From an optimization exercise on the open Yosys and OpenROAD flow, aimed at small area; shortcuts taken in it are not production practice. RTL that was checked went through simulation tests only; none was proved equivalent to the original. The series may have gaps, and a smaller design here may also do less where the tests do not look. Function not checked in run 8: the RTL went through the layout flow alone. The clock port is modelled as an ideal driver, which makes a skipped or thinned clock tree look cheaper than it is; a real chip needs a root buffer or a tree. Power figures rest on the tool's default switching activity, not on a simulated workload.

$ cat run.sh
#!/bin/bash
# synth_recipe.tcl (not shown) runs the flow's synth.tcl, then flattens the netlist and writes it again
# the make line also repeats each setting of config.mk as NAME=value (left out here)
make -C /OpenROAD-flow-scripts/flow DESIGN_CONFIG=/design/flow/config.mk WORK_HOME=/design/flow/orfs CLKGATE_MAP_FILE= SYNTH_SCRIPT=/design/flow/synth_recipe.tcl finish
$ cat config.mk
export PLATFORM = sky130hd
export DESIGN_NAME = Car_alarm_system
export DESIGN_NICKNAME = Car_alarm_system
export VERILOG_FILES = /design/flow/design.v
export SDC_FILE = /design/flow/constraint.sdc
export NUM_CORES = 4
export LEC_CHECK = 0
export CAP_MARGIN = 20
export CORE_MARGIN = 2
export CORE_UTILIZATION = 40
export SLEW_MARGIN = 20
$ cat constraint.sdc
create_clock -name core_clock -period 15.0 [get_ports {clk}]
set_input_delay 3.0000 -clock core_clock [delete_from_list [all_inputs] [get_ports {clk}]]
set_output_delay 3.0000 -clock core_clock [all_outputs]
set_load 0.01 [all_outputs]
$ cat design.v
`timescale 1ns/1ps
module Debouncer(in,brk,hids,ign,dd,pd,clk);
 output reg brk,hids,ign,dd,pd;
 input [4:0]in;
 input clk;
 always@(posedge clk)
 begin
   brk<=in[4];
   hids<=in[3];
   ign<=in[2];
   dd<=in[1];
   pd<=in[0];
 end
endmodule
module fuel_pump(ign,hids,brk,clk,power,reset);
 input ign,hids,clk,brk,reset;
 output reg power;
 reg state;
 always@(posedge clk)
 begin
   if(reset==1'b1)
   begin
     power<=1'b0;
     state<=1'b0;
   end
   else if(state == 1'b0)
   begin
     if((ign & hids & brk) == 1'b1)
     begin
       power<=1'b1;
       state<=1'b1;
     end
   end
   else if (state== 1'b1)
   begin
     if(ign==1'b0)
     begin
       power<=1'b0;
       state<=1'b0;
     end
   end
 end
endmodule
module anti_theft_fsm(ign,dd,pd,st,exp,stat,siren,clk,start,ck,reset);
 input ign,dd,pd,exp,clk,ck,reset;
 output reg siren,stat,start;
 output reg [1:0]st;
 reg [2:0]p_state;
 reg star;
 reg [1:0] k;
 reg [1:0] k_v;
 reg start_v;
 always@(negedge clk)
 begin
  if(reset==1'b1)
  begin
    k<=2'd0;
    start<=1'b0;
    star<=1'b0;
    p_state<=3'd0;
    st<=2'd0;
    siren<=1'b0;
    stat<=1'b0;
  end
  else
  begin
   k_v=k;
   start_v=start;
   if(star==1'b1)
   begin
     k_v=k_v+2'd1;
     if(k_v==2'd2)
     begin
       k_v=2'd0;
       start_v=1'b1;
     end
   end
   else
   begin
     k_v=2'd0;
     start_v=1'b0;
   end
   k<=k_v;
   start<=start_v;
   if(p_state==3'd0)
   begin
    stat<=ck;
   end
   if(p_state==3'd0)
    begin
     if((dd==1'b1 | pd==1'b1) & ign==1'b0)
     begin
       star<=1'b1;
       siren<=1'b0;
       if(dd==1'b1 & pd==1'b0)
       st<=2'd1;
       else if(pd==1'b1)
       st<=2'd2;
       p_state<= 3'd4;
     end
     else if(ign==1'b1)
     begin
       star<=1'b0;
       st<=2'd0;
       stat<=1'b0;
       siren<=1'b0;
       p_state<=3'd2;
     end
    end
    else if(p_state==3'd1)
    begin
      if(dd==1'b0 & pd==1'b0 & ign==1'b0 & siren==1'b1 & exp==1'b1)
      begin
       star<=1'b0;
       st<=2'd0;
       siren<=1'b0;
       stat<=ck;
       p_state<=3'd0;
      end
      else if(ign==1'b1)
      begin
       star<=1'b0;
       st<=2'd0;
       stat<=1'b0;
       siren<=1'b0;
       p_state<=3'd2;
      end
      else if((dd==1'b1 | pd==1'b1) & ign==1'b0 & siren==1'b1)
      begin
       star<=1'b0;
       st<=2'd0;
       stat<=1'b1;
       siren<=1'b1;
       p_state<=3'd5;
      end
    end
    else if(p_state==3'd2)
    begin
      if(dd==1'b0 & pd==1'b0 & ign==1'b0 & siren==1'b0)
      begin
       star<=1'b1;
       st<=2'd0;
       stat<=1'b1;
       siren<=1'b0;
       p_state<=3'd7;
      end
      else if((dd==1'b1 | pd==1'b1) & ign==1'b0 & siren==1'b0)
      begin
       star<=1'b0;
       st<=2'd0;
       stat<=1'b0;
       siren<=1'b0;
       p_state<=3'd4;
     end
    end
    else if(p_state==3'd4)
    begin
      if(ign==1'b1)
      begin
       star<=1'b0;
       st<=2'd0;
       stat<=1'b0;
       siren<=1'b0;
       p_state<=3'd2;
      end
      else if((dd==1'b1 | pd==1'b1) & ign==1'b0 & siren==1'b0 & exp==1'b1)
      begin
       star<=1'b0;
       st<=2'd0;
       stat<=1'b1;
       siren<=1'b1;
       p_state<=3'd5;
      end
      else if(dd==1'b0 & pd==1'b0 & ign==1'b0 & siren==1'b0  & start_v==1'b0)
      begin
       star<=1'b1;
       st<=2'd0;
       stat<=1'b1;
       siren<=1'b0;
       p_state<=3'd7;
      end
      else if(dd==1'b0 & pd==1'b0 & ign==1'b0 & siren==1'b0 & start_v==1'b1)
      begin
        star<=1'b0;
        siren<=1'b0;
        st<=2'd0;
        stat<=ck;
        p_state<=3'd0;
      end
    end
    else if(p_state==3'd5)
    begin
     if(ign==1'b1)
     begin
       star<=1'b0;
       st<=2'd0;
       stat<=1'b0;
       siren<=1'b0;
       p_state<=3'd2;
     end
      else if(dd==1'b0 & pd==1'b0 & ign==1'b0  & siren==1'b1)
      begin
       star<=1'b1;
       st<=2'd3;
       stat<=1'b1;
       siren<=1'b1;
       p_state<=3'd1;
      end
    end
    else if(p_state==3'd7)
    begin
      if(dd==1'b0 & pd==1'b0 & ign==1'b0 & siren==1'b0 & exp==1'b1)
      begin
       star<=1'b0;
       siren<=1'b0;
       st<=2'd0;
       stat<=ck;
       p_state<=3'd0;
      end
      else if((dd==1'b1 | pd==1'b1) & ign==1'b0 & siren==1'b0)
      begin
       star<=1'b0;
       stat<=1'b0;
       st<=2'd0;
       siren<=1'b0;
       p_state<=3'd4;
      end
      else if(ign==1'b1)
      begin
       star<=1'b0;
       stat<=1'b0;
       st<=2'd0;
       siren<=1'b0;
       p_state<=3'd2;
      end
    end
  end
 end
endmodule
module divider(clk,ck,reset);
 input reset,clk;
 output reg ck;
 localparam [9:0] HALF_PERIOD = 10'd1000;
 reg p_clk2;
 reg [9:0]cnt2;
 reg [9:0]cnt2_v;
 always@(posedge clk)
 begin
  if(reset==1'b1)
  begin
   p_clk2<=1'b0;
   ck<=1'b0;
   cnt2<=10'd0;
  end
  else
  begin
   cnt2_v=cnt2+10'd1;
   if(cnt2_v==HALF_PERIOD)
   begin
    ck<=~p_clk2;
    p_clk2<=~p_clk2;
    cnt2_v=10'd0;
   end
   cnt2<=cnt2_v;
  end
 end
endmodule
module Timer(exp,start,clk,st,reset);
 reg [3:0]val;
 reg [1:0]a;
 input [1:0]st;
 input start,clk,reset;
 reg clk_reset;
 output reg exp;
 reg [3:0]count;
 localparam [3:0] T_arm_delay=4'd10, T_driver_delay=4'd8, T_pass_delay=4'd15, T_alarm_delay=4'd3;
 localparam [8:0] TICK = 9'd500;
 reg [8:0] cnt;
 reg [8:0] cnt_v;
 reg exp_v, clk_reset_v;
 always@(negedge clk)
 begin
  if(reset==1'b1)
  begin
    val<=T_driver_delay;
    count<=T_driver_delay;
    a<=2'd0;
    cnt<=9'd0;
    exp<=1'b0;
    clk_reset<=1'b0;
  end
  else
  begin
   exp_v=exp;
   clk_reset_v=clk_reset;
   if(exp_v==1'b1)
   begin
     a<=a+2'd1;
     if(a==2'd3)
     begin
       a<=2'd0;
       exp_v=1'b0;
     end
   end
   case(st)
     2'd0 : begin val<=T_arm_delay; end
     2'd1 : begin val<=T_driver_delay; end
     2'd2 : begin val<=T_pass_delay; end
     2'd3 : begin val<=T_alarm_delay; end
   endcase
   if(start==1'b0)
   begin
     count<=val;
   end
   cnt_v=cnt+9'd1;
   if(cnt_v==TICK)
   begin
     if(start==1'b1)
     begin
       count<=count-4'd1;
       if(count==4'd0)
       begin
         exp_v=1'b1;
         clk_reset_v=1'b1;
        end
     end
     else begin clk_reset_v=1'b0; exp_v=1'b0; end
     if(clk_reset_v==1'b1) begin count<=val; end
     cnt_v=9'd0;
   end
   cnt<=cnt_v;
   exp<=exp_v;
   clk_reset<=clk_reset_v;
  end
 end
endmodule
module Car_alarm_system(in,reset,power,siren,stat,clk);
 input reset,clk;
 input [4:0]in;
 output power,siren,stat;
 wire [1:0] st;
 wire ck,dd,pd,brk,hids,ign,exp,start;
 Debouncer D1(in,brk,hids,ign,dd,pd,clk);
 fuel_pump f1(ign,hids,brk,clk,power,reset);
 anti_theft_fsm a1(ign,dd,pd,st,exp,stat,siren,clk,start,ck,reset);
 Timer tim(exp,start,clk,st,reset);
 divider d1(clk,ck,reset);
endmodule
==> impl_metrics.yaml, run 1 <==
floorplanning:
  rows: 30
  dieArea_um2: 7560
  io_pins: 10
  coreArea_um2: 6720
critical_path:
  path_cells: "clkdlybuf4s50_1"
  cpLargestDelayFamily: "buffers and inverters"
  max_stage_delay_ns: 0.63
  worst_r2r_path_depth: 6
  arrival_ns: 9.10
  cp-start-kind: "register"
  crit_buf_inv: 1
  regToRegSetupSlack_ns: 5.19
  end_kind: "output pin"
  crit_slowest_cell: "clkdlybuf4s50_1"
  crit_path_max_fanout: 16
synth:
  syn_nets: 346
  synthFlopType: "dfxtp_1"
  syn_area_um2: 2750
  async_flop_share: 0
  yosysWarningCount: 5
  synth-seq-cells: 50
sta:
  rsz0062_at_grt: "false"
  worst_slew_pin_slew_ns: 0.943
  relSlewSlack: 0.367
  final.setup.tns_ns: 0
  drv_slew: 0
  finalSetupViolations: 0
  hold_violations: 0
cells_and_area:
  n_antenna_cell: 0
  layout-drive-gt1-share: 0.0746
  nNetsFinal: 375
  stdcell_area_um2: 3040
placement:
  gp_congestion: 0.876
  place_area_um2: 2840
  hpwl_um: 3830
global_route:
  grt_pass1_vias: 2255
  grt.total_usage: 0.161
  grt_first_pass_wirelength_um: 9960
  gr-total-overflow: 0
  antenna_found_initial: 0
clock_network:
  numCtsBuffers: 5
  cts_max_level: 2
  cts_resized: 0
  cts-root-buf: "clkbuf_8"
  hold_buffers: 0
  cts_tree: "built"
  cts_buffer_depth: 2
  cts_setup_buffers: 0
hold_path:
  min_to: "a1.k[0]$_SDFF_NP0_"
  min_path_cells: 1
  hold_class: "reg2reg"
  worstHoldStart: "a1.k[0]$_SDFF_NP0_"
power_and_ir_drop:
  power.density_nw_per_um2: 134
  p_leak_nw: 1.19
job:
  drv_cap: 0
detailed_routing:
  totalWireLength_um: 5640
  ant_nets: 0
  drt_iter0_markers: 124
  drc: 0
status:
  status: "no timing/DRC/antenna violations"
run 1: state kept, by name (all words and copies together), names as in the netlist, 2 cells and up, named ones only:
register	cells
a1.st	2
tim.a	2
tim.count	3
tim.cnt	9
a1.p_state	3
tim.val	4
d1.cnt2	10
a1.k	2
run 1: where the power goes:
| part | internal (mW) | switching [mW] |
|---|---|---|
| combinational | 0.0520 | 0.0565 |
| clock | 0.0483 | 0.0642 |
| sequential | 0.149 | 0.0377 |
| total | 0.249 | 0.158 |
run 1: worst max-delay path by stage:
| stage | slack, ns | to | from |
|---|---|---|---|
| 6_report | 2.90 | siren | a1.siren$_SDFFE_NP0P_ |
| 4_1_cts | 2.91 | siren | a1.siren$_SDFFE_NP0P_ |
| 2_1_floorplan | 3.78 | a1.k[0]$_SDFF_NP0_ | reset |
| 3_5_place_dp | 2.91 | tim.cnt[1]$_SDFF_NP0_ | reset |
| 3_3_place_gp | 2.94 | tim.cnt[1]$_SDFF_NP0_ | reset |
| 5_1_grt | 2.81 | siren | a1.siren$_SDFFE_NP0P_ |
run 1: kinds of logic after synthesis:
kind of cell / after synthesis / share of synthesized area
XOR/XNOR: 18 / 0.0573
flip-flops: 50 / 0.364
AND/OR/NAND/NOR: 142 / 0.265
multiplexers: 8 / 0.0295
AO/OA/AOI/OAI: 75 / 0.192
adder cells (fa/ha/maj): 7 / 0.0318
buffers and inverters: 32 / 0.0605
run 1: synth_stat cells, drive strengths merged, types with 3 or more instances:
library cell | instances | area (um^2)
clkbuf | 12 | 45.0
nand3 | 12 | 60.1
ha | 7 | 87.6
a21oi | 14 | 73.8
a211oi | 8 | 75.1
or3 | 4 | 25.0
nor2 | 46 | 173
inv | 12 | 45.0
o22ai | 5 | 31.3
nand2 | 26 | 97.6
xor2 | 10 | 87.6
a22oi | 3 | 22.5
xnor2 | 8 | 70.1
and2 | 3 | 18.8
dfxtp | 50 | 1000
o21ai | 18 | 90.1
a311oi | 3 | 26.3
nor3b | 3 | 22.5
mux2i | 7 | 70.1
a31oi | 6 | 37.5
buf | 8 | 76.3
nor3 | 16 | 85.1
nand2b | 3 | 18.8
or2 | 4 | 25.0
nand4 | 5 | 31.3
nor2b | 4 | 25.0
run 1: metal layers:
layer / track usage / wire (um)
met1: 0.209 / 2750
met2: 0.260 / 2580
met3: 0.0370 / 258
met4: 0.0639 / 51
met5: 0 / 0
run 1: cell type report:
type / instances / area [um^2] / area share
multi-input combinational: 250 / 1590 / 0.521
clock buffer: 7 / 86.3 / 0.0284
sequential: 50 / 1000 / 0.329
timing repair buffer: 11 / 105 / 0.0345
clock inverter: 33 / 125 / 0.0411
tap: 80 / 100 / 0.0329
inverter: 11 / 41.3 / 0.0136
run 1: stage by stage:
stage / std cells / total power [mW] / worst slack [ns] / hold WS [ns] / util
final: 442 / 0.408 / 2.90 / 0.419 / 0.453
after detailed placement: 403 / 0.309 / 2.91 / 0.420 / 0.422
after CTS: 442 / 0.411 / 2.91 / 0.428 / 0.453
after global placement: 403 / 0.309 / 2.94 / 0.407 / 0.422
after global routing: 442 / 0.444 / 2.81 / 0.439 / 0.453
after floorplan: 332 / 0.284 / 3.78 / 0.396 / -
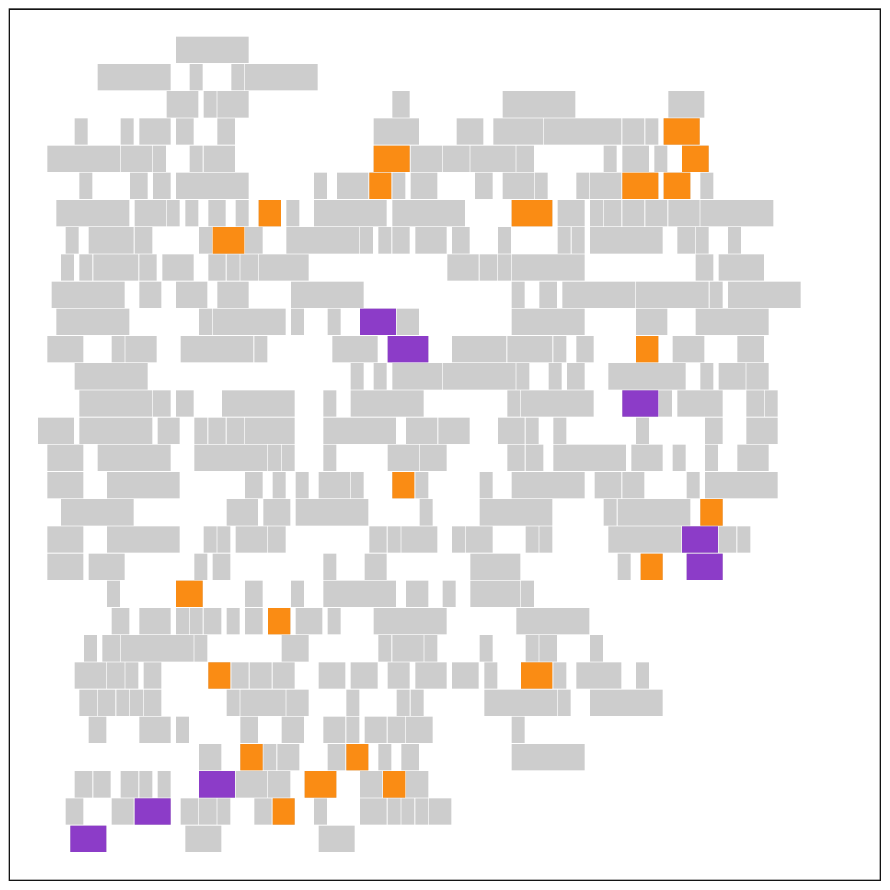
(run_1/logic_types.png)
(10 px per um)
purple -> mux cells  # cells 8
orange -> and/or cells  # cells 22
most common cell after layout, fill and taps aside: dfxtp_1
multi-input combinational area share: 0.521

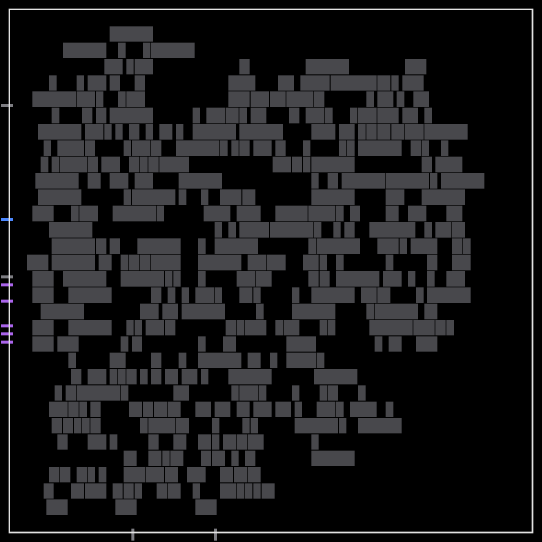
(run_1/io_placement.png)
(6 px per um) Pins as bars across the die edge, other pins in grey.
blue -> reset  # pins 1, direction input, edge left
purple -> in  # pins 5, direction input, edge left
all pins by edge = 8 left, 2 bottom
die width: 87.0 um
Die H: 87.0 um

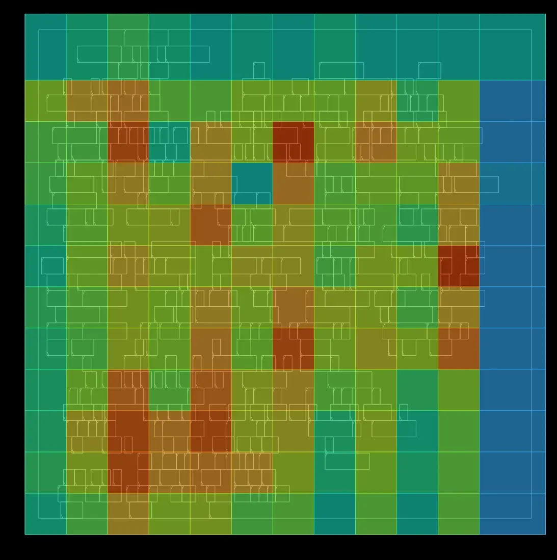
(run_1/congestion.png)
fin util: 0.453
met2 global-route usage: 0.260

==> inputs of run 2 (changes only) <==
==> design.v (replaced) <==
`timescale 1ns/1ps
module Car_alarm_system(in,reset,power,siren,stat,clk);
 input reset,clk;
 input [4:0]in;
 output power,siren,stat;
 wire brk = in[4], hids = in[3], ign = in[2], dd = in[1], pd = in[0];
 wire door = dd | pd;
 reg pp, pw;
 always @(posedge clk) begin
   pp <= ign & ((pp & ~reset) | (hids & brk));
   pw <= pp & ~reset;
 end
 assign power = pw;
 localparam [8:0] D_RST = 9'd432;  
 reg [8:0] d;
 reg hh, ckk;
 wire g = (d[7:0] == 8'd236);
 wire tick = ~reset & g;
 always @(posedge clk) begin
   d <= reset ? D_RST : {d[7:0], d[8] ^ d[3] ^ g};
   hh <= ~reset & (hh ^ g);
   ckk <= ~reset & (ckk ^ (hh & g));
 end
 wire ck = ~reset & ckk;
 localparam [3:0] S_DR = 4'b0000, S_A0 = 4'b0001, S_EB = 4'b1000, S_AR = 4'b0100,
                  S_AL = 4'b1100, S_AC = 4'b1101;
 reg [3:0] q;
 wire [3:0] qs = reset ? S_A0 : q;
 wire is_a0 = (qs[3:2] != 2'b11) & ~qs[1] & qs[0];
 wire is_ea = qs[1];
 wire is_ar = qs == S_AR, is_eb = qs == S_EB, is_dr = qs == S_DR;
 wire is_al = qs == S_AL, is_ac = qs == S_AC;
 wire star = is_ar | is_ea | is_ac;
 wire [1:0] st = is_ea ? (qs[0] ? 2'd2 : 2'd1) : is_ac ? 2'd3 : 2'd0;
 reg k, start;
 wire start_v = star & (k | start);
 reg [3:0] count;
 reg [1:0] p;
 reg cr;
 wire cr_s = cr & ~reset;
 wire cz = (count == 4'd0);
 wire exp = cr_s & ~cz;
 wire [3:0] val = (p == 2'd0) ? 4'd10 : (p == 2'd1) ? 4'd8 : (p == 2'd2) ? 4'd15 : 4'd3;
 always @(posedge clk) begin
   k <= star & ~k;
   start <= start_v;
   p <= st;
   if (cr_s) begin
     if (tick & ~start) begin count <= val; cr <= 1'b0; end
     else begin count <= cz ? count : count - 4'd1; cr <= 1'b1; end
   end else begin
     cr <= tick & start & cz;
     if (~start) count <= val;
     else if (tick) count <= cz ? 4'd4 : count - 4'd1;
   end
 end
 wire [3:0] a0 = {1'b0, ck, 2'b01};
 reg [3:0] nq;
 always @* begin
   nq = qs;
   if (ign) nq = S_DR;
   else if (door) begin
     if (is_a0) nq = {1'b0, ck, 1'b1, pd};
     else if (is_dr | is_ar) nq = S_EB;
     else if (is_eb | is_ea) nq = exp ? S_AL : qs;
     else nq = S_AL;
   end else begin
     if (is_a0) nq = a0;
     else if (is_dr | is_eb) nq = S_AR;
     else if (is_ar | is_ac) nq = exp ? a0 : qs;
     else if (is_al) nq = S_AC;
     else nq = start_v ? a0 : S_AR;  
   end
 end
 always @(posedge clk) q <= nq;
 assign siren = ~reset & q[3] & q[2];
 assign stat = ~reset & q[2];
endmodule
==> flow/run.sh (new file) <==
#!/bin/bash
# The standard layout (standard.sh, ORFS from synthesis to finish) with
# two changes: the port buffers that buffer_ports inserts are buf_1 cells, and
# clock tree synthesis inserts no dummy loads. The make output goes to
# standard.log; ORFS keeps each step's log under orfs/logs/.
set -euo pipefail
export BUFFER_PORTS_ARGS="-buffer_cell sky130_fd_sc_hd__buf_1"
export CTS_ARGS="-sink_clustering_enable -repair_clock_nets -dont_use_dummy_load -buf_list sky130_fd_sc_hd__clkbuf_8"
bash standard.sh > standard.log 2>&1
==> standard.sh (new file) <==
#!/bin/bash
# synth_recipe.tcl (not shown) runs the flow's synth.tcl, then flattens the netlist and writes it again
# the make line also repeats each setting of config.mk as NAME=value (left out here)
make -C /OpenROAD-flow-scripts/flow DESIGN_CONFIG=/design/flow/config.mk WORK_HOME=/design/flow/orfs CLKGATE_MAP_FILE= SYNTH_SCRIPT=/design/flow/synth_recipe.tcl "${@:-finish}"
removed: run.sh
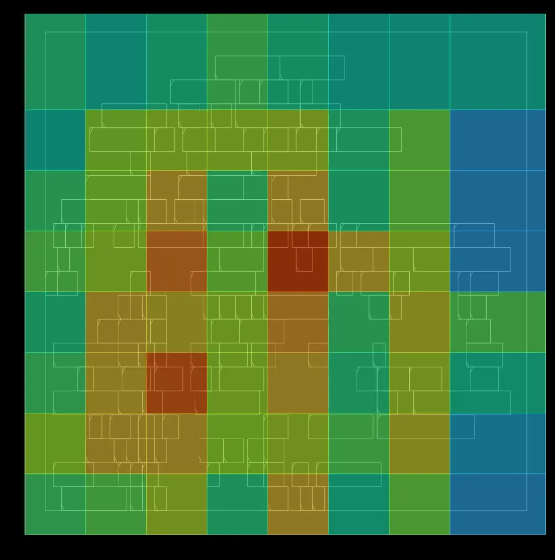
(run_2/congestion.png)
fin util: 0.433
WL/cell: 12.9 um
gr usage total: 0.142
grt peak-use layer: met2
met1 Use GR: 0.186

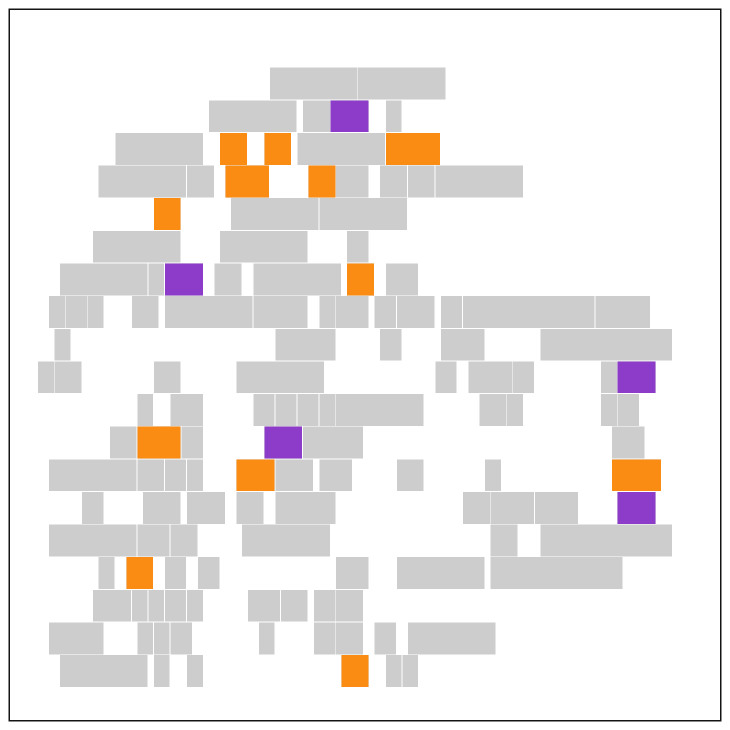
(run_2/logic_types.png)
(12 px per um)
orange -> and/or cells  # cells 12
purple -> xor and xnor cells  # cells 5
multi-input combinational area share: 0.467
post-route insts no fill: 165

==> run 2 against run 1 <==
Net effect:
- power is 69% lower
- worst hold slack better by 0.0037 ns
- synthesized cell count down 61%
- sequential power fell by 59%
- core utilization fell by 2.0 points
- clock-buffer cell count fell by 4
- largest power group unchanged
- critical path type is now in2out
- highest routed layer unchanged
- cell count down 63%
- setup slack improved by 4.9 ns
- flip-flop and latch count down 24
==> impl_metrics.yaml, run 2 <==
clock_network:
  cts_resized: 0
  cts_max_level: 1
  hold_buffers: 0
  cts_setup_buffers: 0
  cts-root-buf: "clkbuf_8"
synth:
  synth_xor_xnor_area_share: 0.0360
  netlist.area_leader.share: 0.362
  syn_nets: 137
  synthTopCellsByCount: "22 x dfxtp_1, 10 x nor2_1, 10 x nor2b_1"
  synth_area_leaders: "dfxtp_1 36%, edfxtp_1 9.9%, nor2b_1 5.1%, a21oi_1 3.7%, nand2b_1 3.6%"
  netlist.top_cell.by_area: "dfxtp_1"
  synthAdderAreaFrac: 0.0206
  yosysWarningCount: 1
detailed_routing:
  totalWireLength_um: 2140
  drc: 0
critical_path:
  worst_r2r_path_depth: 6
  end_kind: "output pin"
  crit_buf_inv: 2
  cp-start-kind: "input pin"
  crit_path_max_fanout: 27
  arrival_ns: 4.19
  cpLargestDelayFamily: "buffers and inverters"
  crit_slowest_cell: "buf_1"
cells_and_area:
  layout-drive-gt1-share: 0.0909
  n_antenna_cell: 0
  largest_reg_flops: 9
  largestRegisters: "d (9), count (4), q (4)"
  regMostFlops: "d"
hold_path:
  hold_class: "reg2reg"
  min_path_cells: 1
power_and_ir_drop:
  intPower_mw: 0.0976
  p_leak_nw: 0.464
  power_mw: 0.126
placement:
  placed_cells: 162
  hpwl_um: 1570
status:
  status: "no timing/DRC/antenna violations"
sta:
  finalSetupViolations: 0
  relSlewSlack: 0.323
  final.setup.tns_ns: 0
  layout_setup_ws_ns: 7.81
  hold_ws_ns: 0.422
  rsz0062_at_grt: "false"
floorplanning:
  dieArea_um2: 3500
  io_pins: 10
  rows: 20
global_route:
  antenna_found_initial: 0
  grt_pass1_vias: 857
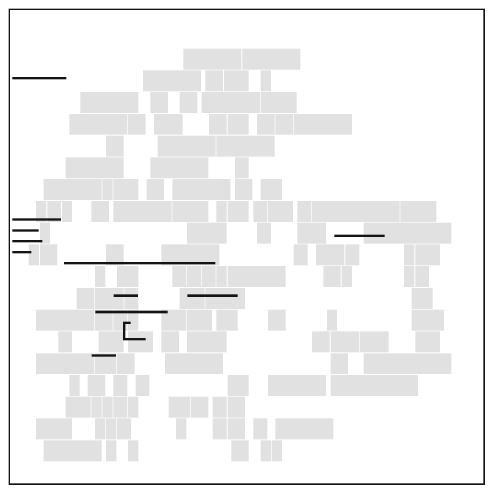
(run_2/layer_met3.png)
(8 px per um)
longest straight run = 18.6 um
share of all routed wire = 3.3%
wire length on this layer = 70.8 um
main direction = horizontal
nets with wire on the layer = 10

run 2: power by group through the flow:
| stage | clock network (mW) | registers, mW | logic [mW] |
|---|---|---|---|
| 6_report | 0.0375 | 0.0769 | 0.0114 |
| 3_3_place_gp | 0 | 0.0784 | 0.0111 |
| 4_1_cts | 0.0391 | 0.0769 | 0.0116 |
| 2_1_floorplan | 0 | 0.0765 | 0.0108 |
| 3_5_place_dp | 0 | 0.0785 | 0.0115 |
| 5_1_grt | 0.0425 | 0.0775 | 0.0131 |
run 2: cell families after synthesis:
logic type	after synthesis
AOI/OAI and AO/OA	28
DFF	26
adders and majority gates	2
xor gates and xnor gates	5
muxes	2
and+or+nand+nor	54
buffers and inverters	11
run 2: area by class of cell:
| class | instances | area, um^2 | share of cell area |
|---|---|---|---|
| multi-input cells | 91 | 602 | 0.467 |
| flip-flops and latches | 26 | 561 | 0.435 |
| clock buffers | 3 | 41.3 | 0.0320 |
| well taps | 33 | 41.3 | 0.0320 |
| repair buffers | 9 | 33.8 | 0.0262 |
| inverters | 3 | 11.3 | 0.00873 |
run 2: final timing paths:
kind | slack [ns] | end | startpoint
max | 7.81 | siren | reset
min | 0.42 | k$_DFF_P_ | k$_DFF_P_
max reg2reg | 13.02 | count[1]$_DFFE_PP_ | count[0]$_DFFE_PP_
min reg2reg | 0.42 | k$_DFF_P_ | k$_DFF_P_
run 2: worst reg2reg max path, delay by kind of cell, from the launching register on:
family | cells | cell delay, ns
adders and majority gates | 1 | 0.19
muxes | 1 | 0.07
and+or+nand+nor | 3 | 0.95
buffers and inverters | 1 | 0.08
DFF | 1 | 0.43
run 2: routing by layer:
metal | track usage | vias to the layer above | wire length, um
met5 | 0 | - | 0
met4 | 0.0649 | 0 | 23
met3 | 0.0262 | 2 | 70
met2 | 0.227 | 18 | 982
met1 | 0.186 | 407 | 1060
li1 | - | 457 | -
==> inputs of run 3 (changes only) <==
--- a/flow/run.sh
+++ b/flow/run.sh
@@ -6,4 +6,4 @@
 set -euo pipefail
 export BUFFER_PORTS_ARGS="-buffer_cell sky130_fd_sc_hd__buf_1"
-export CTS_ARGS="-sink_clustering_enable -repair_clock_nets -dont_use_dummy_load -buf_list sky130_fd_sc_hd__clkbuf_8"
+export CTS_ARGS="-repair_clock_nets -dont_use_dummy_load -buf_list sky130_fd_sc_hd__clkbuf_8 -root_buf sky130_fd_sc_hd__clkbuf_8"
 bash standard.sh > standard.log 2>&1
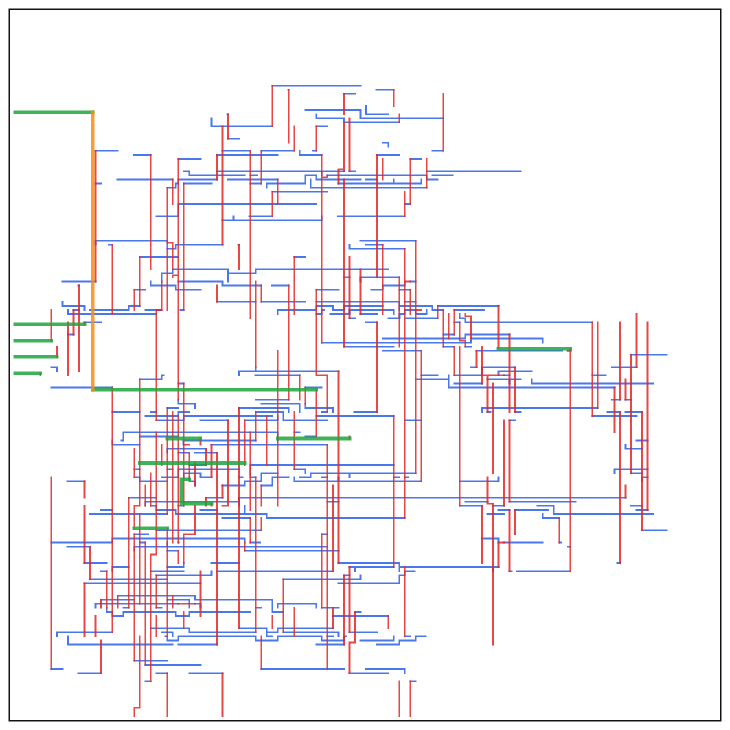
(run_3/wires.png)
(12 px per um)
red -> metal 2  # wire length 983 um
green -> metal 3  # wire length 70.8 um
orange -> metal 4  # wire length 23.1 um
blue -> metal 1  # wire length 1060 um

==> run 3 against run 2 <==
Net effect:
- core utilization did not move
- critical path depth stayed put
- maximum frequency unchanged
- sequential share of layout area unchanged
- wire length stayed put
- worst hold slack stayed put
- cell count unchanged
- register-to-register slack about the same
- clock power about the same
- largest cell class unchanged
==> impl_metrics.yaml, run 3 <==
sta:
  drv_slew: 0
  finalSetupViolations: 0
  final.setup.tns_ns: 0
  relSlewSlack: 0.323
  layout_setup_ws_ns: 7.81
  worst_slew_pin_slew_ns: 1.02
floorplanning:
  die-height_um: 59.2
  io_pins: 10
  coreArea_um2: 2980
  dieArea_um2: 3500
  fp.dieW_um: 59.2
placement:
  hpwl_um: 1570
  dp_slack_ns: 7.83
  gp_congestion: 0.826
global_route:
  antenna_found_initial: 0
  grt_pass1_vias: 857
  grt.total_usage: 0.142
  gr-total-overflow: 0
critical_path:
  arrival_ns: 4.19
  cp-start-kind: "input pin"
  end_kind: "output pin"
  rr_startpoint: "count[0]$_DFFE_PP_"
  crit_path_max_fanout: 27
  regToRegSetupSlack_ns: 13.02
clock_network:
  cts-root-buf: "clkbuf_8"
  cts_tree: "built"
  cts_setup_buffers: 0
  cts_max_level: 1
  cts_resized: 0
  hold_buffers: 0
synth:
  syn_area_um2: 1220
  synthTopCellsByCount: "22 x dfxtp_1, 10 x nor2_1, 10 x nor2b_1"
  syn_nets: 137
  netlist.top_cell.by_area: "dfxtp_1"
  yosysWarningCount: 1
  synth_most_common_cell: "dfxtp_1"
  synth_area_leaders: "dfxtp_1 36%, edfxtp_1 9.9%, nor2b_1 5.1%, a21oi_1 3.7%, nand2b_1 3.6%"
job:
  drv_cap: 0
hold_path:
  min_path_cells: 1
  min_to: "k$_DFF_P_"
  hold_class: "reg2reg"
power_and_ir_drop:
  clockPowerShare: 0.298
  power_switching_mw: 0.0283
  p_leak_nw: 0.464
  power_mw: 0.126
  power.density_nw_per_um2: 97.6
detailed_routing:
  ant_nets: 0
  wl_per_cell_um: 12.9
  totalWireLength_um: 2140
  drt_iter0_markers: 20
status:
  status: "no timing/DRC/antenna violations"
cells_and_area:
  largestRegisters: "d (9), count (4), q (4)"
  final_common_cell: "dfxtp_1"
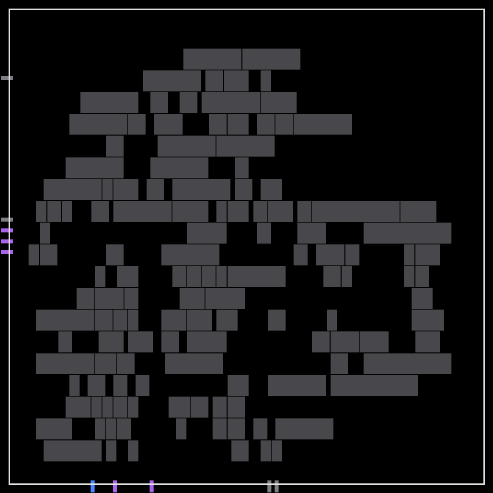
(run_3/io_placement.png)
(8 px per um) Pins as bars across the die edge, other pins in grey.
purple -> in  # pins 5, direction input, edge 3 left, 2 bottom
blue -> reset  # pins 1, direction input, edge bottom
all pins by edge = 5 left, 5 bottom

==> run 3: cell counts in the layout (fill, tap and decap cells not counted) <==
No cell type changed its count.
==> run 3: power by group through the flow <==
stage	Sequential (mW)	Clock, mW	Combinational [mW]
after global routing	0.0775	0.0425	0.0131
final	0.0769	0.0375	0.0114
after CTS	0.0769	0.0391	0.0116
after floorplan	0.0765	0	0.0108
after global placement	0.0784	0	0.0111
after detailed placement	0.0785	0	0.0115
==> run 3: area by class of cell <==
cell class / count / area [um^2]
Tap cell: 33 / 41.3
Inverter: 3 / 11.3
Sequential cell: 26 / 561
Multi-Input combinational cell: 91 / 602
Clock buffer: 3 / 41.3
Timing Repair Buffer: 9 / 33.8
Fill cell: 293 / 1690
==> run 3: critical path, stage by stage <==
cell and delay [ns]:
buf_1 0.73, nor2b_1 0.13, and2_1 0.20, buf_1 0.12
==> run 3: worst max path at each step <==
stage,from,end,cells past startpoint
after floorplan,reset,siren,2
after global placement,reset,siren,4
after detailed placement,reset,siren,4
after CTS,reset,siren,4
after global routing,reset,siren,4
final,reset,siren,4
==> run 3: kinds of logic after synthesis <==
group,synth area share
and+or+nand+nor,0.269
xor gates and xnor gates,0.0360
muxes,0.0164
DFF,0.460
buffers and inverters,0.0452
adders and majority gates,0.0206
AOI/OAI and AO/OA,0.152
==> run 3: per-stage QoR <==
step	utilization	std cells	area [um^2]	hold WS, ns
6_report	0.433	165	1290	0.422
5_1_grt	0.433	165	1290	0.455
4_1_cts	0.433	165	1290	0.424
3_5_place_dp	0.419	162	1250	0.411
3_3_place_gp	0.419	162	1250	0.409
2_1_floorplan	-	128	1220	0.398
==> run 3: layer usage <==
metal / vias up / track usage / wire [um]
li1: 457 / - / -
met1: 407 / 0.186 / 1060
met2: 18 / 0.227 / 982
met3: 2 / 0.0262 / 70
met4: 0 / 0.0649 / 23
met5: - / 0 / 0
==> inputs of run 4 (changes only) <==
--- a/flow/run.sh
+++ b/flow/run.sh
@@ -6,4 +6,4 @@
 set -euo pipefail
 export BUFFER_PORTS_ARGS="-buffer_cell sky130_fd_sc_hd__buf_1"
-export CTS_ARGS="-repair_clock_nets -dont_use_dummy_load -buf_list sky130_fd_sc_hd__clkbuf_8 -root_buf sky130_fd_sc_hd__clkbuf_8"
+export CTS_ARGS="-sink_clustering_enable -sink_clustering_size 40 -sink_clustering_max_diameter 500 -repair_clock_nets -dont_use_dummy_load -buf_list sky130_fd_sc_hd__clkbuf_8 -root_buf sky130_fd_sc_hd__clkbuf_8"
 bash standard.sh > standard.log 2>&1
==> run 4 against run 3 <==
Net effect:
- final area unchanged
- flip-flop and latch count unchanged
- critical path depth unchanged
- largest power group unchanged
==> impl_metrics.yaml, run 4 <==
synth:
  synthTopCellsByCount: "22 x dfxtp_1, 10 x nor2_1, 10 x nor2b_1"
  synth.area.mux_share: 0.0164
  async_flop_share: 0
  synthFlopType: "dfxtp_1"
  synth-seq-cells: 26
  netlist.area_leader.share: 0.362
  synth_compound_area_frac: 0.152
  syn_area_um2: 1220
  yosysWarningCount: 1
  synth_area_leaders: "dfxtp_1 36%, edfxtp_1 9.9%, nor2b_1 5.1%, a21oi_1 3.7%, nand2b_1 3.6%"
  synthAdderAreaFrac: 0.0206
  synth_top_family_by_area: "simple AND/OR/NAND/NOR gates"
  syn_nets: 137
clock_network:
  cts-root-buf: "clkbuf_8"
  cts_tree: "built"
  cts_buffer_depth: 2
  hold_buffers: 0
  cts_max_level: 1
  cts_resized: 0
global_route:
  grt_first_pass_wirelength_um: 3740
  gr-total-overflow: 0
  grt.total_usage: 0.142
power_and_ir_drop:
  power_frac_comb: 0.091
  switching_share: 0.225
  power_switching_mw: 0.0283
sta:
  relSlewSlack: 0.323
  rsz0062_at_grt: "false"
  worst_slew_pin_slew_ns: 1.02
  drv_slew: 0
detailed_routing:
  totalWireLength_um: 2140
  drc: 0
  wl_per_cell_um: 12.9
  ant_nets: 0
floorplanning:
  coreArea_um2: 2980
  die-height_um: 59.2
  fp.dieW_um: 59.2
  rows: 20
critical_path:
  crit_path_max_fanout: 27
  arrival_ns: 4.19
  cp-start-kind: "input pin"
  regToRegSetupSlack_ns: 13.02
status:
  status: "no timing/DRC/antenna violations"
job:
  drv_cap: 0
hold_path:
  hold_class: "reg2reg"
cells_and_area:
  largest_reg_flops: 9
  largestRegisters: "d (9), count (4), q (4)"
  fin_cells: 165
  seq_area_um2: 561
  n_antenna_cell: 0
  multiInputGateArea_um2: 602
placement:
  hpwl_um: 1570
  placed_cells: 162
  gp_congestion: 0.826
==> run 4: cell counts in the layout (fill, tap and decap cells not counted) <==
Identical to the previous run, type by type.
==> run 4: path summary, 6_finish.rpt <==
| check | start | depth (start not counted) | endpoint |
|---|---|---|---|
| max | reset | 4 | siren |
| min | k$_DFF_P_ | 1 | k$_DFF_P_ |
| max reg2reg | count[0]$_DFFE_PP_ | 6 | count[1]$_DFFE_PP_ |
| min reg2reg | k$_DFF_P_ | 1 | k$_DFF_P_ |
==> run 4: stage by stage <==
step	setup WS (ns)	utilization	hold WS, ns	power, mW	area (um^2)
after floorplan	8.59	-	0.398	0.0873	1220
after global placement	7.88	0.419	0.409	0.0895	1250
after detailed placement	7.83	0.419	0.411	0.0899	1250
after CTS	7.83	0.433	0.424	0.128	1290
after global routing	7.71	0.433	0.455	0.133	1290
final	7.81	0.433	0.422	0.126	1290
==> run 4: routing by layer <==
metal	wire [um]	global-route usage	vias to the layer above
li1	-	-	457
met1	1060	0.186	407
met2	982	0.227	18
met3	70	0.0262	2
met4	23	0.0649	0
met5	0	0	-
==> run 4: logic make-up after synthesis <==
family / after synthesis
flip-flops: 26
buffers and inverters: 11
adder cells (fa/ha/maj): 2
AND/OR/NAND/NOR: 54
AO/OA/AOI/OAI: 28
XOR/XNOR: 5
multiplexers: 2
==> run 4: layout make-up <==
type                            instances  share of cell area
Inverter                                3             0.00873
Multi-Input combinational cell         91               0.467
Tap cell                               33              0.0320
Timing Repair Buffer                    9              0.0262
Sequential cell                        26               0.435
Clock buffer                            3              0.0320
==> run 4: critical path: stages <==
cell and delay (ns):
buf_1 0.73, nor2b_1 0.13, and2_1 0.20, buf_1 0.12
==> run 4: power by group through the flow <==
stage          Clock [mW]  Combinational, mW  Sequential, mW
2_1_floorplan           0             0.0108          0.0765
3_3_place_gp            0             0.0111          0.0784
3_5_place_dp            0             0.0115          0.0785
4_1_cts            0.0391             0.0116          0.0769
5_1_grt            0.0425             0.0131          0.0775
6_report           0.0375             0.0114          0.0769
==> inputs of run 5 (changes only) <==
==> run.sh (new file) <==
#!/bin/bash
# synth_recipe.tcl (not shown) runs the flow's synth.tcl, then flattens the netlist and writes it again
# the make line also repeats each setting of config.mk as NAME=value (left out here)
make -C /OpenROAD-flow-scripts/flow DESIGN_CONFIG=/design/flow/config.mk WORK_HOME=/design/flow/orfs CLKGATE_MAP_FILE= SYNTH_SCRIPT=/design/flow/synth_recipe.tcl finish
--- a/config.mk
+++ b/config.mk
@@ -9,3 +9,4 @@
 export CORE_MARGIN = 2
 export CORE_UTILIZATION = 40
+export CTS_BUF_LIST = sky130_fd_sc_hd__clkbuf_8
 export SLEW_MARGIN = 20
removed: flow/run.sh
removed: standard.sh
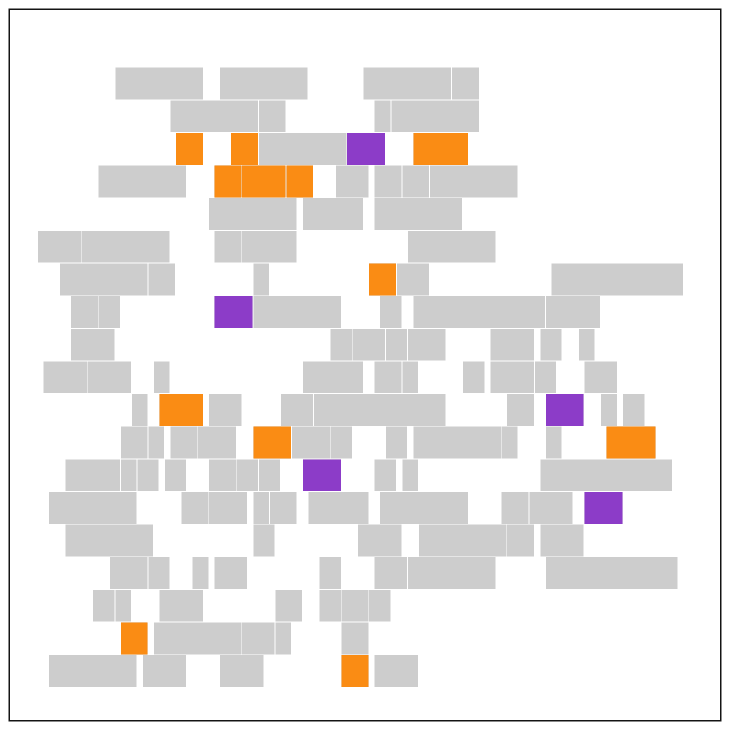
(run_5/logic_types.png)
(12 px per um)
orange -> and/or cells  # cells 12
purple -> xor and xnor cells  # cells 5

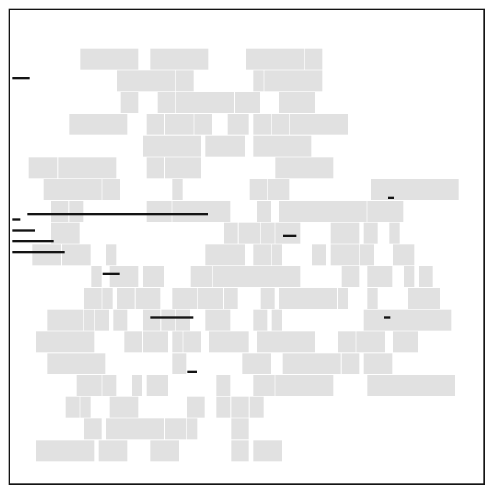
(run_5/layer_met3.png)
(8 px per um)
longest straight run = 22.3 um
nets with wire on the layer = 10
main direction = horizontal
wire length on this layer = 48.1 um
total number of vias: 899
global-route track usage on met3: 0.0262
Total Wirelength: 2110 um

==> run 5 against run 4 <==
Net effect:
- still clean on timing, DRC and antenna
- sequential share of layout area fell by 2.7 points
- synthesized cell count did not move
- die area did not move
- register-to-register slack improved by 0.09 ns
- critical endpoint unchanged
- highest routed layer unchanged
==> impl_metrics.yaml, run 5 <==
cells_and_area:
  layout-drive-gt1-share: 0.0977
  stdcell_area_um2: 1380
  nNetsFinal: 143
  largestRegisters: "d (9), count (4), q (4)"
  fillCellCount: 278
  n_antenna_cell: 0
synth:
  synth.area.mux_share: 0.0164
  netlist.top_cell.by_area: "dfxtp_1"
  syn_nets: 137
  synth-seq-cells: 26
  synth_simple_gate_area_share: 0.269
  synthAdderAreaFrac: 0.0206
critical_path:
  cp-start-kind: "input pin"
  arrival_ns: 4.83
floorplanning:
  dieArea_um2: 3500
  rows: 20
  die-height_um: 59.2
  io_pins: 10
sta:
  relSlewSlack: 0.441
  final.setup.tns_ns: 0
  worst_slew_pin_slew_ns: 0.835
power_and_ir_drop:
  p_leak_nw: 0.501
job:
  drv_cap: 0
hold_path:
  hold_class: "reg2reg"
detailed_routing:
  ant_nets: 0
clock_network:
  cts-root-buf: "clkbuf_8"
  cts_setup_buffers: 0
status:
  status: "no timing/DRC/antenna violations"
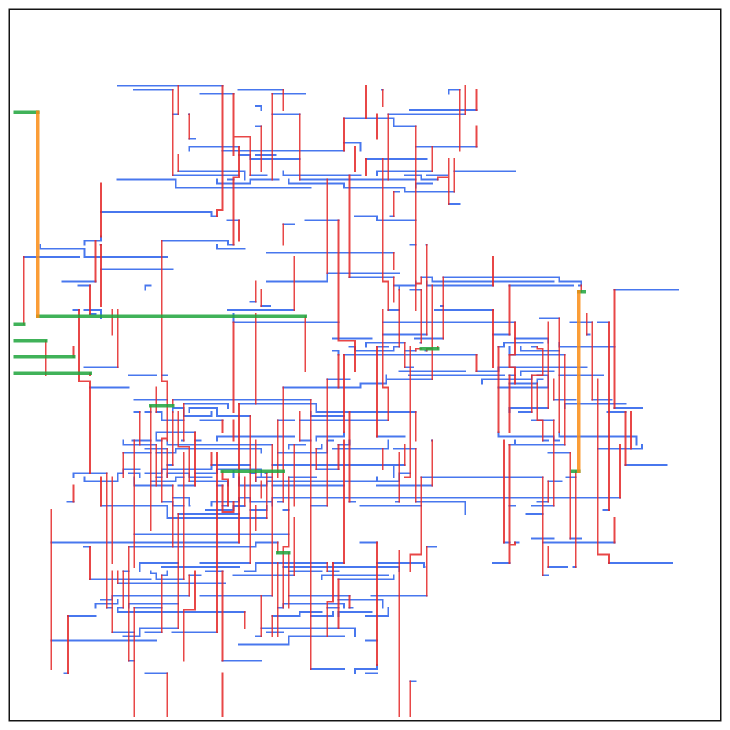
(run_5/wires.png)
(12 px per um)
orange -> metal 4  # wire length 32.0 um
blue -> metal 1  # wire length 1080 um
green -> metal 3  # wire length 48.1 um
red -> metal 2  # wire length 953 um
WL/cell: 12.7 um
gr usage total: 0.137

-- run 5: cells by family after synthesis --
kind of cell	after synthesis
DFF	26
and+or+nand+nor	54
AOI/OAI and AO/OA	28
buffers and inverters	11
xor gates and xnor gates	5
muxes	2
adders and majority gates	2
-- run 5: worst min-delay path by stage --
stage	depth (start not counted)	end	slack, ns	from
detailed placement	1	k$_DFF_P_	0.42	k$_DFF_P_
CTS	1	k$_DFF_P_	0.43	k$_DFF_P_
global route	1	k$_DFF_P_	0.45	k$_DFF_P_
finish	1	k$_DFF_P_	0.43	k$_DFF_P_
floorplan	1	k$_DFF_P_	0.40	k$_DFF_P_
global placement	1	k$_DFF_P_	0.41	k$_DFF_P_
-- run 5: where the power goes --
| part | leakage, nW | internal, mW | switching [mW] |
|---|---|---|---|
| registers | 0.222 | 0.0739 | 0.00301 |
| clock network | 0.0357 | 0.0357 | 0.0211 |
| logic | 0.244 | 0.00698 | 0.00568 |
| total | 0.501 | 0.117 | 0.0298 |
-- run 5: routing by layer --
metal / track usage / up-vias / wire length [um]
li1: - / 466 / -
met1: 0.184 / 414 / 1080
met2: 0.205 / 15 / 952
met3: 0.0262 / 4 / 48
met4: 0.0779 / 0 / 31
met5: 0 / - / 0
-- run 5: metrics by stage --
step	worst slack, ns	utilization	hold slack (ns)	instances
detailed placement	7.16	0.438	0.421	162
CTS	7.17	0.462	0.434	166
floorplan	8.59	-	0.398	128
finish	7.17	0.462	0.431	166
global route	7.04	0.462	0.455	166
global placement	7.23	0.438	0.409	162
-- run 5: layout make-up --
class                   count  area [um^2]  share of cell area
well taps                  33         41.3              0.0300
inverters                   3         11.3             0.00818
clock inverters             1         30.0              0.0218
flip-flops and latches     26          561               0.407
clock buffers               3         41.3              0.0300
multi-input cells          91          602               0.437
repair buffers              9         90.1              0.0655
-- run 5: critical path, cell delays in order --
cell             delay, ns
clkdlybuf4s50_1       0.84
nor2b_1               0.32
and2_1                0.15
clkdlybuf4s50_1       0.52
==> inputs of run 6 (changes only) <==
==> flow/run.sh (new file) <==
#!/bin/bash
# The standard layout (standard.sh, ORFS from synthesis to finish) with
# two changes: the port buffers that buffer_ports inserts are buf_1 cells, and
# clock tree synthesis inserts no dummy loads. The make output goes to
# standard.log; ORFS keeps each step's log under orfs/logs/.
set -euo pipefail
export BUFFER_PORTS_ARGS="-buffer_cell sky130_fd_sc_hd__buf_1"
export CTS_ARGS="-sink_clustering_enable -repair_clock_nets -dont_use_dummy_load -buf_list sky130_fd_sc_hd__clkbuf_8 -root_buf sky130_fd_sc_hd__clkbuf_8"
export POST_CTS_TCL="$PWD/flow/post_cts.tcl"
bash standard.sh > standard.log 2>&1
==> flow/post_cts.tcl (new file) <==
# Remove the clock tree's root buffer: the clock port then drives the leaf
# buffers directly (two of them for this design).
set block [ord::get_db_block]
set clk_net [$block findNet clk]
foreach it [$clk_net getITerms] {
  set root [$it getInst]
  set out_net [[$root findITerm X] getNet]
  set n 0
  foreach l [$out_net getITerms] { if {[$l getInst] != $root} { incr n } }
  if {$n > 4} { continue }
  foreach l [$out_net getITerms] {
    if {[$l getInst] != $root} { $l disconnect; $l connect $clk_net }
  }
  puts "post_cts: removed root buffer [$root getName] ($n loads moved to clk)"
  odb::dbInst_destroy $root
  odb::dbNet_destroy $out_net
  break
}
estimate_parasitics -placement
==> standard.sh (new file) <==
#!/bin/bash
# synth_recipe.tcl (not shown) runs the flow's synth.tcl, then flattens the netlist and writes it again
# the make line also repeats each setting of config.mk as NAME=value (left out here)
make -C /OpenROAD-flow-scripts/flow DESIGN_CONFIG=/design/flow/config.mk WORK_HOME=/design/flow/orfs CLKGATE_MAP_FILE= SYNTH_SCRIPT=/design/flow/synth_recipe.tcl "${@:-finish}"
--- a/config.mk
+++ b/config.mk
@@ -9,4 +9,3 @@
 export CORE_MARGIN = 2
 export CORE_UTILIZATION = 40
-export CTS_BUF_LIST = sky130_fd_sc_hd__clkbuf_8
 export SLEW_MARGIN = 20
removed: run.sh
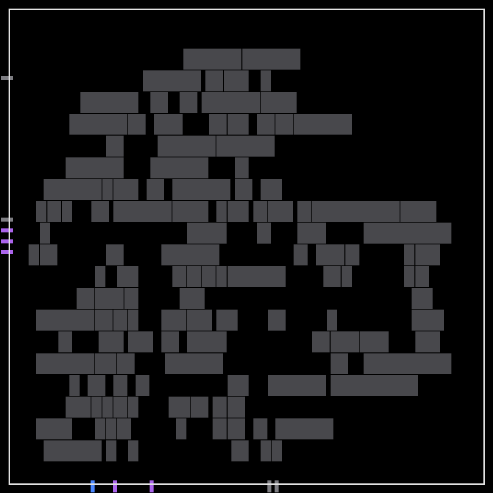
(run_6/io_placement.png)
(8 px per um) Pins as bars across the die edge, other pins in grey.
purple -> in  # pins 5, direction input, edge 3 left, 2 bottom
blue -> reset  # pins 1, direction input, edge bottom
all pins by edge = 5 left, 5 bottom

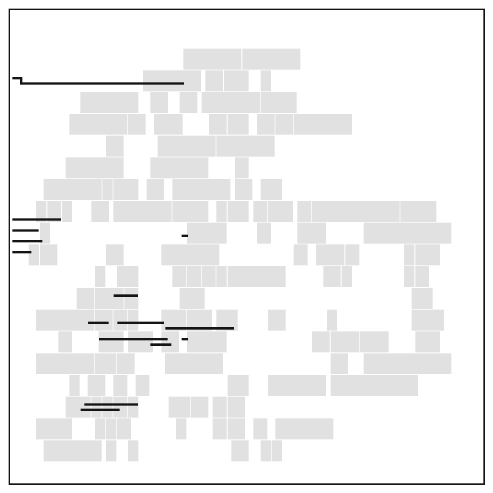
(run_6/layer_met3.png)
(8 px per um)
wire length on this layer = 77.0 um
main direction = horizontal
share of all routed wire = 3.6%
longest straight run = 20.2 um
nets with wire on the layer = 10
global-route track usage on met3: 0.0197
Total Wirelength: 2130 um
total number of vias: 892

==> run 6 against run 5 <==
Net effect:
- critical path type unchanged
- global-route usage is 0.23 points higher
- register-to-register slack worse by 0.09 ns
- non-clock buffer count unchanged
- clock power is 48% lower
- wire length is 0.76% higher
- critical endpoint unchanged
- final area decreased by 7.3%
- critical path depth stayed put
==> impl_metrics.yaml, run 6 <==
placement:
  placed_cells: 162
  hpwl_um: 1570
  place_area_um2: 1250
global_route:
  gr-total-overflow: 0
  grt_first_pass_wirelength_um: 3710
  grt_pass1_vias: 839
  antenna_found_initial: 0
cells_and_area:
  n_antenna_cell: 0
  fin_cells: 164
  seq_area_um2: 561
  nNetsFinal: 142
  fillCellCount: 294
  stdcell_area_um2: 1280
floorplanning:
  io_pins: 10
  fp.dieW_um: 59.2
  die-height_um: 59.2
  rows: 20
  dieArea_um2: 3500
  coreArea_um2: 2980
synth:
  synthFlopType: "dfxtp_1"
  yosysWarningCount: 1
  synthTopCellsByCount: "22 x dfxtp_1, 10 x nor2_1, 10 x nor2b_1"
  synth_area_leaders: "dfxtp_1 36%, edfxtp_1 9.9%, nor2b_1 5.1%, a21oi_1 3.7%, nand2b_1 3.6%"
  syn_nets: 137
  netlist.area_leader.share: 0.362
  async_flop_share: 0
  synth_most_common_cell: "dfxtp_1"
  syn_area_um2: 1220
  netlist.top_cell.by_area: "dfxtp_1"
sta:
  hold_ws_ns: 0.420
  hold_violations: 0
  finalSetupViolations: 0
  relSlewSlack: 0.337
  rsz0062_at_grt: "false"
  final.setup.tns_ns: 0
  worst_slew_pin_slew_ns: 0.994
  fin_crit_ns: 7.17
critical_path:
  end_kind: "output pin"
  crit_path_max_fanout: 27
  cp-start-kind: "input pin"
  arrival_ns: 4.17
status:
  status: "no timing/DRC/antenna violations"
job:
  drv_cap: 0
hold_path:
  hold_class: "reg2reg"
detailed_routing:
  ant_nets: 0
  wl_per_cell_um: 13.0
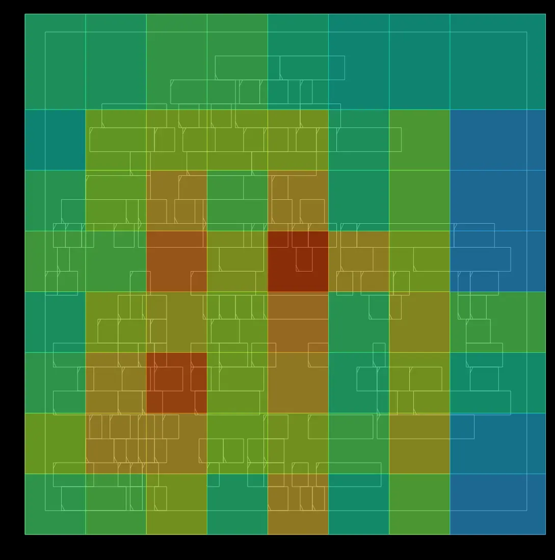
(run_6/congestion.png)
gr usage total: 0.139
fin util: 0.429

-- run 6: cell counts after synthesis --
Identical to the previous run, type by type.
-- run 6: power breakdown --
| part | internal (mW) | switching, mW |
|---|---|---|
| logic | 0.00578 | 0.00569 |
| registers | 0.0739 | 0.00297 |
| clock network | 0.0123 | 0.0173 |
| total | 0.0919 | 0.0259 |
-- run 6: stage by stage --
stage | setup WS (ns) | utilization | power, mW
3_5_place_dp | 7.83 | 0.419 | 0.0899
6_report | 7.83 | 0.429 | 0.118
3_3_place_gp | 7.88 | 0.419 | 0.0895
5_1_grt | 7.71 | 0.429 | 0.124
2_1_floorplan | 8.59 | - | 0.0873
-- run 6: cell type report --
| cell class | count | area share |
|---|---|---|
| sequential | 26 | 0.439 |
| multi-input combinational | 91 | 0.472 |
| inverter | 3 | 0.00882 |
| clock buffer | 2 | 0.0216 |
| tap | 33 | 0.0324 |
| timing repair buffer | 9 | 0.0265 |
-- run 6: metal layers --
| metal | global-route usage | routed length, um |
|---|---|---|
| met3 | 0.0197 | 77 |
| met5 | 0 | 0 |
| met2 | 0.227 | 998 |
| met4 | 0.0552 | 31 |
| met1 | 0.186 | 1020 |
-- run 6: kinds of logic (layout without fill, tap and decap cells) --
logic type	count (synthesis)	after routing	synth area share
simple gates	54	54	0.269
compound gates	28	28	0.152
flops	26	26	0.460
buf+inv	11	14	0.0452
xor+xnor	5	5	0.0360
fa+ha+maj	2	2	0.0206
mux	2	2	0.0164
-- run 6: critical path, cell delays in order --
cell,delay (ns)
buf_1,0.72
nor2b_1,0.13
and2_1,0.20
buf_1,0.12
-- run 6: final timing paths --
path                                         start            endpoint  slack, ns  depth (start not counted)
worst max-delay path                         reset               siren       7.83                          4
worst min-delay path                     k$_DFF_P_           k$_DFF_P_       0.42                          1
worst max register to register  count[0]$_DFFE_PP_  count[1]$_DFFE_PP_      13.02                          6
worst min register to register           k$_DFF_P_           k$_DFF_P_       0.42                          1
==> inputs of run 7 (changes only) <==
==> flow/run.sh (replaced) <==
#!/bin/bash
# Layout flow: the standard flow (standard.sh) with these changes.
#  1. After the standard synthesis, the combinational logic between the
#     registers is mapped again by ABC for area (remap.log); the registers,
#     their cells and names are the standard synthesis's.
#  2. buffer_ports inserts buf_1 cells as the port buffers.
#  3. Clock tree synthesis adds no dummy loads, and its root buffer is then
#     removed, so the clock port drives the (two) leaf buffers directly.
# Each tool's output goes to a log file in this folder; ORFS keeps each
# step's own log under orfs/logs/.
set -euo pipefail
export BUFFER_PORTS_ARGS="-buffer_cell sky130_fd_sc_hd__buf_1"
export CTS_ARGS="-sink_clustering_enable -repair_clock_nets -dont_use_dummy_load -buf_list sky130_fd_sc_hd__clkbuf_8 -root_buf sky130_fd_sc_hd__clkbuf_8"
export POST_CTS_TCL="$PWD/flow/post_cts.tcl"

bash standard.sh synth > standard_synth.log 2>&1

R=orfs/results/$FLOW_PLATFORM/Car_alarm_system/base
cp $R/1_2_yosys.v remap_in.v
bash flow/remap.sh remap_in.v remap_out.v > remap.log 2>&1
cp remap_out.v $R/1_2_yosys.v
rm -f $R/1_synth.odb $R/1_synth.sdc

bash standard.sh > standard.log 2>&1
==> flow/cellmodels.py (new file) <==
#!/usr/bin/env python3
# Write Verilog models for the standard cells a netlist uses: combinational
# cells get their liberty function, sequential cells stay black boxes.
# usage: cellmodels.py LIBERTY NETLIST > models.v
import re, sys
lib = open(sys.argv[1]).read()
used = set(re.findall(r'^\s*(sky130_fd_sc_hd__\w+)\s', open(sys.argv[2]).read(), re.M))
starts = list(re.finditer(r'\n\s*cell\s*\(\s*"?(sky130_fd_sc_hd__\w+)"?\s*\)\s*\{', lib))
for i, m in enumerate(starts):
    name = m.group(1)
    if name not in used:
        continue
    used.discard(name)
    body = lib[m.end(): starts[i + 1].start() if i + 1 < len(starts) else len(lib)]
    seq = re.search(r'\n\s*(ff|latch|statetable)\s*\(', body) is not None
    ins, outs = [], []
    for pn, pb in re.findall(r'\n\s*pin\s*\(\s*"?(\w+)"?\s*\)\s*\{(.*?)\n\s{8}\}', body, re.S):
        d = re.search(r'direction\s*:\s*"?(\w+)"?', pb)
        if not d:
            continue
        f = re.search(r'function\s*:\s*"([^"]*)"', pb)
        if d.group(1) == 'input':
            ins.append(pn)
        elif d.group(1) == 'output':
            outs.append((pn, f.group(1) if f else None))
    ports = ', '.join([f'input {p}' for p in ins] + [f'output {p}' for p, _ in outs])
    if seq or any(f is None for _, f in outs):
        print(f'(* blackbox *) module {name}({ports}); endmodule')
        continue
    assigns = []
    for p, f in outs:
        e = f.replace('!', '~').replace('*', '&').replace('+', '|')
        e = re.sub(r'(\w)\s+(?=[\w(~])', r'\1 & ', e)
        e = re.sub(r'\)\s+(?=[\w(~])', ') & ', e)
        assigns.append(f'assign {p} = {e};')
    print(f'module {name}({ports}); ' + ' '.join(assigns) + ' endmodule')
if used:
    sys.exit(f'no liberty cell for {sorted(used)}')
==> flow/dont_use.txt (new file) <==
sky130_fd_sc_hd__probe_p_8
sky130_fd_sc_hd__probec_p_8
sky130_fd_sc_hd__lpflow_bleeder_1
sky130_fd_sc_hd__lpflow_clkbufkapwr_1
sky130_fd_sc_hd__lpflow_clkbufkapwr_16
sky130_fd_sc_hd__lpflow_clkbufkapwr_2
sky130_fd_sc_hd__lpflow_clkbufkapwr_4
sky130_fd_sc_hd__lpflow_clkbufkapwr_8
sky130_fd_sc_hd__lpflow_clkinvkapwr_1
sky130_fd_sc_hd__lpflow_clkinvkapwr_16
sky130_fd_sc_hd__lpflow_clkinvkapwr_2
sky130_fd_sc_hd__lpflow_clkinvkapwr_4
sky130_fd_sc_hd__lpflow_clkinvkapwr_8
sky130_fd_sc_hd__lpflow_decapkapwr_12
sky130_fd_sc_hd__lpflow_decapkapwr_3
sky130_fd_sc_hd__lpflow_decapkapwr_4
sky130_fd_sc_hd__lpflow_decapkapwr_6
sky130_fd_sc_hd__lpflow_decapkapwr_8
sky130_fd_sc_hd__lpflow_inputiso0n_1
sky130_fd_sc_hd__lpflow_inputiso0p_1
sky130_fd_sc_hd__lpflow_inputiso1n_1
sky130_fd_sc_hd__lpflow_inputiso1p_1
sky130_fd_sc_hd__lpflow_inputisolatch_1
sky130_fd_sc_hd__lpflow_isobufsrc_1
sky130_fd_sc_hd__lpflow_isobufsrc_16
sky130_fd_sc_hd__lpflow_isobufsrc_2
sky130_fd_sc_hd__lpflow_isobufsrc_4
sky130_fd_sc_hd__lpflow_isobufsrc_8
sky130_fd_sc_hd__lpflow_isobufsrckapwr_16
sky130_fd_sc_hd__lpflow_lsbuf_lh_hl_isowell_tap_1
sky130_fd_sc_hd__lpflow_lsbuf_lh_hl_isowell_tap_2
sky130_fd_sc_hd__lpflow_lsbuf_lh_hl_isowell_tap_4
sky130_fd_sc_hd__lpflow_lsbuf_lh_isowell_4
sky130_fd_sc_hd__lpflow_lsbuf_lh_isowell_tap_1
sky130_fd_sc_hd__lpflow_lsbuf_lh_isowell_tap_2
sky130_fd_sc_hd__lpflow_lsbuf_lh_isowell_tap_4
sky130_fd_sc_hd__fill_1
sky130_fd_sc_hd__fill_2
sky130_fd_sc_hd__fill_4
sky130_fd_sc_hd__fill_8
sky130_fd_sc_hd__conb_1
==> flow/remap.abc (new file) <==
&get -n
&deepsyn -T 30 -S @SEED@
&put
strash
dch -f
amap -A 20 -F 5
topo
==> flow/remap.sh (new file) <==
#!/bin/bash
# Map the combinational logic of the standard synthesis' netlist again with
# ABC, for area. The registers (cells and names) are left as they are.
# usage: remap.sh IN.v OUT.v ; logs to remap_s<seed>.log
set -euo pipefail
IN=$1; OUT=$2
HERE=$(cd "$(dirname "$0")" && pwd)
LIB=$FLOW_HOME/platforms/$FLOW_PLATFORM/lib/sky130_fd_sc_hd__tt_025C_1v80.lib
YOSYS=$FLOW_HOME/../tools/install/yosys/bin/yosys
python3 $HERE/cellmodels.py $LIB $IN > remap_cells.v
DONT_USE=""
for c in $(cat $HERE/dont_use.txt); do DONT_USE="$DONT_USE -dont_use $c"; done
for s in 1 2 3 4; do
  sed "s/@SEED@/$s/" $HERE/remap.abc > remap_s$s.abc
  cat > remap_s$s.ys <<EOS
read_verilog remap_cells.v
read_verilog $IN
hierarchy -top $FLOW_TOP
flatten
techmap
opt -purge
abc -liberty $LIB $DONT_USE -script $PWD/remap_s$s.abc
opt_clean -purge
hierarchy -top $FLOW_TOP
tee -o remap_s$s.stat stat -liberty $LIB
write_verilog -noattr -noexpr -nohex -nodec remap_s$s.v
EOS
  $YOSYS -s remap_s$s.ys > remap_s$s.log 2>&1 &
done
wait
best=""; barea=""
for s in 1 2 3 4; do
  a=$(awk '/Chip area/ {print $NF}' remap_s$s.stat)
  echo "seed $s: area $a"
  if [[ -n "$a" ]] && { [[ -z "$barea" ]] || python3 -c "import sys; sys.exit(0 if $a < $barea else 1)"; }; then best=$s; barea=$a; fi
done
echo "using seed $best ($barea)"
cp remap_s$best.v $OUT
--- a/config.mk
+++ b/config.mk
@@ -8,4 +8,4 @@
 export CAP_MARGIN = 20
 export CORE_MARGIN = 2
-export CORE_UTILIZATION = 40
+export CORE_UTILIZATION = 25
 export SLEW_MARGIN = 20
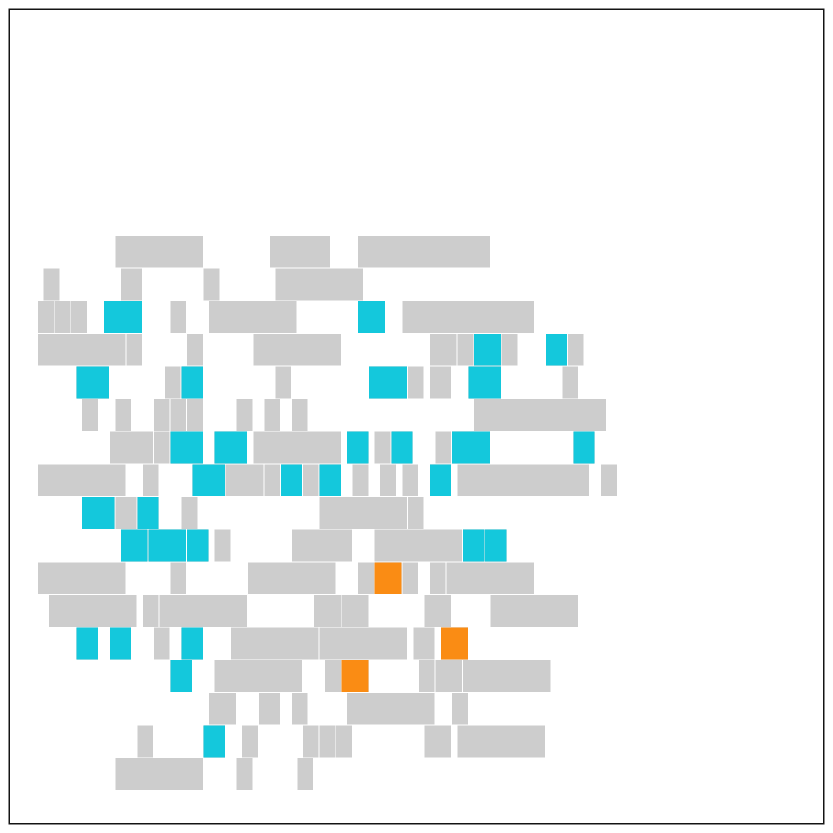
(run_7/logic_types.png)
(12 px per um)
cyan -> aoi and oai cells  # cells 30
orange -> and/or cells  # cells 3

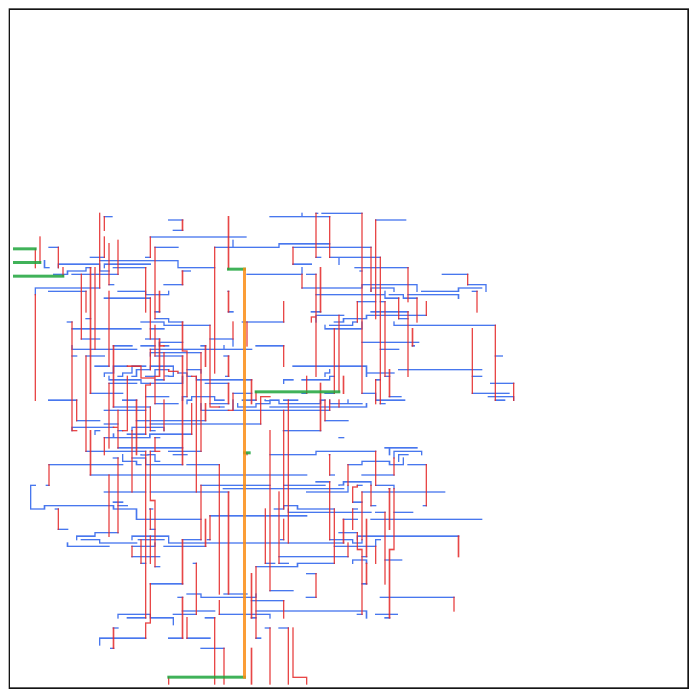
(run_7/wires.png)
(10 px per um)
blue -> metal 1  # wire length 893 um
green -> metal 3  # wire length 27.1 um
orange -> metal 4  # wire length 40.8 um
red -> metal 2  # wire length 740 um
gr usage total: 0.0810
Total Wirelength: 1700 um
total number of vias: 799
WL/cell: 9.55 um

==> run 7 against run 6 <==
Net effect:
- flip-flop and latch count did not move
- cell count rose by 8.5%
- largest power group unchanged
- setup slack better by 0.46 ns
- sequential share of layout area increased by 5.3 points
- still clean
- critical path type unchanged
- power up 0.28%
==> impl_metrics.yaml, run 7 <==
power_and_ir_drop:
  power.density_nw_per_um2: 104
  power_switching_mw: 0.0264
  power_frac_comb: 0.102
  switching_share: 0.223
  intPower_mw: 0.0918
  pwr-share-seq: 0.655
  clockPowerShare: 0.244
  p_leak_nw: 0.382
floorplanning:
  fp.dieW_um: 67.8
  io_pins: 10
  die-height_um: 67.8
  dieArea_um2: 4590
  coreArea_um2: 3940
  start_util: 0.258
  rows: 23
cells_and_area:
  fin_cells: 178
  fillCellCount: 420
  n_antenna_cell: 0
  seq_area_um2: 561
  nNetsFinal: 137
  multiInputGateArea_um2: 395
  regMostFlops: "d"
  post-route-util: 0.289
  largest_reg_flops: 9
  layout-drive-gt1-share: 0.0156
  largestRegisters: "d (9), count (4), q (4)"
placement:
  placed_cells: 176
  hpwl_um: 1350
  gp_congestion: 0.819
critical_path:
  cp-start-kind: "input pin"
  end_kind: "output pin"
  crit_path_max_fanout: 15
  worst_r2r_path_depth: 6
  arrival_ns: 3.71
global_route:
  gr-total-overflow: 0
  antenna_found_initial: 0
  grt_first_pass_wirelength_um: 2900
  grt_pass1_vias: 690
status:
  status: "no timing/DRC/antenna violations"
synth:
  syn_area_um2: 1020
  syn_nets: 124
  yosysWarningCount: 1
sta:
  relSlewSlack: 0.380
  final.setup.tns_ns: 0
  worst_slew_pin_slew_ns: 0.921
  fin_crit_ns: 6.71
  finalSetupViolations: 0
  hold_violations: 0
  drv_slew: 0
  rsz0062_at_grt: "false"
hold_path:
  min_path_cells: 1
  hold_class: "reg2reg"
detailed_routing:
  drc: 0
  drt_iter0_markers: 23
  ant_nets: 0
job:
  drv_cap: 0
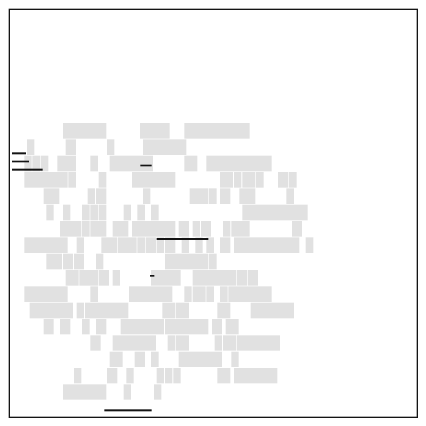
(run_7/layer_met3.png)
(6 px per um)
main direction = horizontal
nets with wire on the layer = 5
wire length on this layer = 27.1 um

## run 7: critical path: stages
cell	delay [ns]
buf_1	0.43
nor3_1	0.13
buf_1	0.15
## run 7: power groups by stage
stage               registers, mW  clock network [mW]  logic, mW
global placement           0.0790                   0     0.0121
detailed placement         0.0790                   0     0.0120
floorplan                  0.0784                   0    0.00899
finish                     0.0774              0.0288     0.0120
global route               0.0780              0.0319     0.0138
## run 7: final cells by class
type                    instances  share of cell area
multi-input cells              75               0.347
repair buffers                  9              0.0296
flip-flops and latches         26               0.492
clock buffers                   2              0.0241
inverters                      16              0.0527
well taps                      50              0.0549
## run 7: metal layers
layer | vias up | part of all wire | routed length (um) | track usage
li1 | 432 | - | - | -
met1 | 356 | 0.52 | 892 | 0.109
met2 | 8 | 0.43 | 739 | 0.127
met3 | 3 | 0.016 | 27 | 0.00500
met4 | 0 | 0.024 | 40 | 0.0459
met5 | - | 0 | 0 | 0
## run 7: final timing paths
check	start	end	slack (ns)
max reg2reg	d[3]$_SDFF_PP0_	count[3]$_DFFE_PP_	12.34
min reg2reg	k$_DFF_P_	k$_DFF_P_	0.41
min	k$_DFF_P_	k$_DFF_P_	0.41
max	reset	siren	8.29
## run 7: metrics by stage
| step | total power [mW] | area (um^2) | hold WS, ns | setup slack (ns) |
|---|---|---|---|---|
| floorplan | 0.0874 | 1020 | 0.392 | 8.70 |
| global placement | 0.0911 | 1110 | 0.408 | 8.32 |
| detailed placement | 0.0911 | 1110 | 0.410 | 8.31 |
| global route | 0.124 | 1140 | 0.438 | 8.20 |
| finish | 0.118 | 1140 | 0.413 | 8.29 |
==> inputs of run 8 (changes only) <==
--- a/design.v
+++ b/design.v
@@ -36,22 +36,33 @@
  wire start_v = star & (k | start);
  reg [3:0] count;
- reg [1:0] p;
  reg cr;
  wire cr_s = cr & ~reset;
  wire cz = (count == 4'd0);
- wire exp = cr_s & ~cz;
- wire [3:0] val = (p == 2'd0) ? 4'd10 : (p == 2'd1) ? 4'd8 : (p == 2'd2) ? 4'd15 : 4'd3;
+ wire exp = cr_s & (count[3:2] == 2'b01);
+ wire last = exp & (count[1:0] == 2'b00);
+ wire load_ok = ~start & ~start_v;
+ wire [3:0] val = (st == 2'd0) ? 4'd10 : (st == 2'd1) ? 4'd8 : (st == 2'd2) ? 4'd15 : 4'd3;
+ reg [3:0] count_n;
+ reg cr_n;
+ always @* begin
+   count_n = count;
+   cr_n = cr_s;
+   if (cr_s) begin
+     if (tick & ~start) cr_n = 1'b0;
+     if (exp & ~last) count_n = count - 4'd1;
+     else if (load_ok) count_n = val;
+     else if (last) count_n = 4'd3;
+   end else if (start) begin
+     if (tick) begin
+       if (cz) begin count_n = 4'd7; cr_n = 1'b1; end
+       else count_n = count - 4'd1;
+     end
+   end else if (load_ok) count_n = val;
+ end
  always @(posedge clk) begin
    k <= star & ~k;
    start <= start_v;
-   p <= st;
-   if (cr_s) begin
-     if (tick & ~start) begin count <= val; cr <= 1'b0; end
-     else begin count <= cz ? count : count - 4'd1; cr <= 1'b1; end
-   end else begin
-     cr <= tick & start & cz;
-     if (~start) count <= val;
-     else if (tick) count <= cz ? 4'd4 : count - 4'd1;
-   end
+   cr <= cr_n;
+   count <= count ^ (count_n ^ count);
  end
  wire [3:0] a0 = {1'b0, ck, 2'b01};
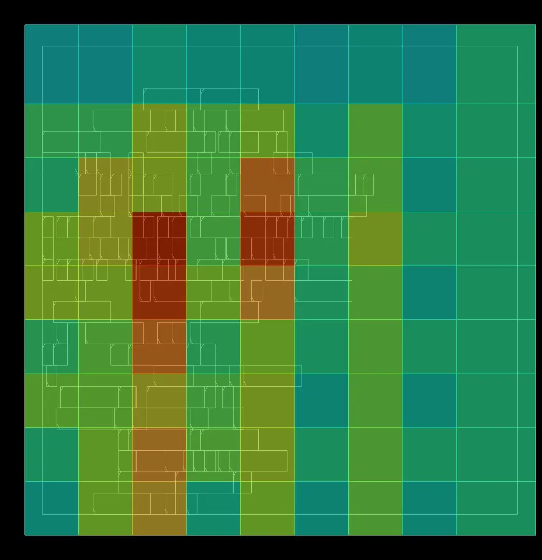
(run_8/congestion.png)
met1 Use GR: 0.119
global-route track usage on met3: 0.0103
fin util: 0.292

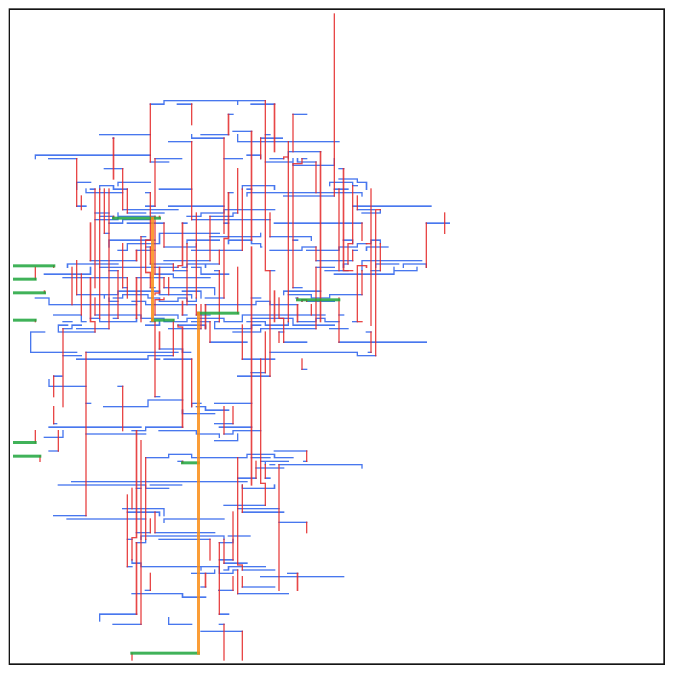
(run_8/wires.png)
(10 px per um)
red -> metal 2  # wire length 704 um
orange -> metal 4  # wire length 44.2 um
green -> metal 3  # wire length 38.6 um
blue -> metal 1  # wire length 898 um
Total Wirelength: 1680 um
gr usage total: 0.0893
WL/cell: 9.46 um
total number of vias: 764

==> run 8 against run 7 <==
Net effect:
- power down 11%
- flip-flop and latch count fell by 2
- setup slack got worse by 0.44 ns
- clock skew increased by 0.0024 ns
- highest routed layer unchanged
- combinational power down 23%
- via count shrank 4.4%
- clock-buffer cell count unchanged
- still clean on timing, DRC and antenna
- largest cell class unchanged
- maximum frequency down 6.2%
==> impl_metrics.yaml, run 8 <==
floorplanning:
  coreArea_um2: 3630
  dieArea_um2: 4270
  io_pins: 10
  fp.dieW_um: 65.4
  start_util: 0.259
  die-height_um: 65.4
  rows: 22
cells_and_area:
  seq_area_um2: 480
  nNetsFinal: 139
  final_cell_mix: "24 x dfxtp_1, 23 x nor2_1, 20 x clkinv_1"
  largestRegisters: "d (9), count (4), q (4)"
  layout-drive-gt1-share: 0.0154
  fillCellCount: 409
  largest_reg_flops: 9
  regMostFlops: "d"
  n_antenna_cell: 0
  final_common_cell: "dfxtp_1"
  multiInputGateArea_um2: 385
job:
  drv_cap: 0
clock_network:
  path_clk_slew_ns: 0.07
  clk_latency_ns: 0.14
placement:
  hpwl_um: 1330
  gp_congestion: 0.842
  dp_slack_ns: 7.85
  port_buffers: 9
sta:
  drv_slew: 0
  fin_crit_ns: 7.15
  worst_slew_pin_slew_ns: 0.832
  finalSetupViolations: 0
  finClkSkew_ns: 0.0133
  layout_setup_ws_ns: 7.85
  final.setup.tns_ns: 0
  hold_violations: 0
  relSlewSlack: 0.440
  rsz0062_at_grt: "false"
global_route:
  grt_pass1_vias: 728
  grt_first_pass_wirelength_um: 3050
  antenna_found_initial: 0
  gr-total-overflow: 0
status:
  status: "no timing/DRC/antenna violations"
synth:
  syn_area_um2: 941
  syn_nets: 126
  yosysWarningCount: 1
critical_path:
  crit_path_max_fanout: 13
  end_kind: "output pin"
  cp-start-kind: "input pin"
  crit_required_ns: 12.00
  arrival_ns: 4.15
power_and_ir_drop:
  power.density_nw_per_um2: 99.4
  p_leak_nw: 0.363
  ir_worst_vdd_uv: 49.4
detailed_routing:
  ant_nets: 0
  drt_iter0_markers: 8
  drc: 0
  vias_per_cell: 4.29
hold_path:
  hold_class: "reg2reg"
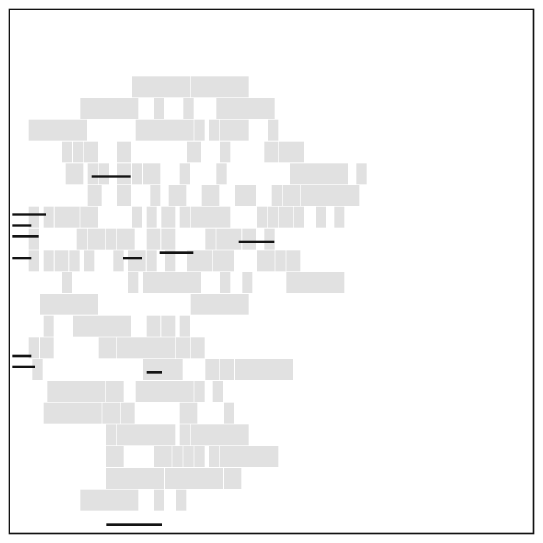
(run_8/layer_met3.png)
(8 px per um)
nets with wire on the layer = 9
wire length on this layer = 38.6 um
main direction = horizontal

==> run 8: final timing paths <==
check	start	to	slack, ns	cells past startpoint
worst max-delay path	reset	siren	7.85	5
worst min-delay path	k$_DFF_P_	k$_DFF_P_	0.41	1
worst max register to register	d[2]$_SDFF_PP0_	count[0]$_DFF_P_	12.44	10
worst min register to register	k$_DFF_P_	k$_DFF_P_	0.41	1
==> run 8: routing by layer <==
metal  vias to the layer above  wire [um]  track usage
li1                        423          -            -
met1                       322        897        0.119
met2                        14        703        0.143
met3                         5         38       0.0103
met4                         0         44       0.0443
met5                         -          0            0
==> run 8: layout make-up <==
class	count	area share
flip-flops and latches	24	0.452
inverters	20	0.0707
repair buffers	9	0.0318
clock buffers	2	0.0259
well taps	48	0.0565
multi-input cells	75	0.363
==> run 8: critical path, cell delays in order <==
cell	delay [ns]
buf_1	0.39
clkinv_1	0.31
nand2_1	0.21
nor2_1	0.10
buf_1	0.15
==> run 8: where the power goes <==
group	internal [mW]	leakage [nW]	switching, mW
sequential	0.0666	0.197	0.00160
combinational	0.00337	0.152	0.00590
clock	0.0122	0.0144	0.0159
total	0.0822	0.363	0.0234
==> run 8: per-stage QoR <==
stage | instances | util | total power [mW] | area [um^2] | hold slack [ns]
floorplan | 119 | - | 0.0758 | 941 | 0.392
global placement | 176 | 0.285 | 0.0790 | 1030 | 0.401
detailed placement | 176 | 0.285 | 0.0789 | 1030 | 0.405
global route | 178 | 0.292 | 0.111 | 1060 | 0.443
finish | 178 | 0.292 | 0.106 | 1060 | 0.412
==> inputs of run 9 (changes only) <==
--- a/design.v
+++ b/design.v
@@ -13,10 +13,12 @@
  assign power = pw;
  localparam [8:0] D_RST = 9'd432;  
- reg [8:0] d;
+ localparam [8:0] D_POL = 9'b000001110;
+ reg [8:0] e;
+ wire [8:0] d = e ^ D_POL;
  reg hh, ckk;
  wire g = (d[7:0] == 8'd236);
  wire tick = ~reset & g;
  always @(posedge clk) begin
-   d <= reset ? D_RST : {d[7:0], d[8] ^ d[3] ^ g};
+   e <= (reset ? D_RST : {d[7:0], d[8] ^ d[3] ^ g}) ^ D_POL;
    hh <= ~reset & (hh ^ g);
    ckk <= ~reset & (ckk ^ (hh & g));
==> flow/remap.abc (replaced) <==
&get -n
&deepsyn -J 300 -S @SEED@
&put
strash
dch -f
amap -A 20 -F 5
topo
--- a/flow/remap.sh
+++ b/flow/remap.sh
@@ -11,5 +11,7 @@
 DONT_USE=""
 for c in $(cat $HERE/dont_use.txt); do DONT_USE="$DONT_USE -dont_use $c"; done
-for s in 1 2 3 4; do
+SEEDS="1 2 3 4 5 6 7 8"
+run_seed() {
+  local s=$1
   sed "s/@SEED@/$s/" $HERE/remap.abc > remap_s$s.abc
   cat > remap_s$s.ys <<EOS
@@ -26,10 +28,14 @@
 write_verilog -noattr -noexpr -nohex -nodec remap_s$s.v
 EOS
-  $YOSYS -s remap_s$s.ys > remap_s$s.log 2>&1 &
+  $YOSYS -s remap_s$s.ys > remap_s$s.log 2>&1
+}
+for s in $SEEDS; do
+  run_seed $s &
+  while (( $(jobs -rp | wc -l) >= ${NUM_CORES:-4} )); do sleep 0.5; done
 done
 wait
 best=""; barea=""
-for s in 1 2 3 4; do
-  a=$(awk '/Chip area/ {print $NF}' remap_s$s.stat)
+for s in $SEEDS; do
+  a=$(awk '/Chip area/ {print $NF}' remap_s$s.stat 2>/dev/null || true)
   echo "seed $s: area $a"
   if [[ -n "$a" ]] && { [[ -z "$barea" ]] || python3 -c "import sys; sys.exit(0 if $a < $barea else 1)"; }; then best=$s; barea=$a; fi
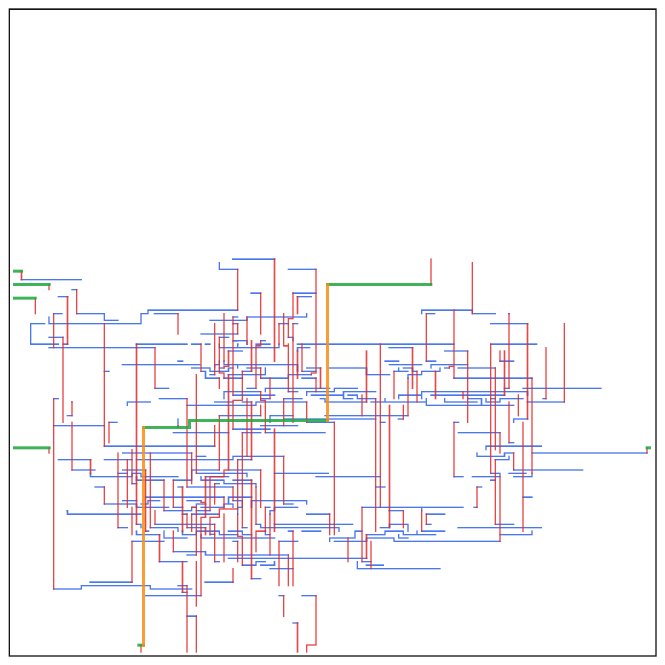
(run_9/wires.png)
(10 px per um)
green -> metal 3  # wire length 39.5 um
orange -> metal 4  # wire length 35.4 um
blue -> metal 1  # wire length 826 um
red -> metal 2  # wire length 704 um

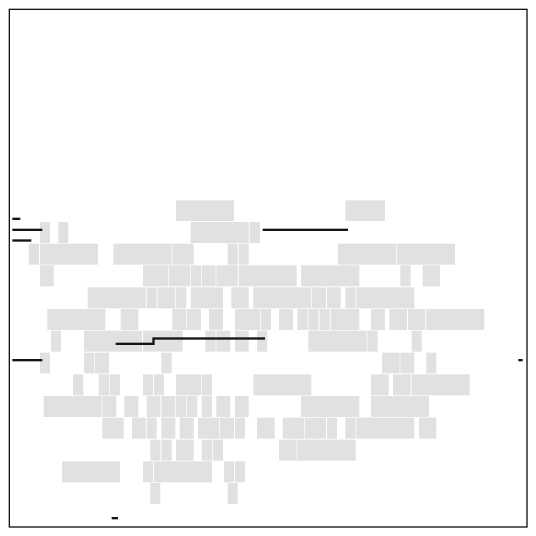
(run_9/layer_met3.png)
(8 px per um)
longest straight run = 13.8 um
wire length on this layer = 39.5 um
main direction = horizontal
nets with wire on the layer = 6
share of all routed wire = 2.5%

==> run 9 against run 8 <==
Net effect:
- still clean
- wire length down 4.8%
- worst hold slack worse by 0.0061 ns
- setup slack better by 0.28 ns
- synthesized area down 2.7%
- sequential share of layout area up 1.2 points
- clock-buffer cell count unchanged
- sequential power up 0.9%
- global-route usage down 0.089 points
- die area down 2.5%
- register-to-register slack better by 0.11 ns
- combinational power down 5.9%
- clock power down 2%
==> impl_metrics.yaml, run 9 <==
sta:
  fin_crit_ns: 6.87
  finalSetupViolations: 0
  layout_setup_ws_ns: 8.13
  relSlewSlack: 0.478
  final.setup.tns_ns: 0
  rsz0062_at_grt: "false"
  worst_slew_pin_slew_ns: 0.776
detailed_routing:
  drc: 0
  drt_iter0_markers: 19
  totalWireLength_um: 1600
  vias_per_cell: 4.48
  wl_per_cell_um: 9.66
  ant_nets: 0
cells_and_area:
  post-route-util: 0.303
  layout-drive-gt1-share: 0.0167
  largest_reg_flops: 9
  regMostFlops: "e"
  final_cell_mix: "24 x dfxtp_1, 17 x clkinv_1, 13 x nor2_1"
  final_common_cell: "dfxtp_1"
  nNetsFinal: 129
  n_antenna_cell: 0
global_route:
  grt_first_pass_wirelength_um: 2930
  gr-total-overflow: 0
  grt_pass1_vias: 707
  grt.total_usage: 0.0884
hold_path:
  hold_class: "reg2reg"
critical_path:
  cp-start-kind: "input pin"
  max_stage_delay_ns: 0.26
  r2r_end: "count[2]$_DFF_P_"
  crit_path_max_fanout: 15
  cp-endpoint: "siren"
  regToRegSetupSlack_ns: 12.55
  rr_startpoint: "e[0]$_SDFF_PP0_"
placement:
  port_buffers: 9
  dp_slack_ns: 8.10
  gp_congestion: 0.735
floorplanning:
  start_util: 0.268
  rows: 21
  io_pins: 10
  dieArea_um2: 4160
  die-height_um: 64.5
synth:
  syn_nets: 116
  syn_area_um2: 916
status:
  status: "no timing/DRC/antenna violations"
power_and_ir_drop:
  power.density_nw_per_um2: 102
  p_leak_nw: 0.341
clock_network:
  path_clk_slew_ns: 0.08
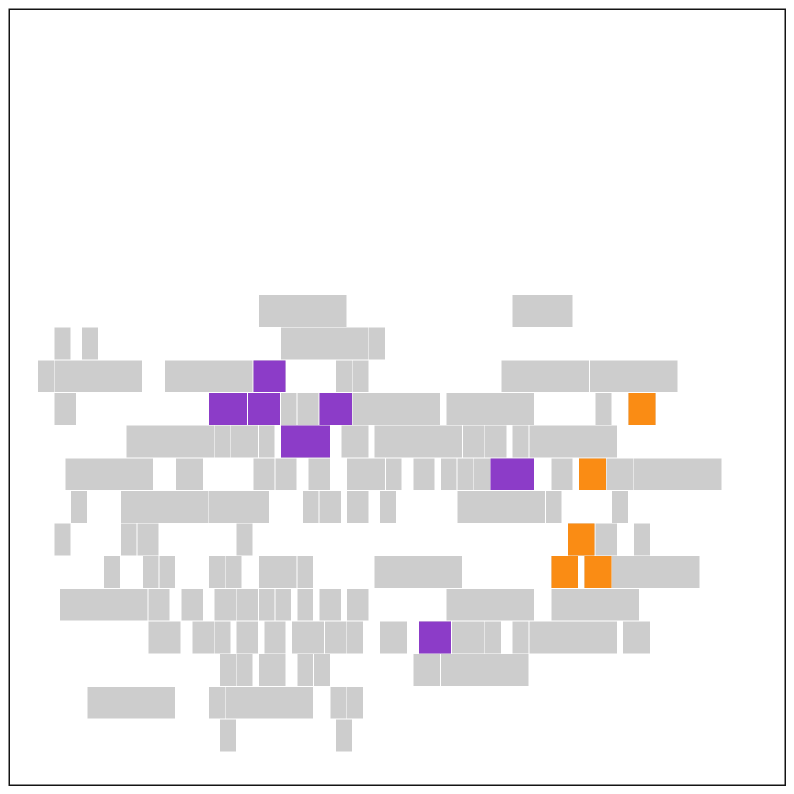
(run_9/logic_types.png)
(12 px per um)
orange -> and/or cells  # cells 5
purple -> non-inverting ao/oa cells  # cells 7
post-route insts no fill: 166
multi-input combinational area share: 0.359

run 9: cell type report:
type,instances,area (um^2)
inverter,17,63.8
tap,46,57.6
fill,377,2380
sequential,24,480
clock buffer,2,27.5
timing repair buffer,9,33.8
multi-input combinational,68,372
run 9: worst max-delay path, delay by kind of cell:
kind | cells | cell delay (ns)
and+or+nand+nor | 2 | 0.34
buffers and inverters | 3 | 0.52
run 9: power breakdown:
group / internal, mW / switching, mW / total, mW
clock: 0.0122 / 0.0154 / 0.0276
sequential: 0.0668 / 0.00203 / 0.0688
combinational: 0.00345 / 0.00527 / 0.00872
total: 0.0825 / 0.0227 / 0.105
run 9: how the worst min path moves through the flow:
stage	slack [ns]	endpoint	cells past startpoint	from
5_1_grt	0.42	e[1]$_DFF_P_	1	e[0]$_SDFF_PP0_
6_report	0.41	e[1]$_DFF_P_	1	e[0]$_SDFF_PP0_
3_3_place_gp	0.38	e[1]$_DFF_P_	1	e[0]$_SDFF_PP0_
3_5_place_dp	0.38	e[1]$_DFF_P_	1	e[0]$_SDFF_PP0_
2_1_floorplan	0.37	e[1]$_DFF_P_	1	e[0]$_SDFF_PP0_
run 9: per-stage QoR:
| stage | hold slack (ns) | total power [mW] | instances | area, um^2 |
|---|---|---|---|---|
| global placement | 0.383 | 0.0788 | 164 | 1010 |
| floorplan | 0.367 | 0.0760 | 109 | 916 |
| global route | 0.416 | 0.110 | 166 | 1030 |
| detailed placement | 0.384 | 0.0791 | 164 | 1010 |
| finish | 0.406 | 0.105 | 166 | 1030 |
run 9: metal layers:
layer,part of all wire,routed length [um],track usage
met1,0.51,825,0.114
met2,0.44,704,0.135
met3,0.024,39,0.0260
met4,0.022,35,0.0399
met5,0,0,0
==> inputs of run 10 (changes only) <==
==> design.v (replaced) <==
`timescale 1ns/1ps
module Car_alarm_system(in,reset,power,siren,stat,clk);
 input reset,clk;
 input [4:0]in;
 output power,siren,stat;
 wire brk = in[4], hids = in[3], ign = in[2], dd = in[1], pd = in[0];
 wire door = dd | pd;
 reg pp, pw;
 always @(posedge clk) begin
   pp <= ign & ((pp & ~reset) | (hids & brk));
   pw <= pp & ~reset;
 end
 assign power = pw;
 localparam [8:0] D_RST = 9'd432;  
 localparam [8:0] D_POL = 9'b000001110;
 reg [8:0] e;
 wire [8:0] d = e ^ D_POL;
 reg hh_r, ckk_r;
 wire hh = hh_r ^ 1'b0, ckk = ckk_r ^ 1'b0;
 wire g = (d[7:0] == 8'd236);
 wire tick = ~reset & g;
 always @(posedge clk) begin
   e <= (reset ? D_RST : {d[7:0], d[8] ^ d[3] ^ g}) ^ D_POL;
   hh_r <= (~reset & (hh ^ g)) ^ 1'b0;
   ckk_r <= (~reset & (ckk ^ (hh & g))) ^ 1'b0;
 end
 wire ck = ~reset & ckk;
 reg [3:0] q;
 wire [3:0] qs = reset ? 4'd2 : q;
 reg k_r, start_r;
 wire k = k_r ^ 1'b0, start = start_r ^ 1'b0;
 wire d_a0 = (~qs[3] & qs[1] & ~qs[0]);
 wire d_drar = (~qs[1] & qs[0]) | (~qs[2] & ~qs[1]);
 wire d_ebea = (qs[1]);
 wire n_a0 = (~qs[3] & qs[1] & ~qs[0]);
 wire n_dreb = (~qs[2] & ~qs[1]) | (~qs[3] & qs[0]);
 wire n_arac = (qs[3] & ~qs[1]);
 wire n_al = (~qs[1]);
 wire star = (qs[3] & qs[1]) | (qs[3] & qs[2]);
 wire st1 = (qs[3] & qs[1] & ~qs[0]) | (qs[3] & qs[2] & ~qs[0]);
 wire st0 = (qs[3] & qs[1] & qs[0]) | (qs[3] & qs[2] & ~qs[1] & ~qs[0]);
 wire sir = (qs[2] & ~qs[1] & ~qs[0]);
 wire [1:0] st = {st1, st0};
 wire start_v = star & (k | start);
 reg [3:0] count_r;
 wire [3:0] count = count_r ^ 4'b0000;
 reg cr_r;
 wire cr = cr_r ^ 1'b1;
 wire cr_s = cr & ~reset;
 wire cz = (count == 4'd0);
 wire exp = cr_s & (count[3:2] == 2'b01);
 wire last = exp & (count[1:0] == 2'b00);
 wire load_ok = ~start & ~start_v;
 wire [3:0] val = (st == 2'd0) ? 4'd10 : (st == 2'd1) ? 4'd8 : (st == 2'd2) ? 4'd15 : 4'd3;
 reg [3:0] count_n;
 reg cr_n;
 always @* begin
   count_n = count;
   cr_n = cr_s;
   if (cr_s) begin
     if (tick & ~start) cr_n = 1'b0;
     if (exp & ~last) count_n = count - 4'd1;
     else if (load_ok) count_n = val;
     else if (last) count_n = 4'd3;
   end else if (start) begin
     if (tick) begin
       if (cz) begin count_n = 4'd7; cr_n = 1'b1; end
       else count_n = count - 4'd1;
     end
   end else if (load_ok) count_n = val;
 end
 always @(posedge clk) begin
   k_r <= (star & ~k) ^ 1'b0;
   start_r <= start_v ^ 1'b0;
   cr_r <= cr_n ^ 1'b1;
   count_r <= count_r ^ ((count_n ^ 4'b0000) ^ count_r);
 end
 reg [3:0] nq;
 always @* begin
   if (ign) nq = 4'd8;
   else if (door) begin
     if (d_a0) nq = (4'd11 ^ ({4{pd}} & 4'd1) | ({4{ck}} & 4'd4));
     else if (d_drar) nq = 4'd3;
     else if (d_ebea) nq = exp ? 4'd4 : qs;
     else nq = 4'd4;
   end else begin
     if (n_a0) nq = (4'd2 | {4{ck}} & 4'd4);
     else if (n_dreb) nq = 4'd13;
     else if (n_arac) nq = exp ? (4'd2 | {4{ck}} & 4'd4) : qs;
     else if (n_al) nq = 4'd12;
     else nq = start_v ? (4'd2 | {4{ck}} & 4'd4) : 4'd13;
   end
 end
 always @(posedge clk) q <= nq;
 assign siren = ~reset & ((q[2] & ~q[1] & ~q[0]));
 assign stat = ~reset & q[2];
endmodule
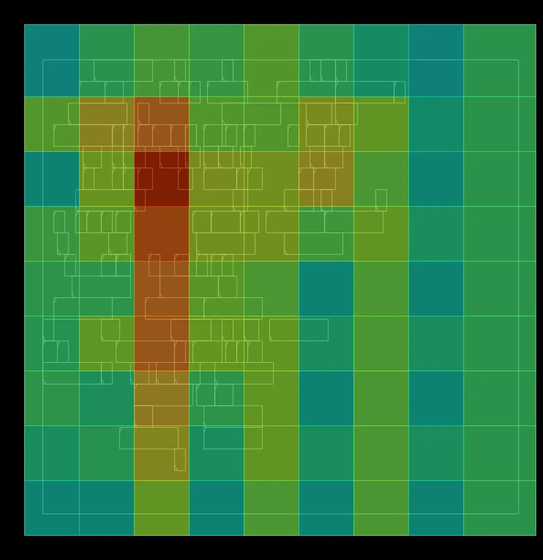
(run_10/congestion.png)
fin util: 0.301
WL/cell: 10.3 um
met2 global-route usage: 0.159
global-route track usage on met3: 0.0211

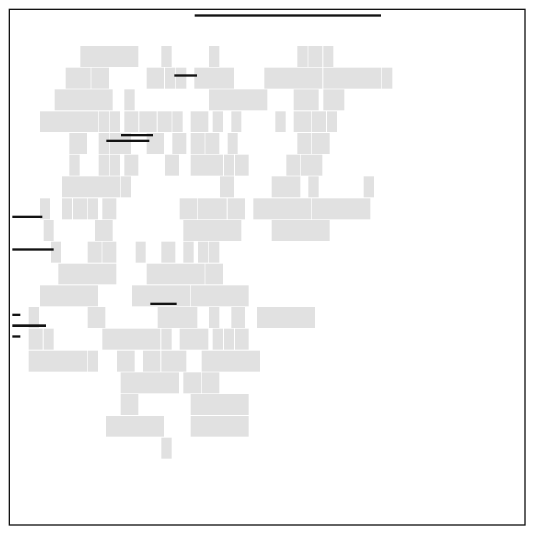
(run_10/layer_met3.png)
(8 px per um)
longest straight run = 23.0 um
wire length on this layer = 50.8 um
share of all routed wire = 3.0%
nets with wire on the layer = 8

==> run 10 against run 9 <==
Net effect:
- still clean on timing, DRC and antenna
- maximum frequency up 3.4%
- power up 3.1%
- final area down 0.72%
- clock skew down 0.0092 ns
- sequential power up 2%
- wire length up 4.5%
- synthesized cell count down 3.7%
- critical path type unchanged
==> impl_metrics.yaml, run 10 <==
hold_path:
  min_path_cells: 1
  hold_class: "reg2reg"
sta:
  finalSetupViolations: 0
  drv_slew: 0
  fin_crit_ns: 6.64
  final.setup.tns_ns: 0
  worst_slew_pin_slew_ns: 0.607
cells_and_area:
  regMostFlops: "e"
  n_antenna_cell: 0
  largestRegisters: "e (9), count_r (4), q (4)"
  final_cell_mix: "24 x dfxtp_1, 15 x nor2_1, 13 x clkinv_1"
power_and_ir_drop:
  ir_worst_vdd_uv: 51.9
  p_leak_nw: 0.349
global_route:
  antenna_found_initial: 0
  grt_first_pass_wirelength_um: 2950
synth:
  syn_nets: 112
  yosysWarningCount: 1
placement:
  gp_congestion: 0.812
  port_buffers: 9
status:
  status: "no timing/DRC/antenna violations"
clock_network:
  path_clk_slew_ns: 0.08
floorplanning:
  io_pins: 10
  coreArea_um2: 3420
critical_path:
  end_kind: "output pin"
  crit_path_max_fanout: 13
  crit_required_ns: 12.00
  regToRegSetupSlack_ns: 12.68
detailed_routing:
  drc: 0
  vias_per_cell: 4.66
job:
  drv_cap: 0
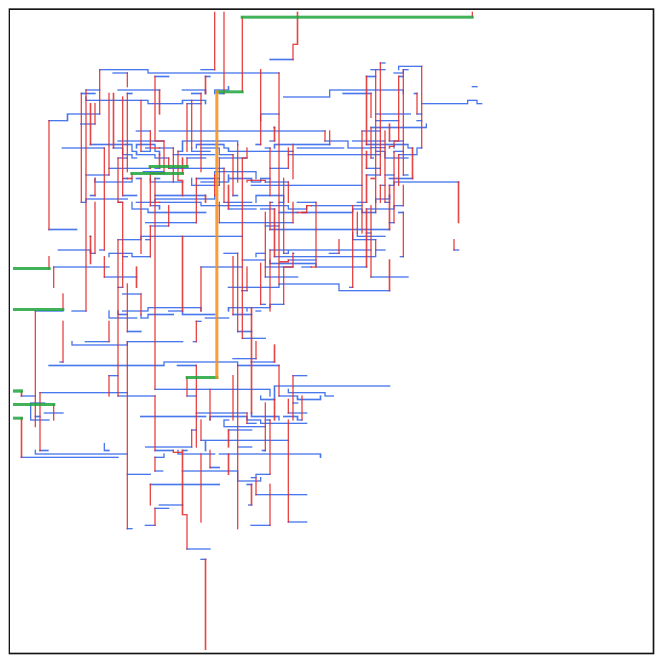
(run_10/wires.png)
(10 px per um)
green -> metal 3  # wire length 50.8 um
orange -> metal 4  # wire length 28.6 um
blue -> metal 1  # wire length 818 um
red -> metal 2  # wire length 780 um
gr usage total: 0.0907
total number of vias: 755
Total Wirelength: 1680 um

[run 10: final cells by class]
type / instances / area (um^2) / area share
inverters: 13 / 48.8 / 0.0475
well taps: 46 / 57.6 / 0.0560
repair buffers: 9 / 33.8 / 0.0329
clock buffers: 2 / 27.5 / 0.0268
flip-flops and latches: 24 / 480 / 0.468
multi-input cells: 68 / 379 / 0.369
[run 10: worst max-delay path: stages]
cell	delay, ns
buf_1	0.39
nor2_1	0.11
buf_1	0.15
[run 10: power by group]
group / total, mW / internal [mW] / switching [mW] / leakage [nW]
clock: 0.0275 / 0.0122 / 0.0153 / 0.0144
sequential: 0.0700 / 0.0676 / 0.00239 / 0.198
combinational: 0.0110 / 0.00425 / 0.00679 / 0.136
total: 0.108 / 0.0840 / 0.0245 / 0.349
[run 10: layer usage]
| metal | routed length, um | part of all wire | global-route usage | vias to the layer above |
|---|---|---|---|---|
| met2 | 779 | 0.46 | 0.159 | 13 |
| met4 | 28 | 0.017 | 0.0399 | 0 |
| li1 | - | - | - | 392 |
| met3 | 50 | 0.030 | 0.0211 | 2 |
| met1 | 817 | 0.49 | 0.105 | 348 |
| met5 | 0 | 0 | 0 | - |
[run 10: worst paths after layout]
| path | from | end |
|---|---|---|
| worst max-delay path | reset | stat |
| worst min-delay path | e[0]$_SDFF_PP0_ | e[1]$_DFF_P_ |
| worst max register to register | e[3]$_DFF_P_ | count_r[1]$_DFF_P_ |
| worst min register to register | e[0]$_SDFF_PP0_ | e[1]$_DFF_P_ |
[run 10: per-stage QoR]
stage	cells	worst slack [ns]	total power, mW	util	hold slack [ns]
finish	162	8.36	0.108	0.301	0.406
global route	162	8.29	0.114	0.301	0.424
detailed placement	160	8.34	0.0825	0.293	0.387
global placement	160	8.35	0.0822	0.293	0.381
floorplan	105	8.82	0.0789	-	0.367
==> inputs of run 11 (changes only) <==
--- a/design.v
+++ b/design.v
@@ -27,20 +27,21 @@
  wire ck = ~reset & ckk;
  reg [3:0] q;
- wire [3:0] qs = reset ? 4'd2 : q;
- reg k_r, start_r;
- wire k = k_r ^ 1'b0, start = start_r ^ 1'b0;
- wire d_a0 = (~qs[3] & qs[1] & ~qs[0]);
- wire d_drar = (~qs[1] & qs[0]) | (~qs[2] & ~qs[1]);
- wire d_ebea = (qs[1]);
- wire n_a0 = (~qs[3] & qs[1] & ~qs[0]);
- wire n_dreb = (~qs[2] & ~qs[1]) | (~qs[3] & qs[0]);
- wire n_arac = (qs[3] & ~qs[1]);
- wire n_al = (~qs[1]);
- wire star = (qs[3] & qs[1]) | (qs[3] & qs[2]);
- wire st1 = (qs[3] & qs[1] & ~qs[0]) | (qs[3] & qs[2] & ~qs[0]);
- wire st0 = (qs[3] & qs[1] & qs[0]) | (qs[3] & qs[2] & ~qs[1] & ~qs[0]);
- wire sir = (qs[2] & ~qs[1] & ~qs[0]);
+ wire [3:0] qs = reset ? 4'd10 : q;
+ reg ps_r, ps2_r;
+ wire ps = ps_r ^ 1'b0, ps2 = ps2_r ^ 1'b0;
+ wire start = ps & ps2;
+ wire d_a0 = (qs[3] & qs[1]);
+ wire d_drar = (~qs[2] & qs[1]) | (~qs[3] & ~qs[1] & ~qs[0]);
+ wire d_ebea = (~qs[1]);
+ wire n_a0 = (qs[3] & qs[1]);
+ wire n_dreb = (~qs[3] & ~qs[2]);
+ wire n_arac = (~qs[3] & ~qs[0]);
+ wire n_al = (qs[1]);
+ wire star = (qs[3] & ~qs[1]) | (~qs[3] & qs[2] & ~qs[0]);
+ wire st1 = (qs[3] & ~qs[1] & ~qs[0]) | (~qs[3] & qs[2] & qs[1] & ~qs[0]);
+ wire st0 = (qs[3] & qs[0]) | (~qs[3] & qs[2] & qs[1] & ~qs[0]);
+ wire sir = (~qs[3] & qs[2] & qs[1]);
  wire [1:0] st = {st1, st0};
- wire start_v = star & (k | start);
+ wire start_v = star & ps;
  reg [3:0] count_r;
  wire [3:0] count = count_r ^ 4'b0000;
@@ -71,6 +72,6 @@
  end
  always @(posedge clk) begin
-   k_r <= (star & ~k) ^ 1'b0;
-   start_r <= start_v ^ 1'b0;
+   ps_r <= star ^ 1'b0;
+   ps2_r <= ps ^ 1'b0;
    cr_r <= cr_n ^ 1'b1;
    count_r <= count_r ^ ((count_n ^ 4'b0000) ^ count_r);
@@ -78,20 +79,20 @@
  reg [3:0] nq;
  always @* begin
-   if (ign) nq = 4'd8;
+   if (ign) nq = 4'd2;
    else if (door) begin
-     if (d_a0) nq = (4'd11 ^ ({4{pd}} & 4'd1) | ({4{ck}} & 4'd4));
-     else if (d_drar) nq = 4'd3;
-     else if (d_ebea) nq = exp ? 4'd4 : qs;
-     else nq = 4'd4;
+     if (d_a0) nq = (4'd9 ^ ({4{pd}} & 4'd1) | ({4{ck}} & 4'd4));
+     else if (d_drar) nq = 4'd1;
+     else if (d_ebea) nq = exp ? 4'd7 : qs;
+     else nq = 4'd7;
    end else begin
-     if (n_a0) nq = (4'd2 | {4{ck}} & 4'd4);
-     else if (n_dreb) nq = 4'd13;
-     else if (n_arac) nq = exp ? (4'd2 | {4{ck}} & 4'd4) : qs;
-     else if (n_al) nq = 4'd12;
-     else nq = start_v ? (4'd2 | {4{ck}} & 4'd4) : 4'd13;
+     if (n_a0) nq = (4'd10 | {4{ck}} & 4'd4);
+     else if (n_dreb) nq = 4'd4;
+     else if (n_arac) nq = exp ? (4'd10 | {4{ck}} & 4'd4) : qs;
+     else if (n_al) nq = 4'd6;
+     else nq = start_v ? (4'd10 | {4{ck}} & 4'd4) : 4'd4;
    end
  end
  always @(posedge clk) q <= nq;
- assign siren = ~reset & ((q[2] & ~q[1] & ~q[0]));
+ assign siren = ~reset & ((~q[3] & q[2] & q[1]));
  assign stat = ~reset & q[2];
 endmodule
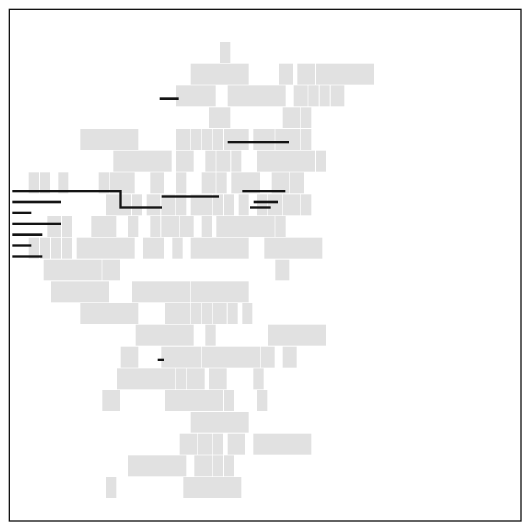
(run_11/layer_met3.png)
(8 px per um)
longest straight run = 13.3 um
nets with wire on the layer = 12
main direction = horizontal
global-route track usage on met3: 0.0158
total number of vias: 733
Total Wirelength: 1550 um

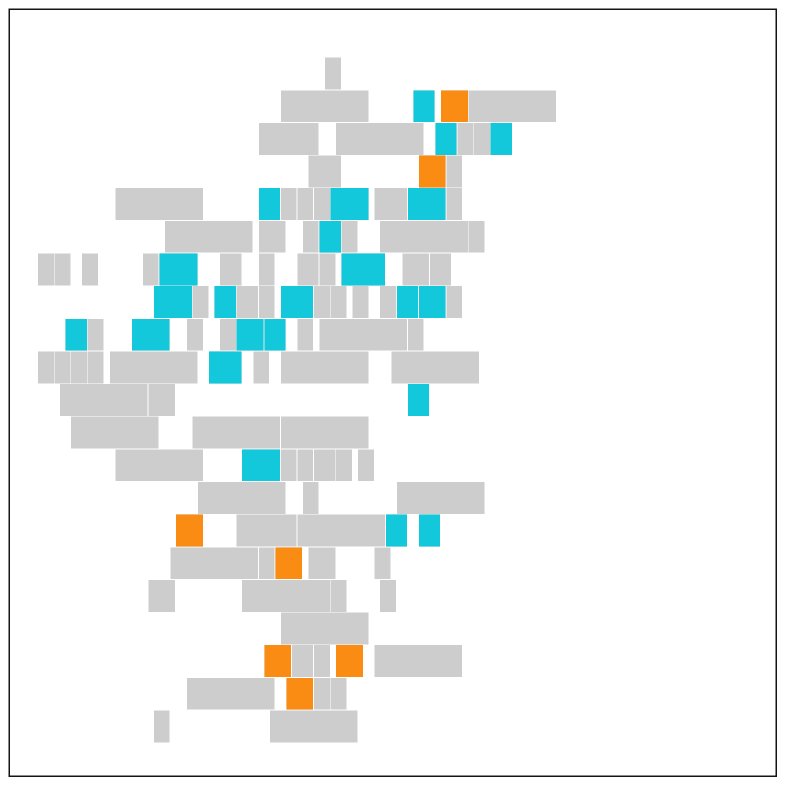
(run_11/logic_types.png)
(12 px per um)
orange -> and/or cells  # cells 7
cyan -> aoi and oai cells  # cells 23

==> run 11 against run 10 <==
Net effect:
- still clean
- via count decreased by 2.9%
- flip-flop and latch count unchanged
- core utilization fell by 0.21 points
- die area fell by 1.5%
- critical path depth unchanged
- sequential power hardly changed
- synthesized cell count stayed put
- clock power rose by 3%
- sequential share of layout area up 0.69 points
- critical path type unchanged
- highest routed layer unchanged
==> impl_metrics.yaml, run 11 <==
sta:
  finClkSkew_ns: 0.00513
  finalSetupViolations: 0
  relSlewSlack: 0.476
  worst_slew_pin_slew_ns: 0.779
  final.setup.tns_ns: 0
  drv_slew: 0
  rsz0062_at_grt: "false"
  hold_violations: 0
  fin_crit_ns: 6.89
critical_path:
  regToRegSetupSlack_ns: 12.53
  end_kind: "output pin"
  crit_top_cell: "buf_1"
  cp-start-kind: "input pin"
  worst_r2r_path_depth: 11
  rr_startpoint: "e[2]$_DFF_P_"
  r2r_end: "count_r[1]$_DFF_P_"
  crit_path_max_fanout: 15
  crit_path_start: "reset"
  arrival_ns: 3.89
  max_stage_delay_ns: 0.44
global_route:
  grt_pass1_vias: 676
  gr-total-overflow: 0
  antenna_found_initial: 0
hold_path:
  min_to: "e[1]$_DFF_P_"
  worstHoldStart: "e[0]$_SDFF_PP0_"
  hold_class: "reg2reg"
floorplanning:
  die-height_um: 63.8
  start_util: 0.264
  fp.dieW_um: 63.8
  dieArea_um2: 4070
  coreArea_um2: 3390
  rows: 21
status:
  status: "no timing/DRC/antenna violations"
cells_and_area:
  post-route-util: 0.299
  multiInputGateArea_um2: 364
  final_cell_mix: "24 x dfxtp_1, 18 x nor2_1, 13 x clkinv_1"
  n_antenna_cell: 0
  fillCellCount: 359
  fin_cells: 162
  largestRegisters: "e (9), count_r (4), q (4)"
  layout-drive-gt1-share: 0.0172
detailed_routing:
  ant_nets: 0
  drc: 0
synth:
  yosysWarningCount: 1
  syn_area_um2: 893
  syn_nets: 112
power_and_ir_drop:
  power_mw: 0.106
  p_leak_nw: 0.332
  ir_worst_vdd_uv: 42.2
  power.density_nw_per_um2: 105
placement:
  gp_congestion: 0.807
  hpwl_um: 1200
  port_buffers: 9
clock_network:
  clk_latency_ns: 0.14
  path_clk_slew_ns: 0.07
job:
  drv_cap: 0
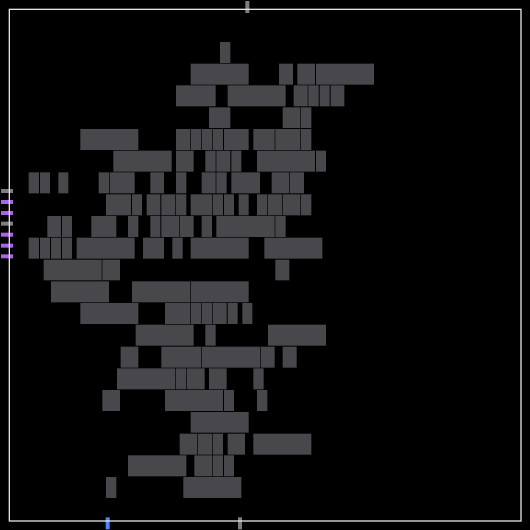
(run_11/io_placement.png)
(8 px per um) Pins as bars across the die edge, other pins in grey.
blue -> reset  # pins 1, direction input, edge bottom
purple -> in  # pins 5, direction input, edge left
all pins by edge = 7 left, 2 bottom, 1 top

## run 11: changes by cell type in the layout (fill, tap and decap cells not counted), sizes merged, moves of 3 or more
cell / delta
nand2: +3
o21ai: -3
nor2: +3
nor4: +3
nor2b: -4
## run 11: cell type report
| type | count | area share |
|---|---|---|
| multi-input cells | 68 | 0.360 |
| inverters | 13 | 0.0482 |
| well taps | 46 | 0.0569 |
| clock buffers | 2 | 0.0272 |
| repair buffers | 9 | 0.0334 |
| flip-flops and latches | 24 | 0.475 |
## run 11: metal layers
metal / wire, um / track usage
met1: 753 / 0.115
met2: 696 / 0.142
met3: 69 / 0.0158
met4: 32 / 0.0408
met5: 0 / 0
## run 11: critical path, delay by kind of cell
kind	cells	cell delay [ns]
buffers and inverters	2	0.44
AND/OR/NAND/NOR	1	0.44
## run 11: how the worst max path moves through the flow
stage	slack [ns]	cells after the start	to
finish	8.11	3	siren
global route	8.00	3	siren
detailed placement	8.06	3	siren
global placement	8.13	3	siren
floorplan	8.50	1	siren
## run 11: through the flow
step / setup WS, ns / instance area (um^2)
final: 8.11 / 1010
after global routing: 8.00 / 1010
after detailed placement: 8.06 / 985
after global placement: 8.13 / 985
after floorplan: 8.50 / 893
## run 11: report_power, final
group	switching (mW)	leakage [nW]	internal, mW	total (mW)
Sequential	0.00271	0.198	0.0673	0.0700
Combinational	0.00505	0.120	0.00319	0.00823
Clock	0.0160	0.0144	0.0122	0.0282
Total	0.0237	0.332	0.0827	0.106
==> inputs of run 12 (changes only) <==
--- a/design.v
+++ b/design.v
@@ -17,5 +17,5 @@
  wire [8:0] d = e ^ D_POL;
  reg hh_r, ckk_r;
- wire hh = hh_r ^ 1'b0, ckk = ckk_r ^ 1'b0;
+ wire hh = hh_r ^ 1'b0, ckk = ckk_r ^ 1'b1;
  wire g = (d[7:0] == 8'd236);
  wire tick = ~reset & g;
@@ -23,5 +23,5 @@
    e <= (reset ? D_RST : {d[7:0], d[8] ^ d[3] ^ g}) ^ D_POL;
    hh_r <= (~reset & (hh ^ g)) ^ 1'b0;
-   ckk_r <= (~reset & (ckk ^ (hh & g))) ^ 1'b0;
+   ckk_r <= (~reset & (ckk ^ (hh & g))) ^ 1'b1;
  end
  wire ck = ~reset & ckk;
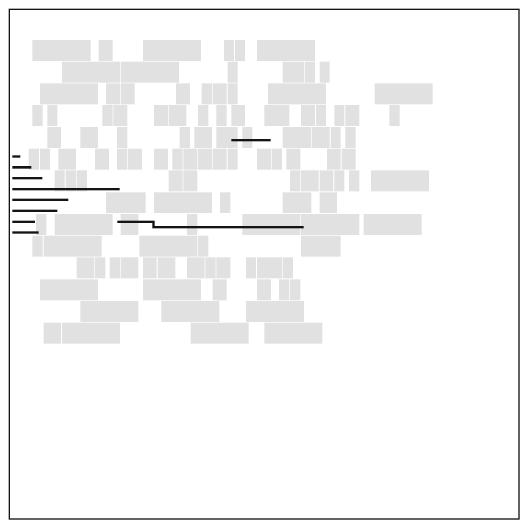
(run_12/layer_met3.png)
(8 px per um)
share of all routed wire = 4.0%
nets with wire on the layer = 9
wire length on this layer = 65.1 um
main direction = horizontal
longest straight run = 18.6 um
Total Wirelength: 1630 um
total number of vias: 730

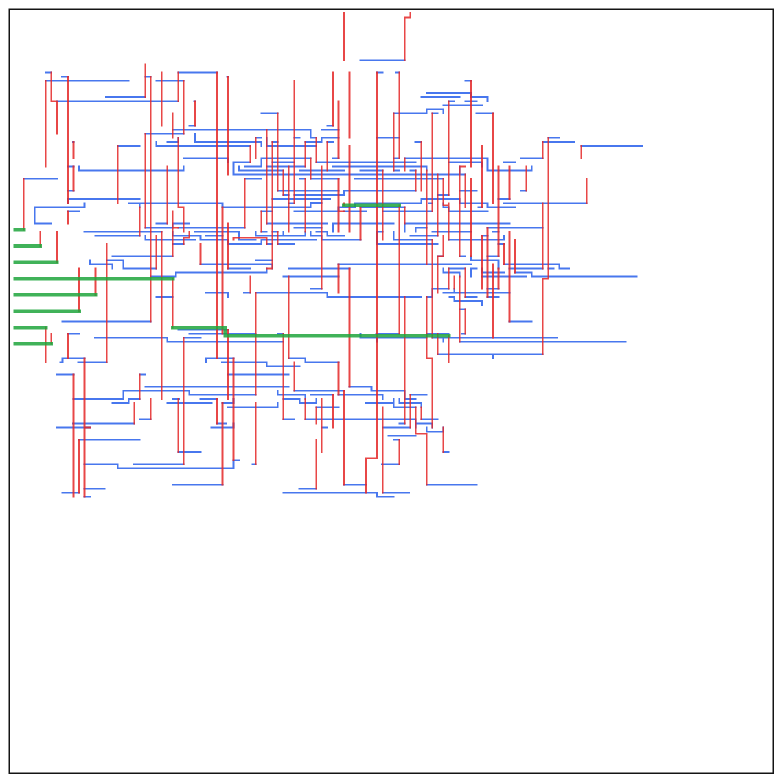
(run_12/wires.png)
(12 px per um)
red -> metal 2  # wire length 742 um
blue -> metal 1  # wire length 822 um
green -> metal 3  # wire length 65.1 um

==> run 12 against run 11 <==
Net effect:
- via count shrank 0.41%
- combinational power fell by 7.9%
- clock power down 4%
- maximum frequency is 3.7% lower
- still clean on timing, DRC and antenna
- synthesized cell count up 0.95%
- power decreased by 2.4%
- synthesized area fell by 0.84%
==> impl_metrics.yaml, run 12 <==
status:
  status: "no timing/DRC/antenna violations"
critical_path:
  arrival_ns: 4.16
  crit_path_start: "reset"
  crit_path_max_fanout: 14
  regToRegSetupSlack_ns: 12.79
  rr_startpoint: "e[2]$_DFF_P_"
  r2r_end: "count_r[1]$_DFF_P_"
cells_and_area:
  fin_cells: 163
  final_common_cell: "dfxtp_1"
  layout-drive-gt1-share: 0.0171
  largest_reg_flops: 9
  largestRegisters: "e (9), count_r (4), q (4)"
  stdcell_area_um2: 1000
  n_antenna_cell: 0
  nNetsFinal: 126
placement:
  place_area_um2: 977
  gp_congestion: 0.734
  placed_cells: 161
  port_buffers: 9
  dp_slack_ns: 7.79
  hpwl_um: 1300
global_route:
  grt.total_usage: 0.0884
  grt_pass1_vias: 721
  antenna_found_initial: 0
  grt_first_pass_wirelength_um: 2940
hold_path:
  hold_class: "reg2reg"
power_and_ir_drop:
  power.density_nw_per_um2: 103
  pwr-share-seq: 0.665
  power_switching_mw: 0.0219
  power_frac_comb: 0.073
  clockPowerShare: 0.262
  p_leak_nw: 0.338
  power_mw: 0.104
  ir_worst_vdd_uv: 69.8
clock_network:
  path_clk_slew_ns: 0.08
floorplanning:
  rows: 21
  coreArea_um2: 3360
  die-height_um: 63.5
  dieArea_um2: 4040
  fp.dieW_um: 63.5
  io_pins: 10
synth:
  syn_area_um2: 886
  syn_nets: 113
  yosysWarningCount: 1
detailed_routing:
  drt_iter0_markers: 27
  ant_nets: 0
  wl_per_cell_um: 9.99
sta:
  drv_slew: 0
  hold_ws_ns: 0.391
  rsz0062_at_grt: "false"
  worst_slew_pin_slew_ns: 0.867
  finalSetupViolations: 0
job:
  drv_cap: 0
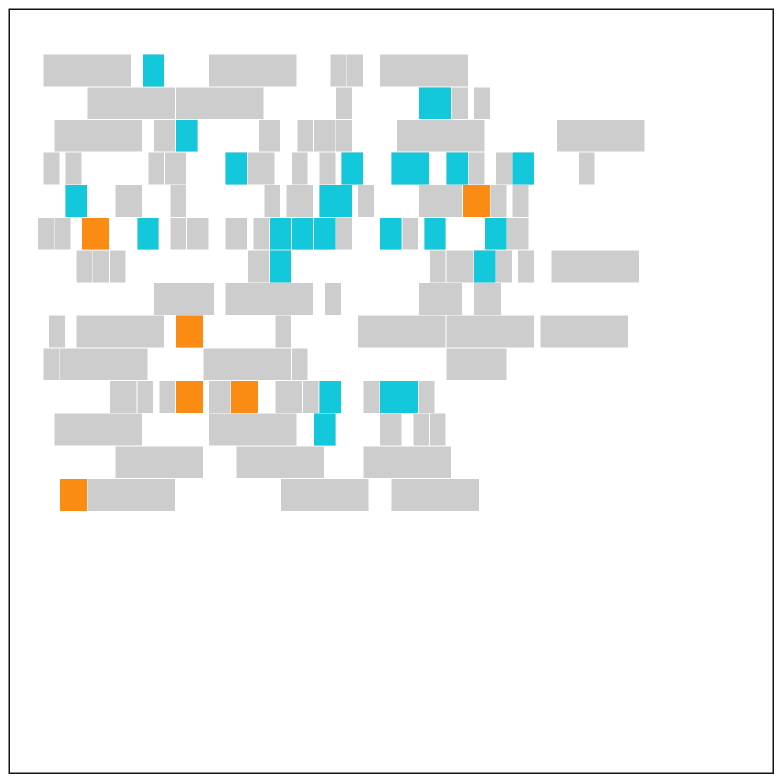
(run_12/logic_types.png)
(12 px per um)
cyan -> aoi and oai cells  # cells 22
orange -> and/or cells  # cells 6

## run 12: critical path: stages
cell      delay (ns)
buf_1           0.40
clkinv_1        0.37
nand2_1         0.17
clkinv_1        0.08
buf_1           0.13
## run 12: power groups by stage
stage | registers [mW] | clock network, mW | logic [mW]
6_report | 0.0690 | 0.0272 | 0.00758
5_1_grt | 0.0694 | 0.0299 | 0.00882
3_5_place_dp | 0.0705 | 0 | 0.00762
3_3_place_gp | 0.0704 | 0 | 0.00756
2_1_floorplan | 0.0699 | 0 | 0.00520
## run 12: layout make-up
class / count / area [um^2] / share of cell area
repair buffers: 9 / 33.8 / 0.0336
inverters: 13 / 48.8 / 0.0486
flip-flops and latches: 24 / 480 / 0.478
multi-input cells: 69 / 357 / 0.355
well taps: 46 / 57.6 / 0.0573
clock buffers: 2 / 27.5 / 0.0274
## run 12: per-layer routing
| metal | track usage | up-vias | wire (um) |
|---|---|---|---|
| li1 | - | 393 | - |
| met1 | 0.113 | 325 | 821 |
| met2 | 0.150 | 12 | 741 |
| met3 | 0.0286 | 0 | 65 |
| met4 | 0.00815 | 0 | 0 |
| met5 | 0 | - | 0 |
## run 12: how the worst min path moves through the flow
stage / startpoint / end / cells after the start
6_report: e[0]$_SDFF_PP0_ / e[1]$_DFF_P_ / 1
3_3_place_gp: e[0]$_SDFF_PP0_ / e[1]$_DFF_P_ / 1
3_5_place_dp: e[0]$_SDFF_PP0_ / e[1]$_DFF_P_ / 1
5_1_grt: e[0]$_SDFF_PP0_ / e[1]$_DFF_P_ / 1
2_1_floorplan: e[0]$_SDFF_PP0_ / e[1]$_DFF_P_ / 1

==> notes/layouts.md <==
Pictures saved along the way, in no particular order.

I/O pins on the die edge.
image #1
(8 px per um) Pins as bars across the die edge, other pins in grey.
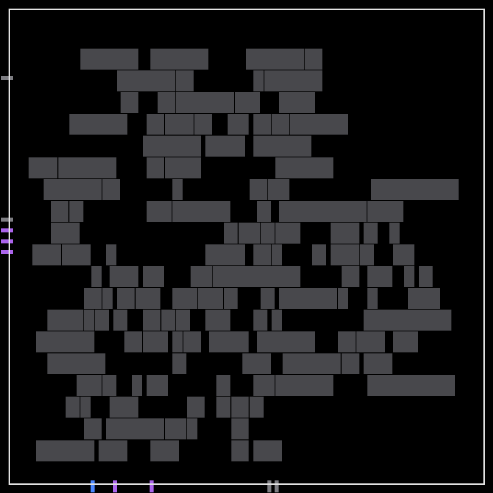
image #2
(6 px per um) Pins as bars across the die edge, other pins in grey.
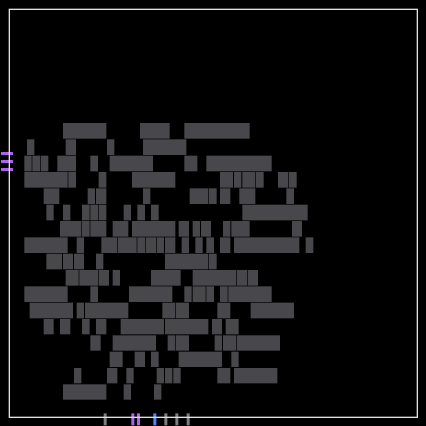
image #3
(8 px per um) Pins as bars across the die edge, other pins in grey.
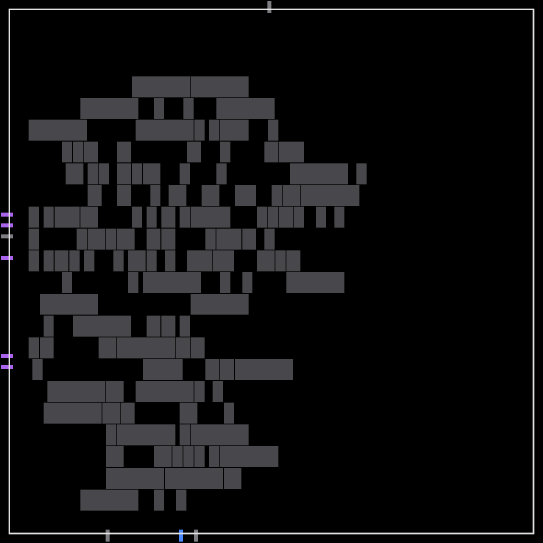
image #4
(8 px per um) Pins as bars across the die edge, other pins in grey.
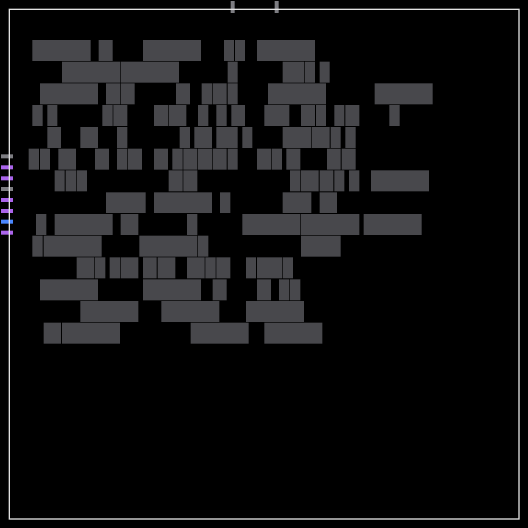
image #5
(8 px per um) Pins as bars across the die edge, other pins in grey.
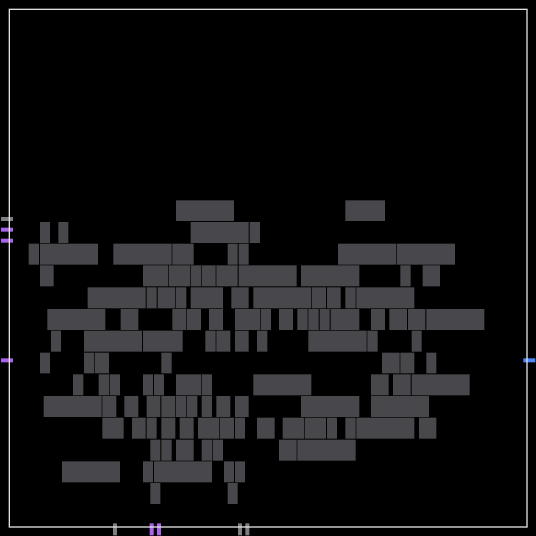
image #6
(8 px per um) Pins as bars across the die edge, other pins in grey.
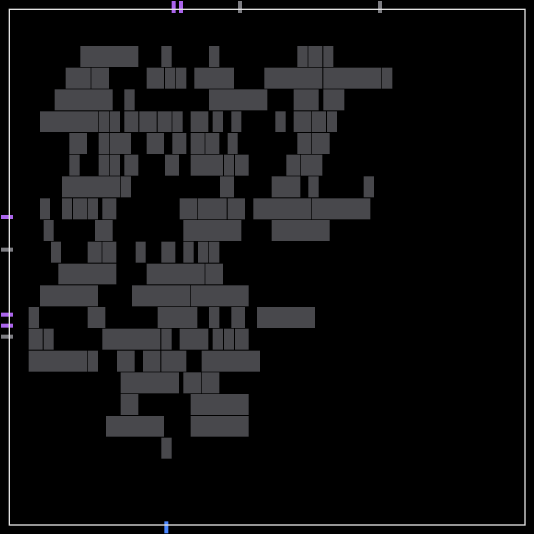
image #5 -> run 9
image #1 -> run 5
image #2 -> run 7
image #4 -> run 12
image #3 -> run 8
image #6 -> run 10


## Gallery

Gate-type map.
(12 px per um)
panel A
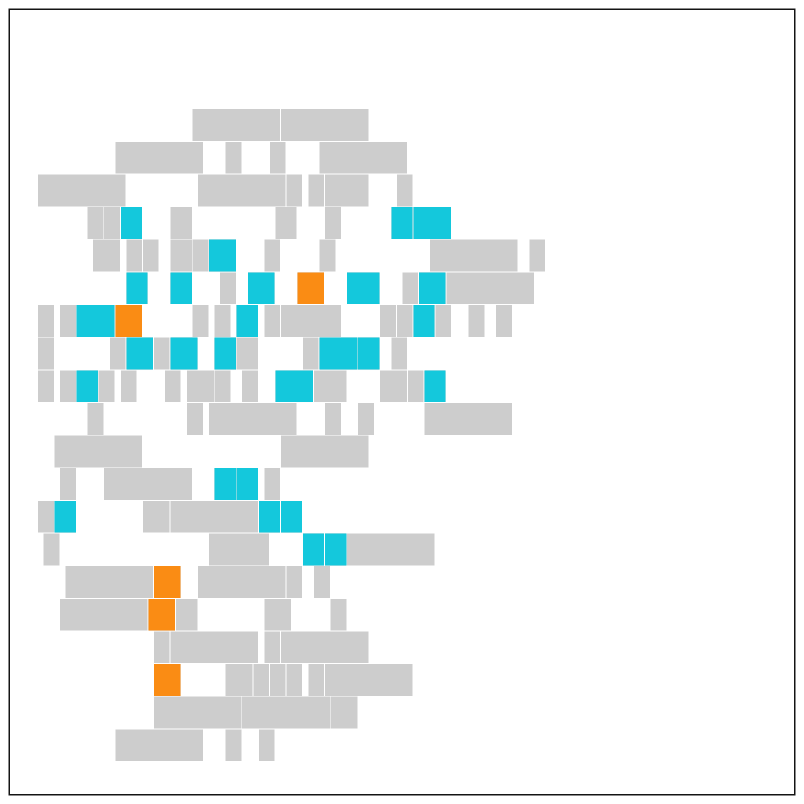
panel B
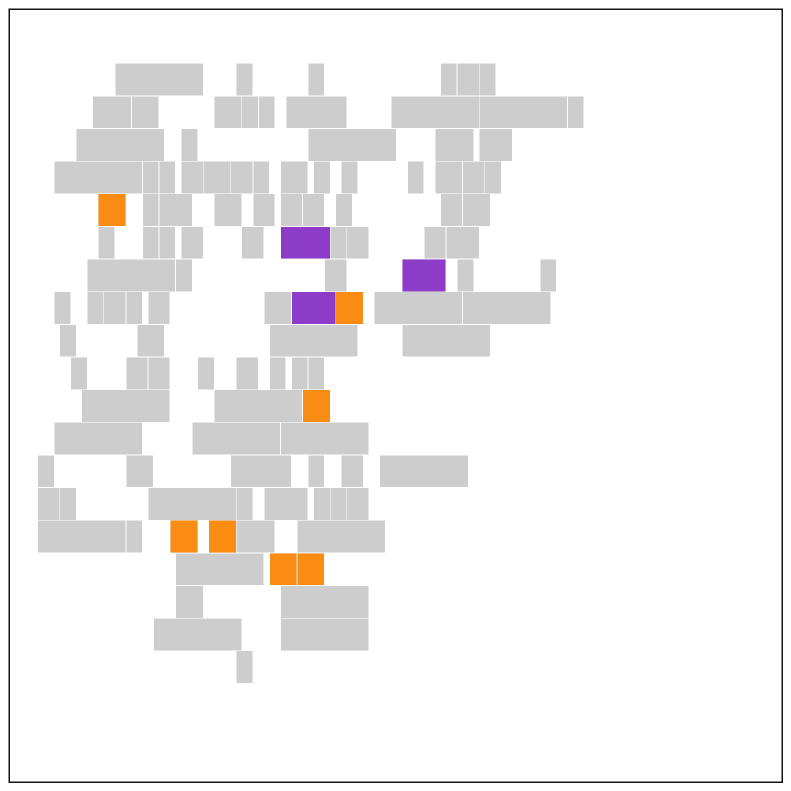
Panel A comes from run 8.
Panel B comes from run 10.

Key to panel B:
orange -> and/or cells  # cells 7
purple -> non-inverting ao/oa cells  # cells 3

Re-timed with assumed drivers on the ports (clkbuf_16 on the clock, buf_2 on other inputs), run 12 has 7.819 ns of setup slack against 7.843 ns with ideal ports, and 7.819 ns once port delays also move by the mid clock arrival of 0.165 ns.
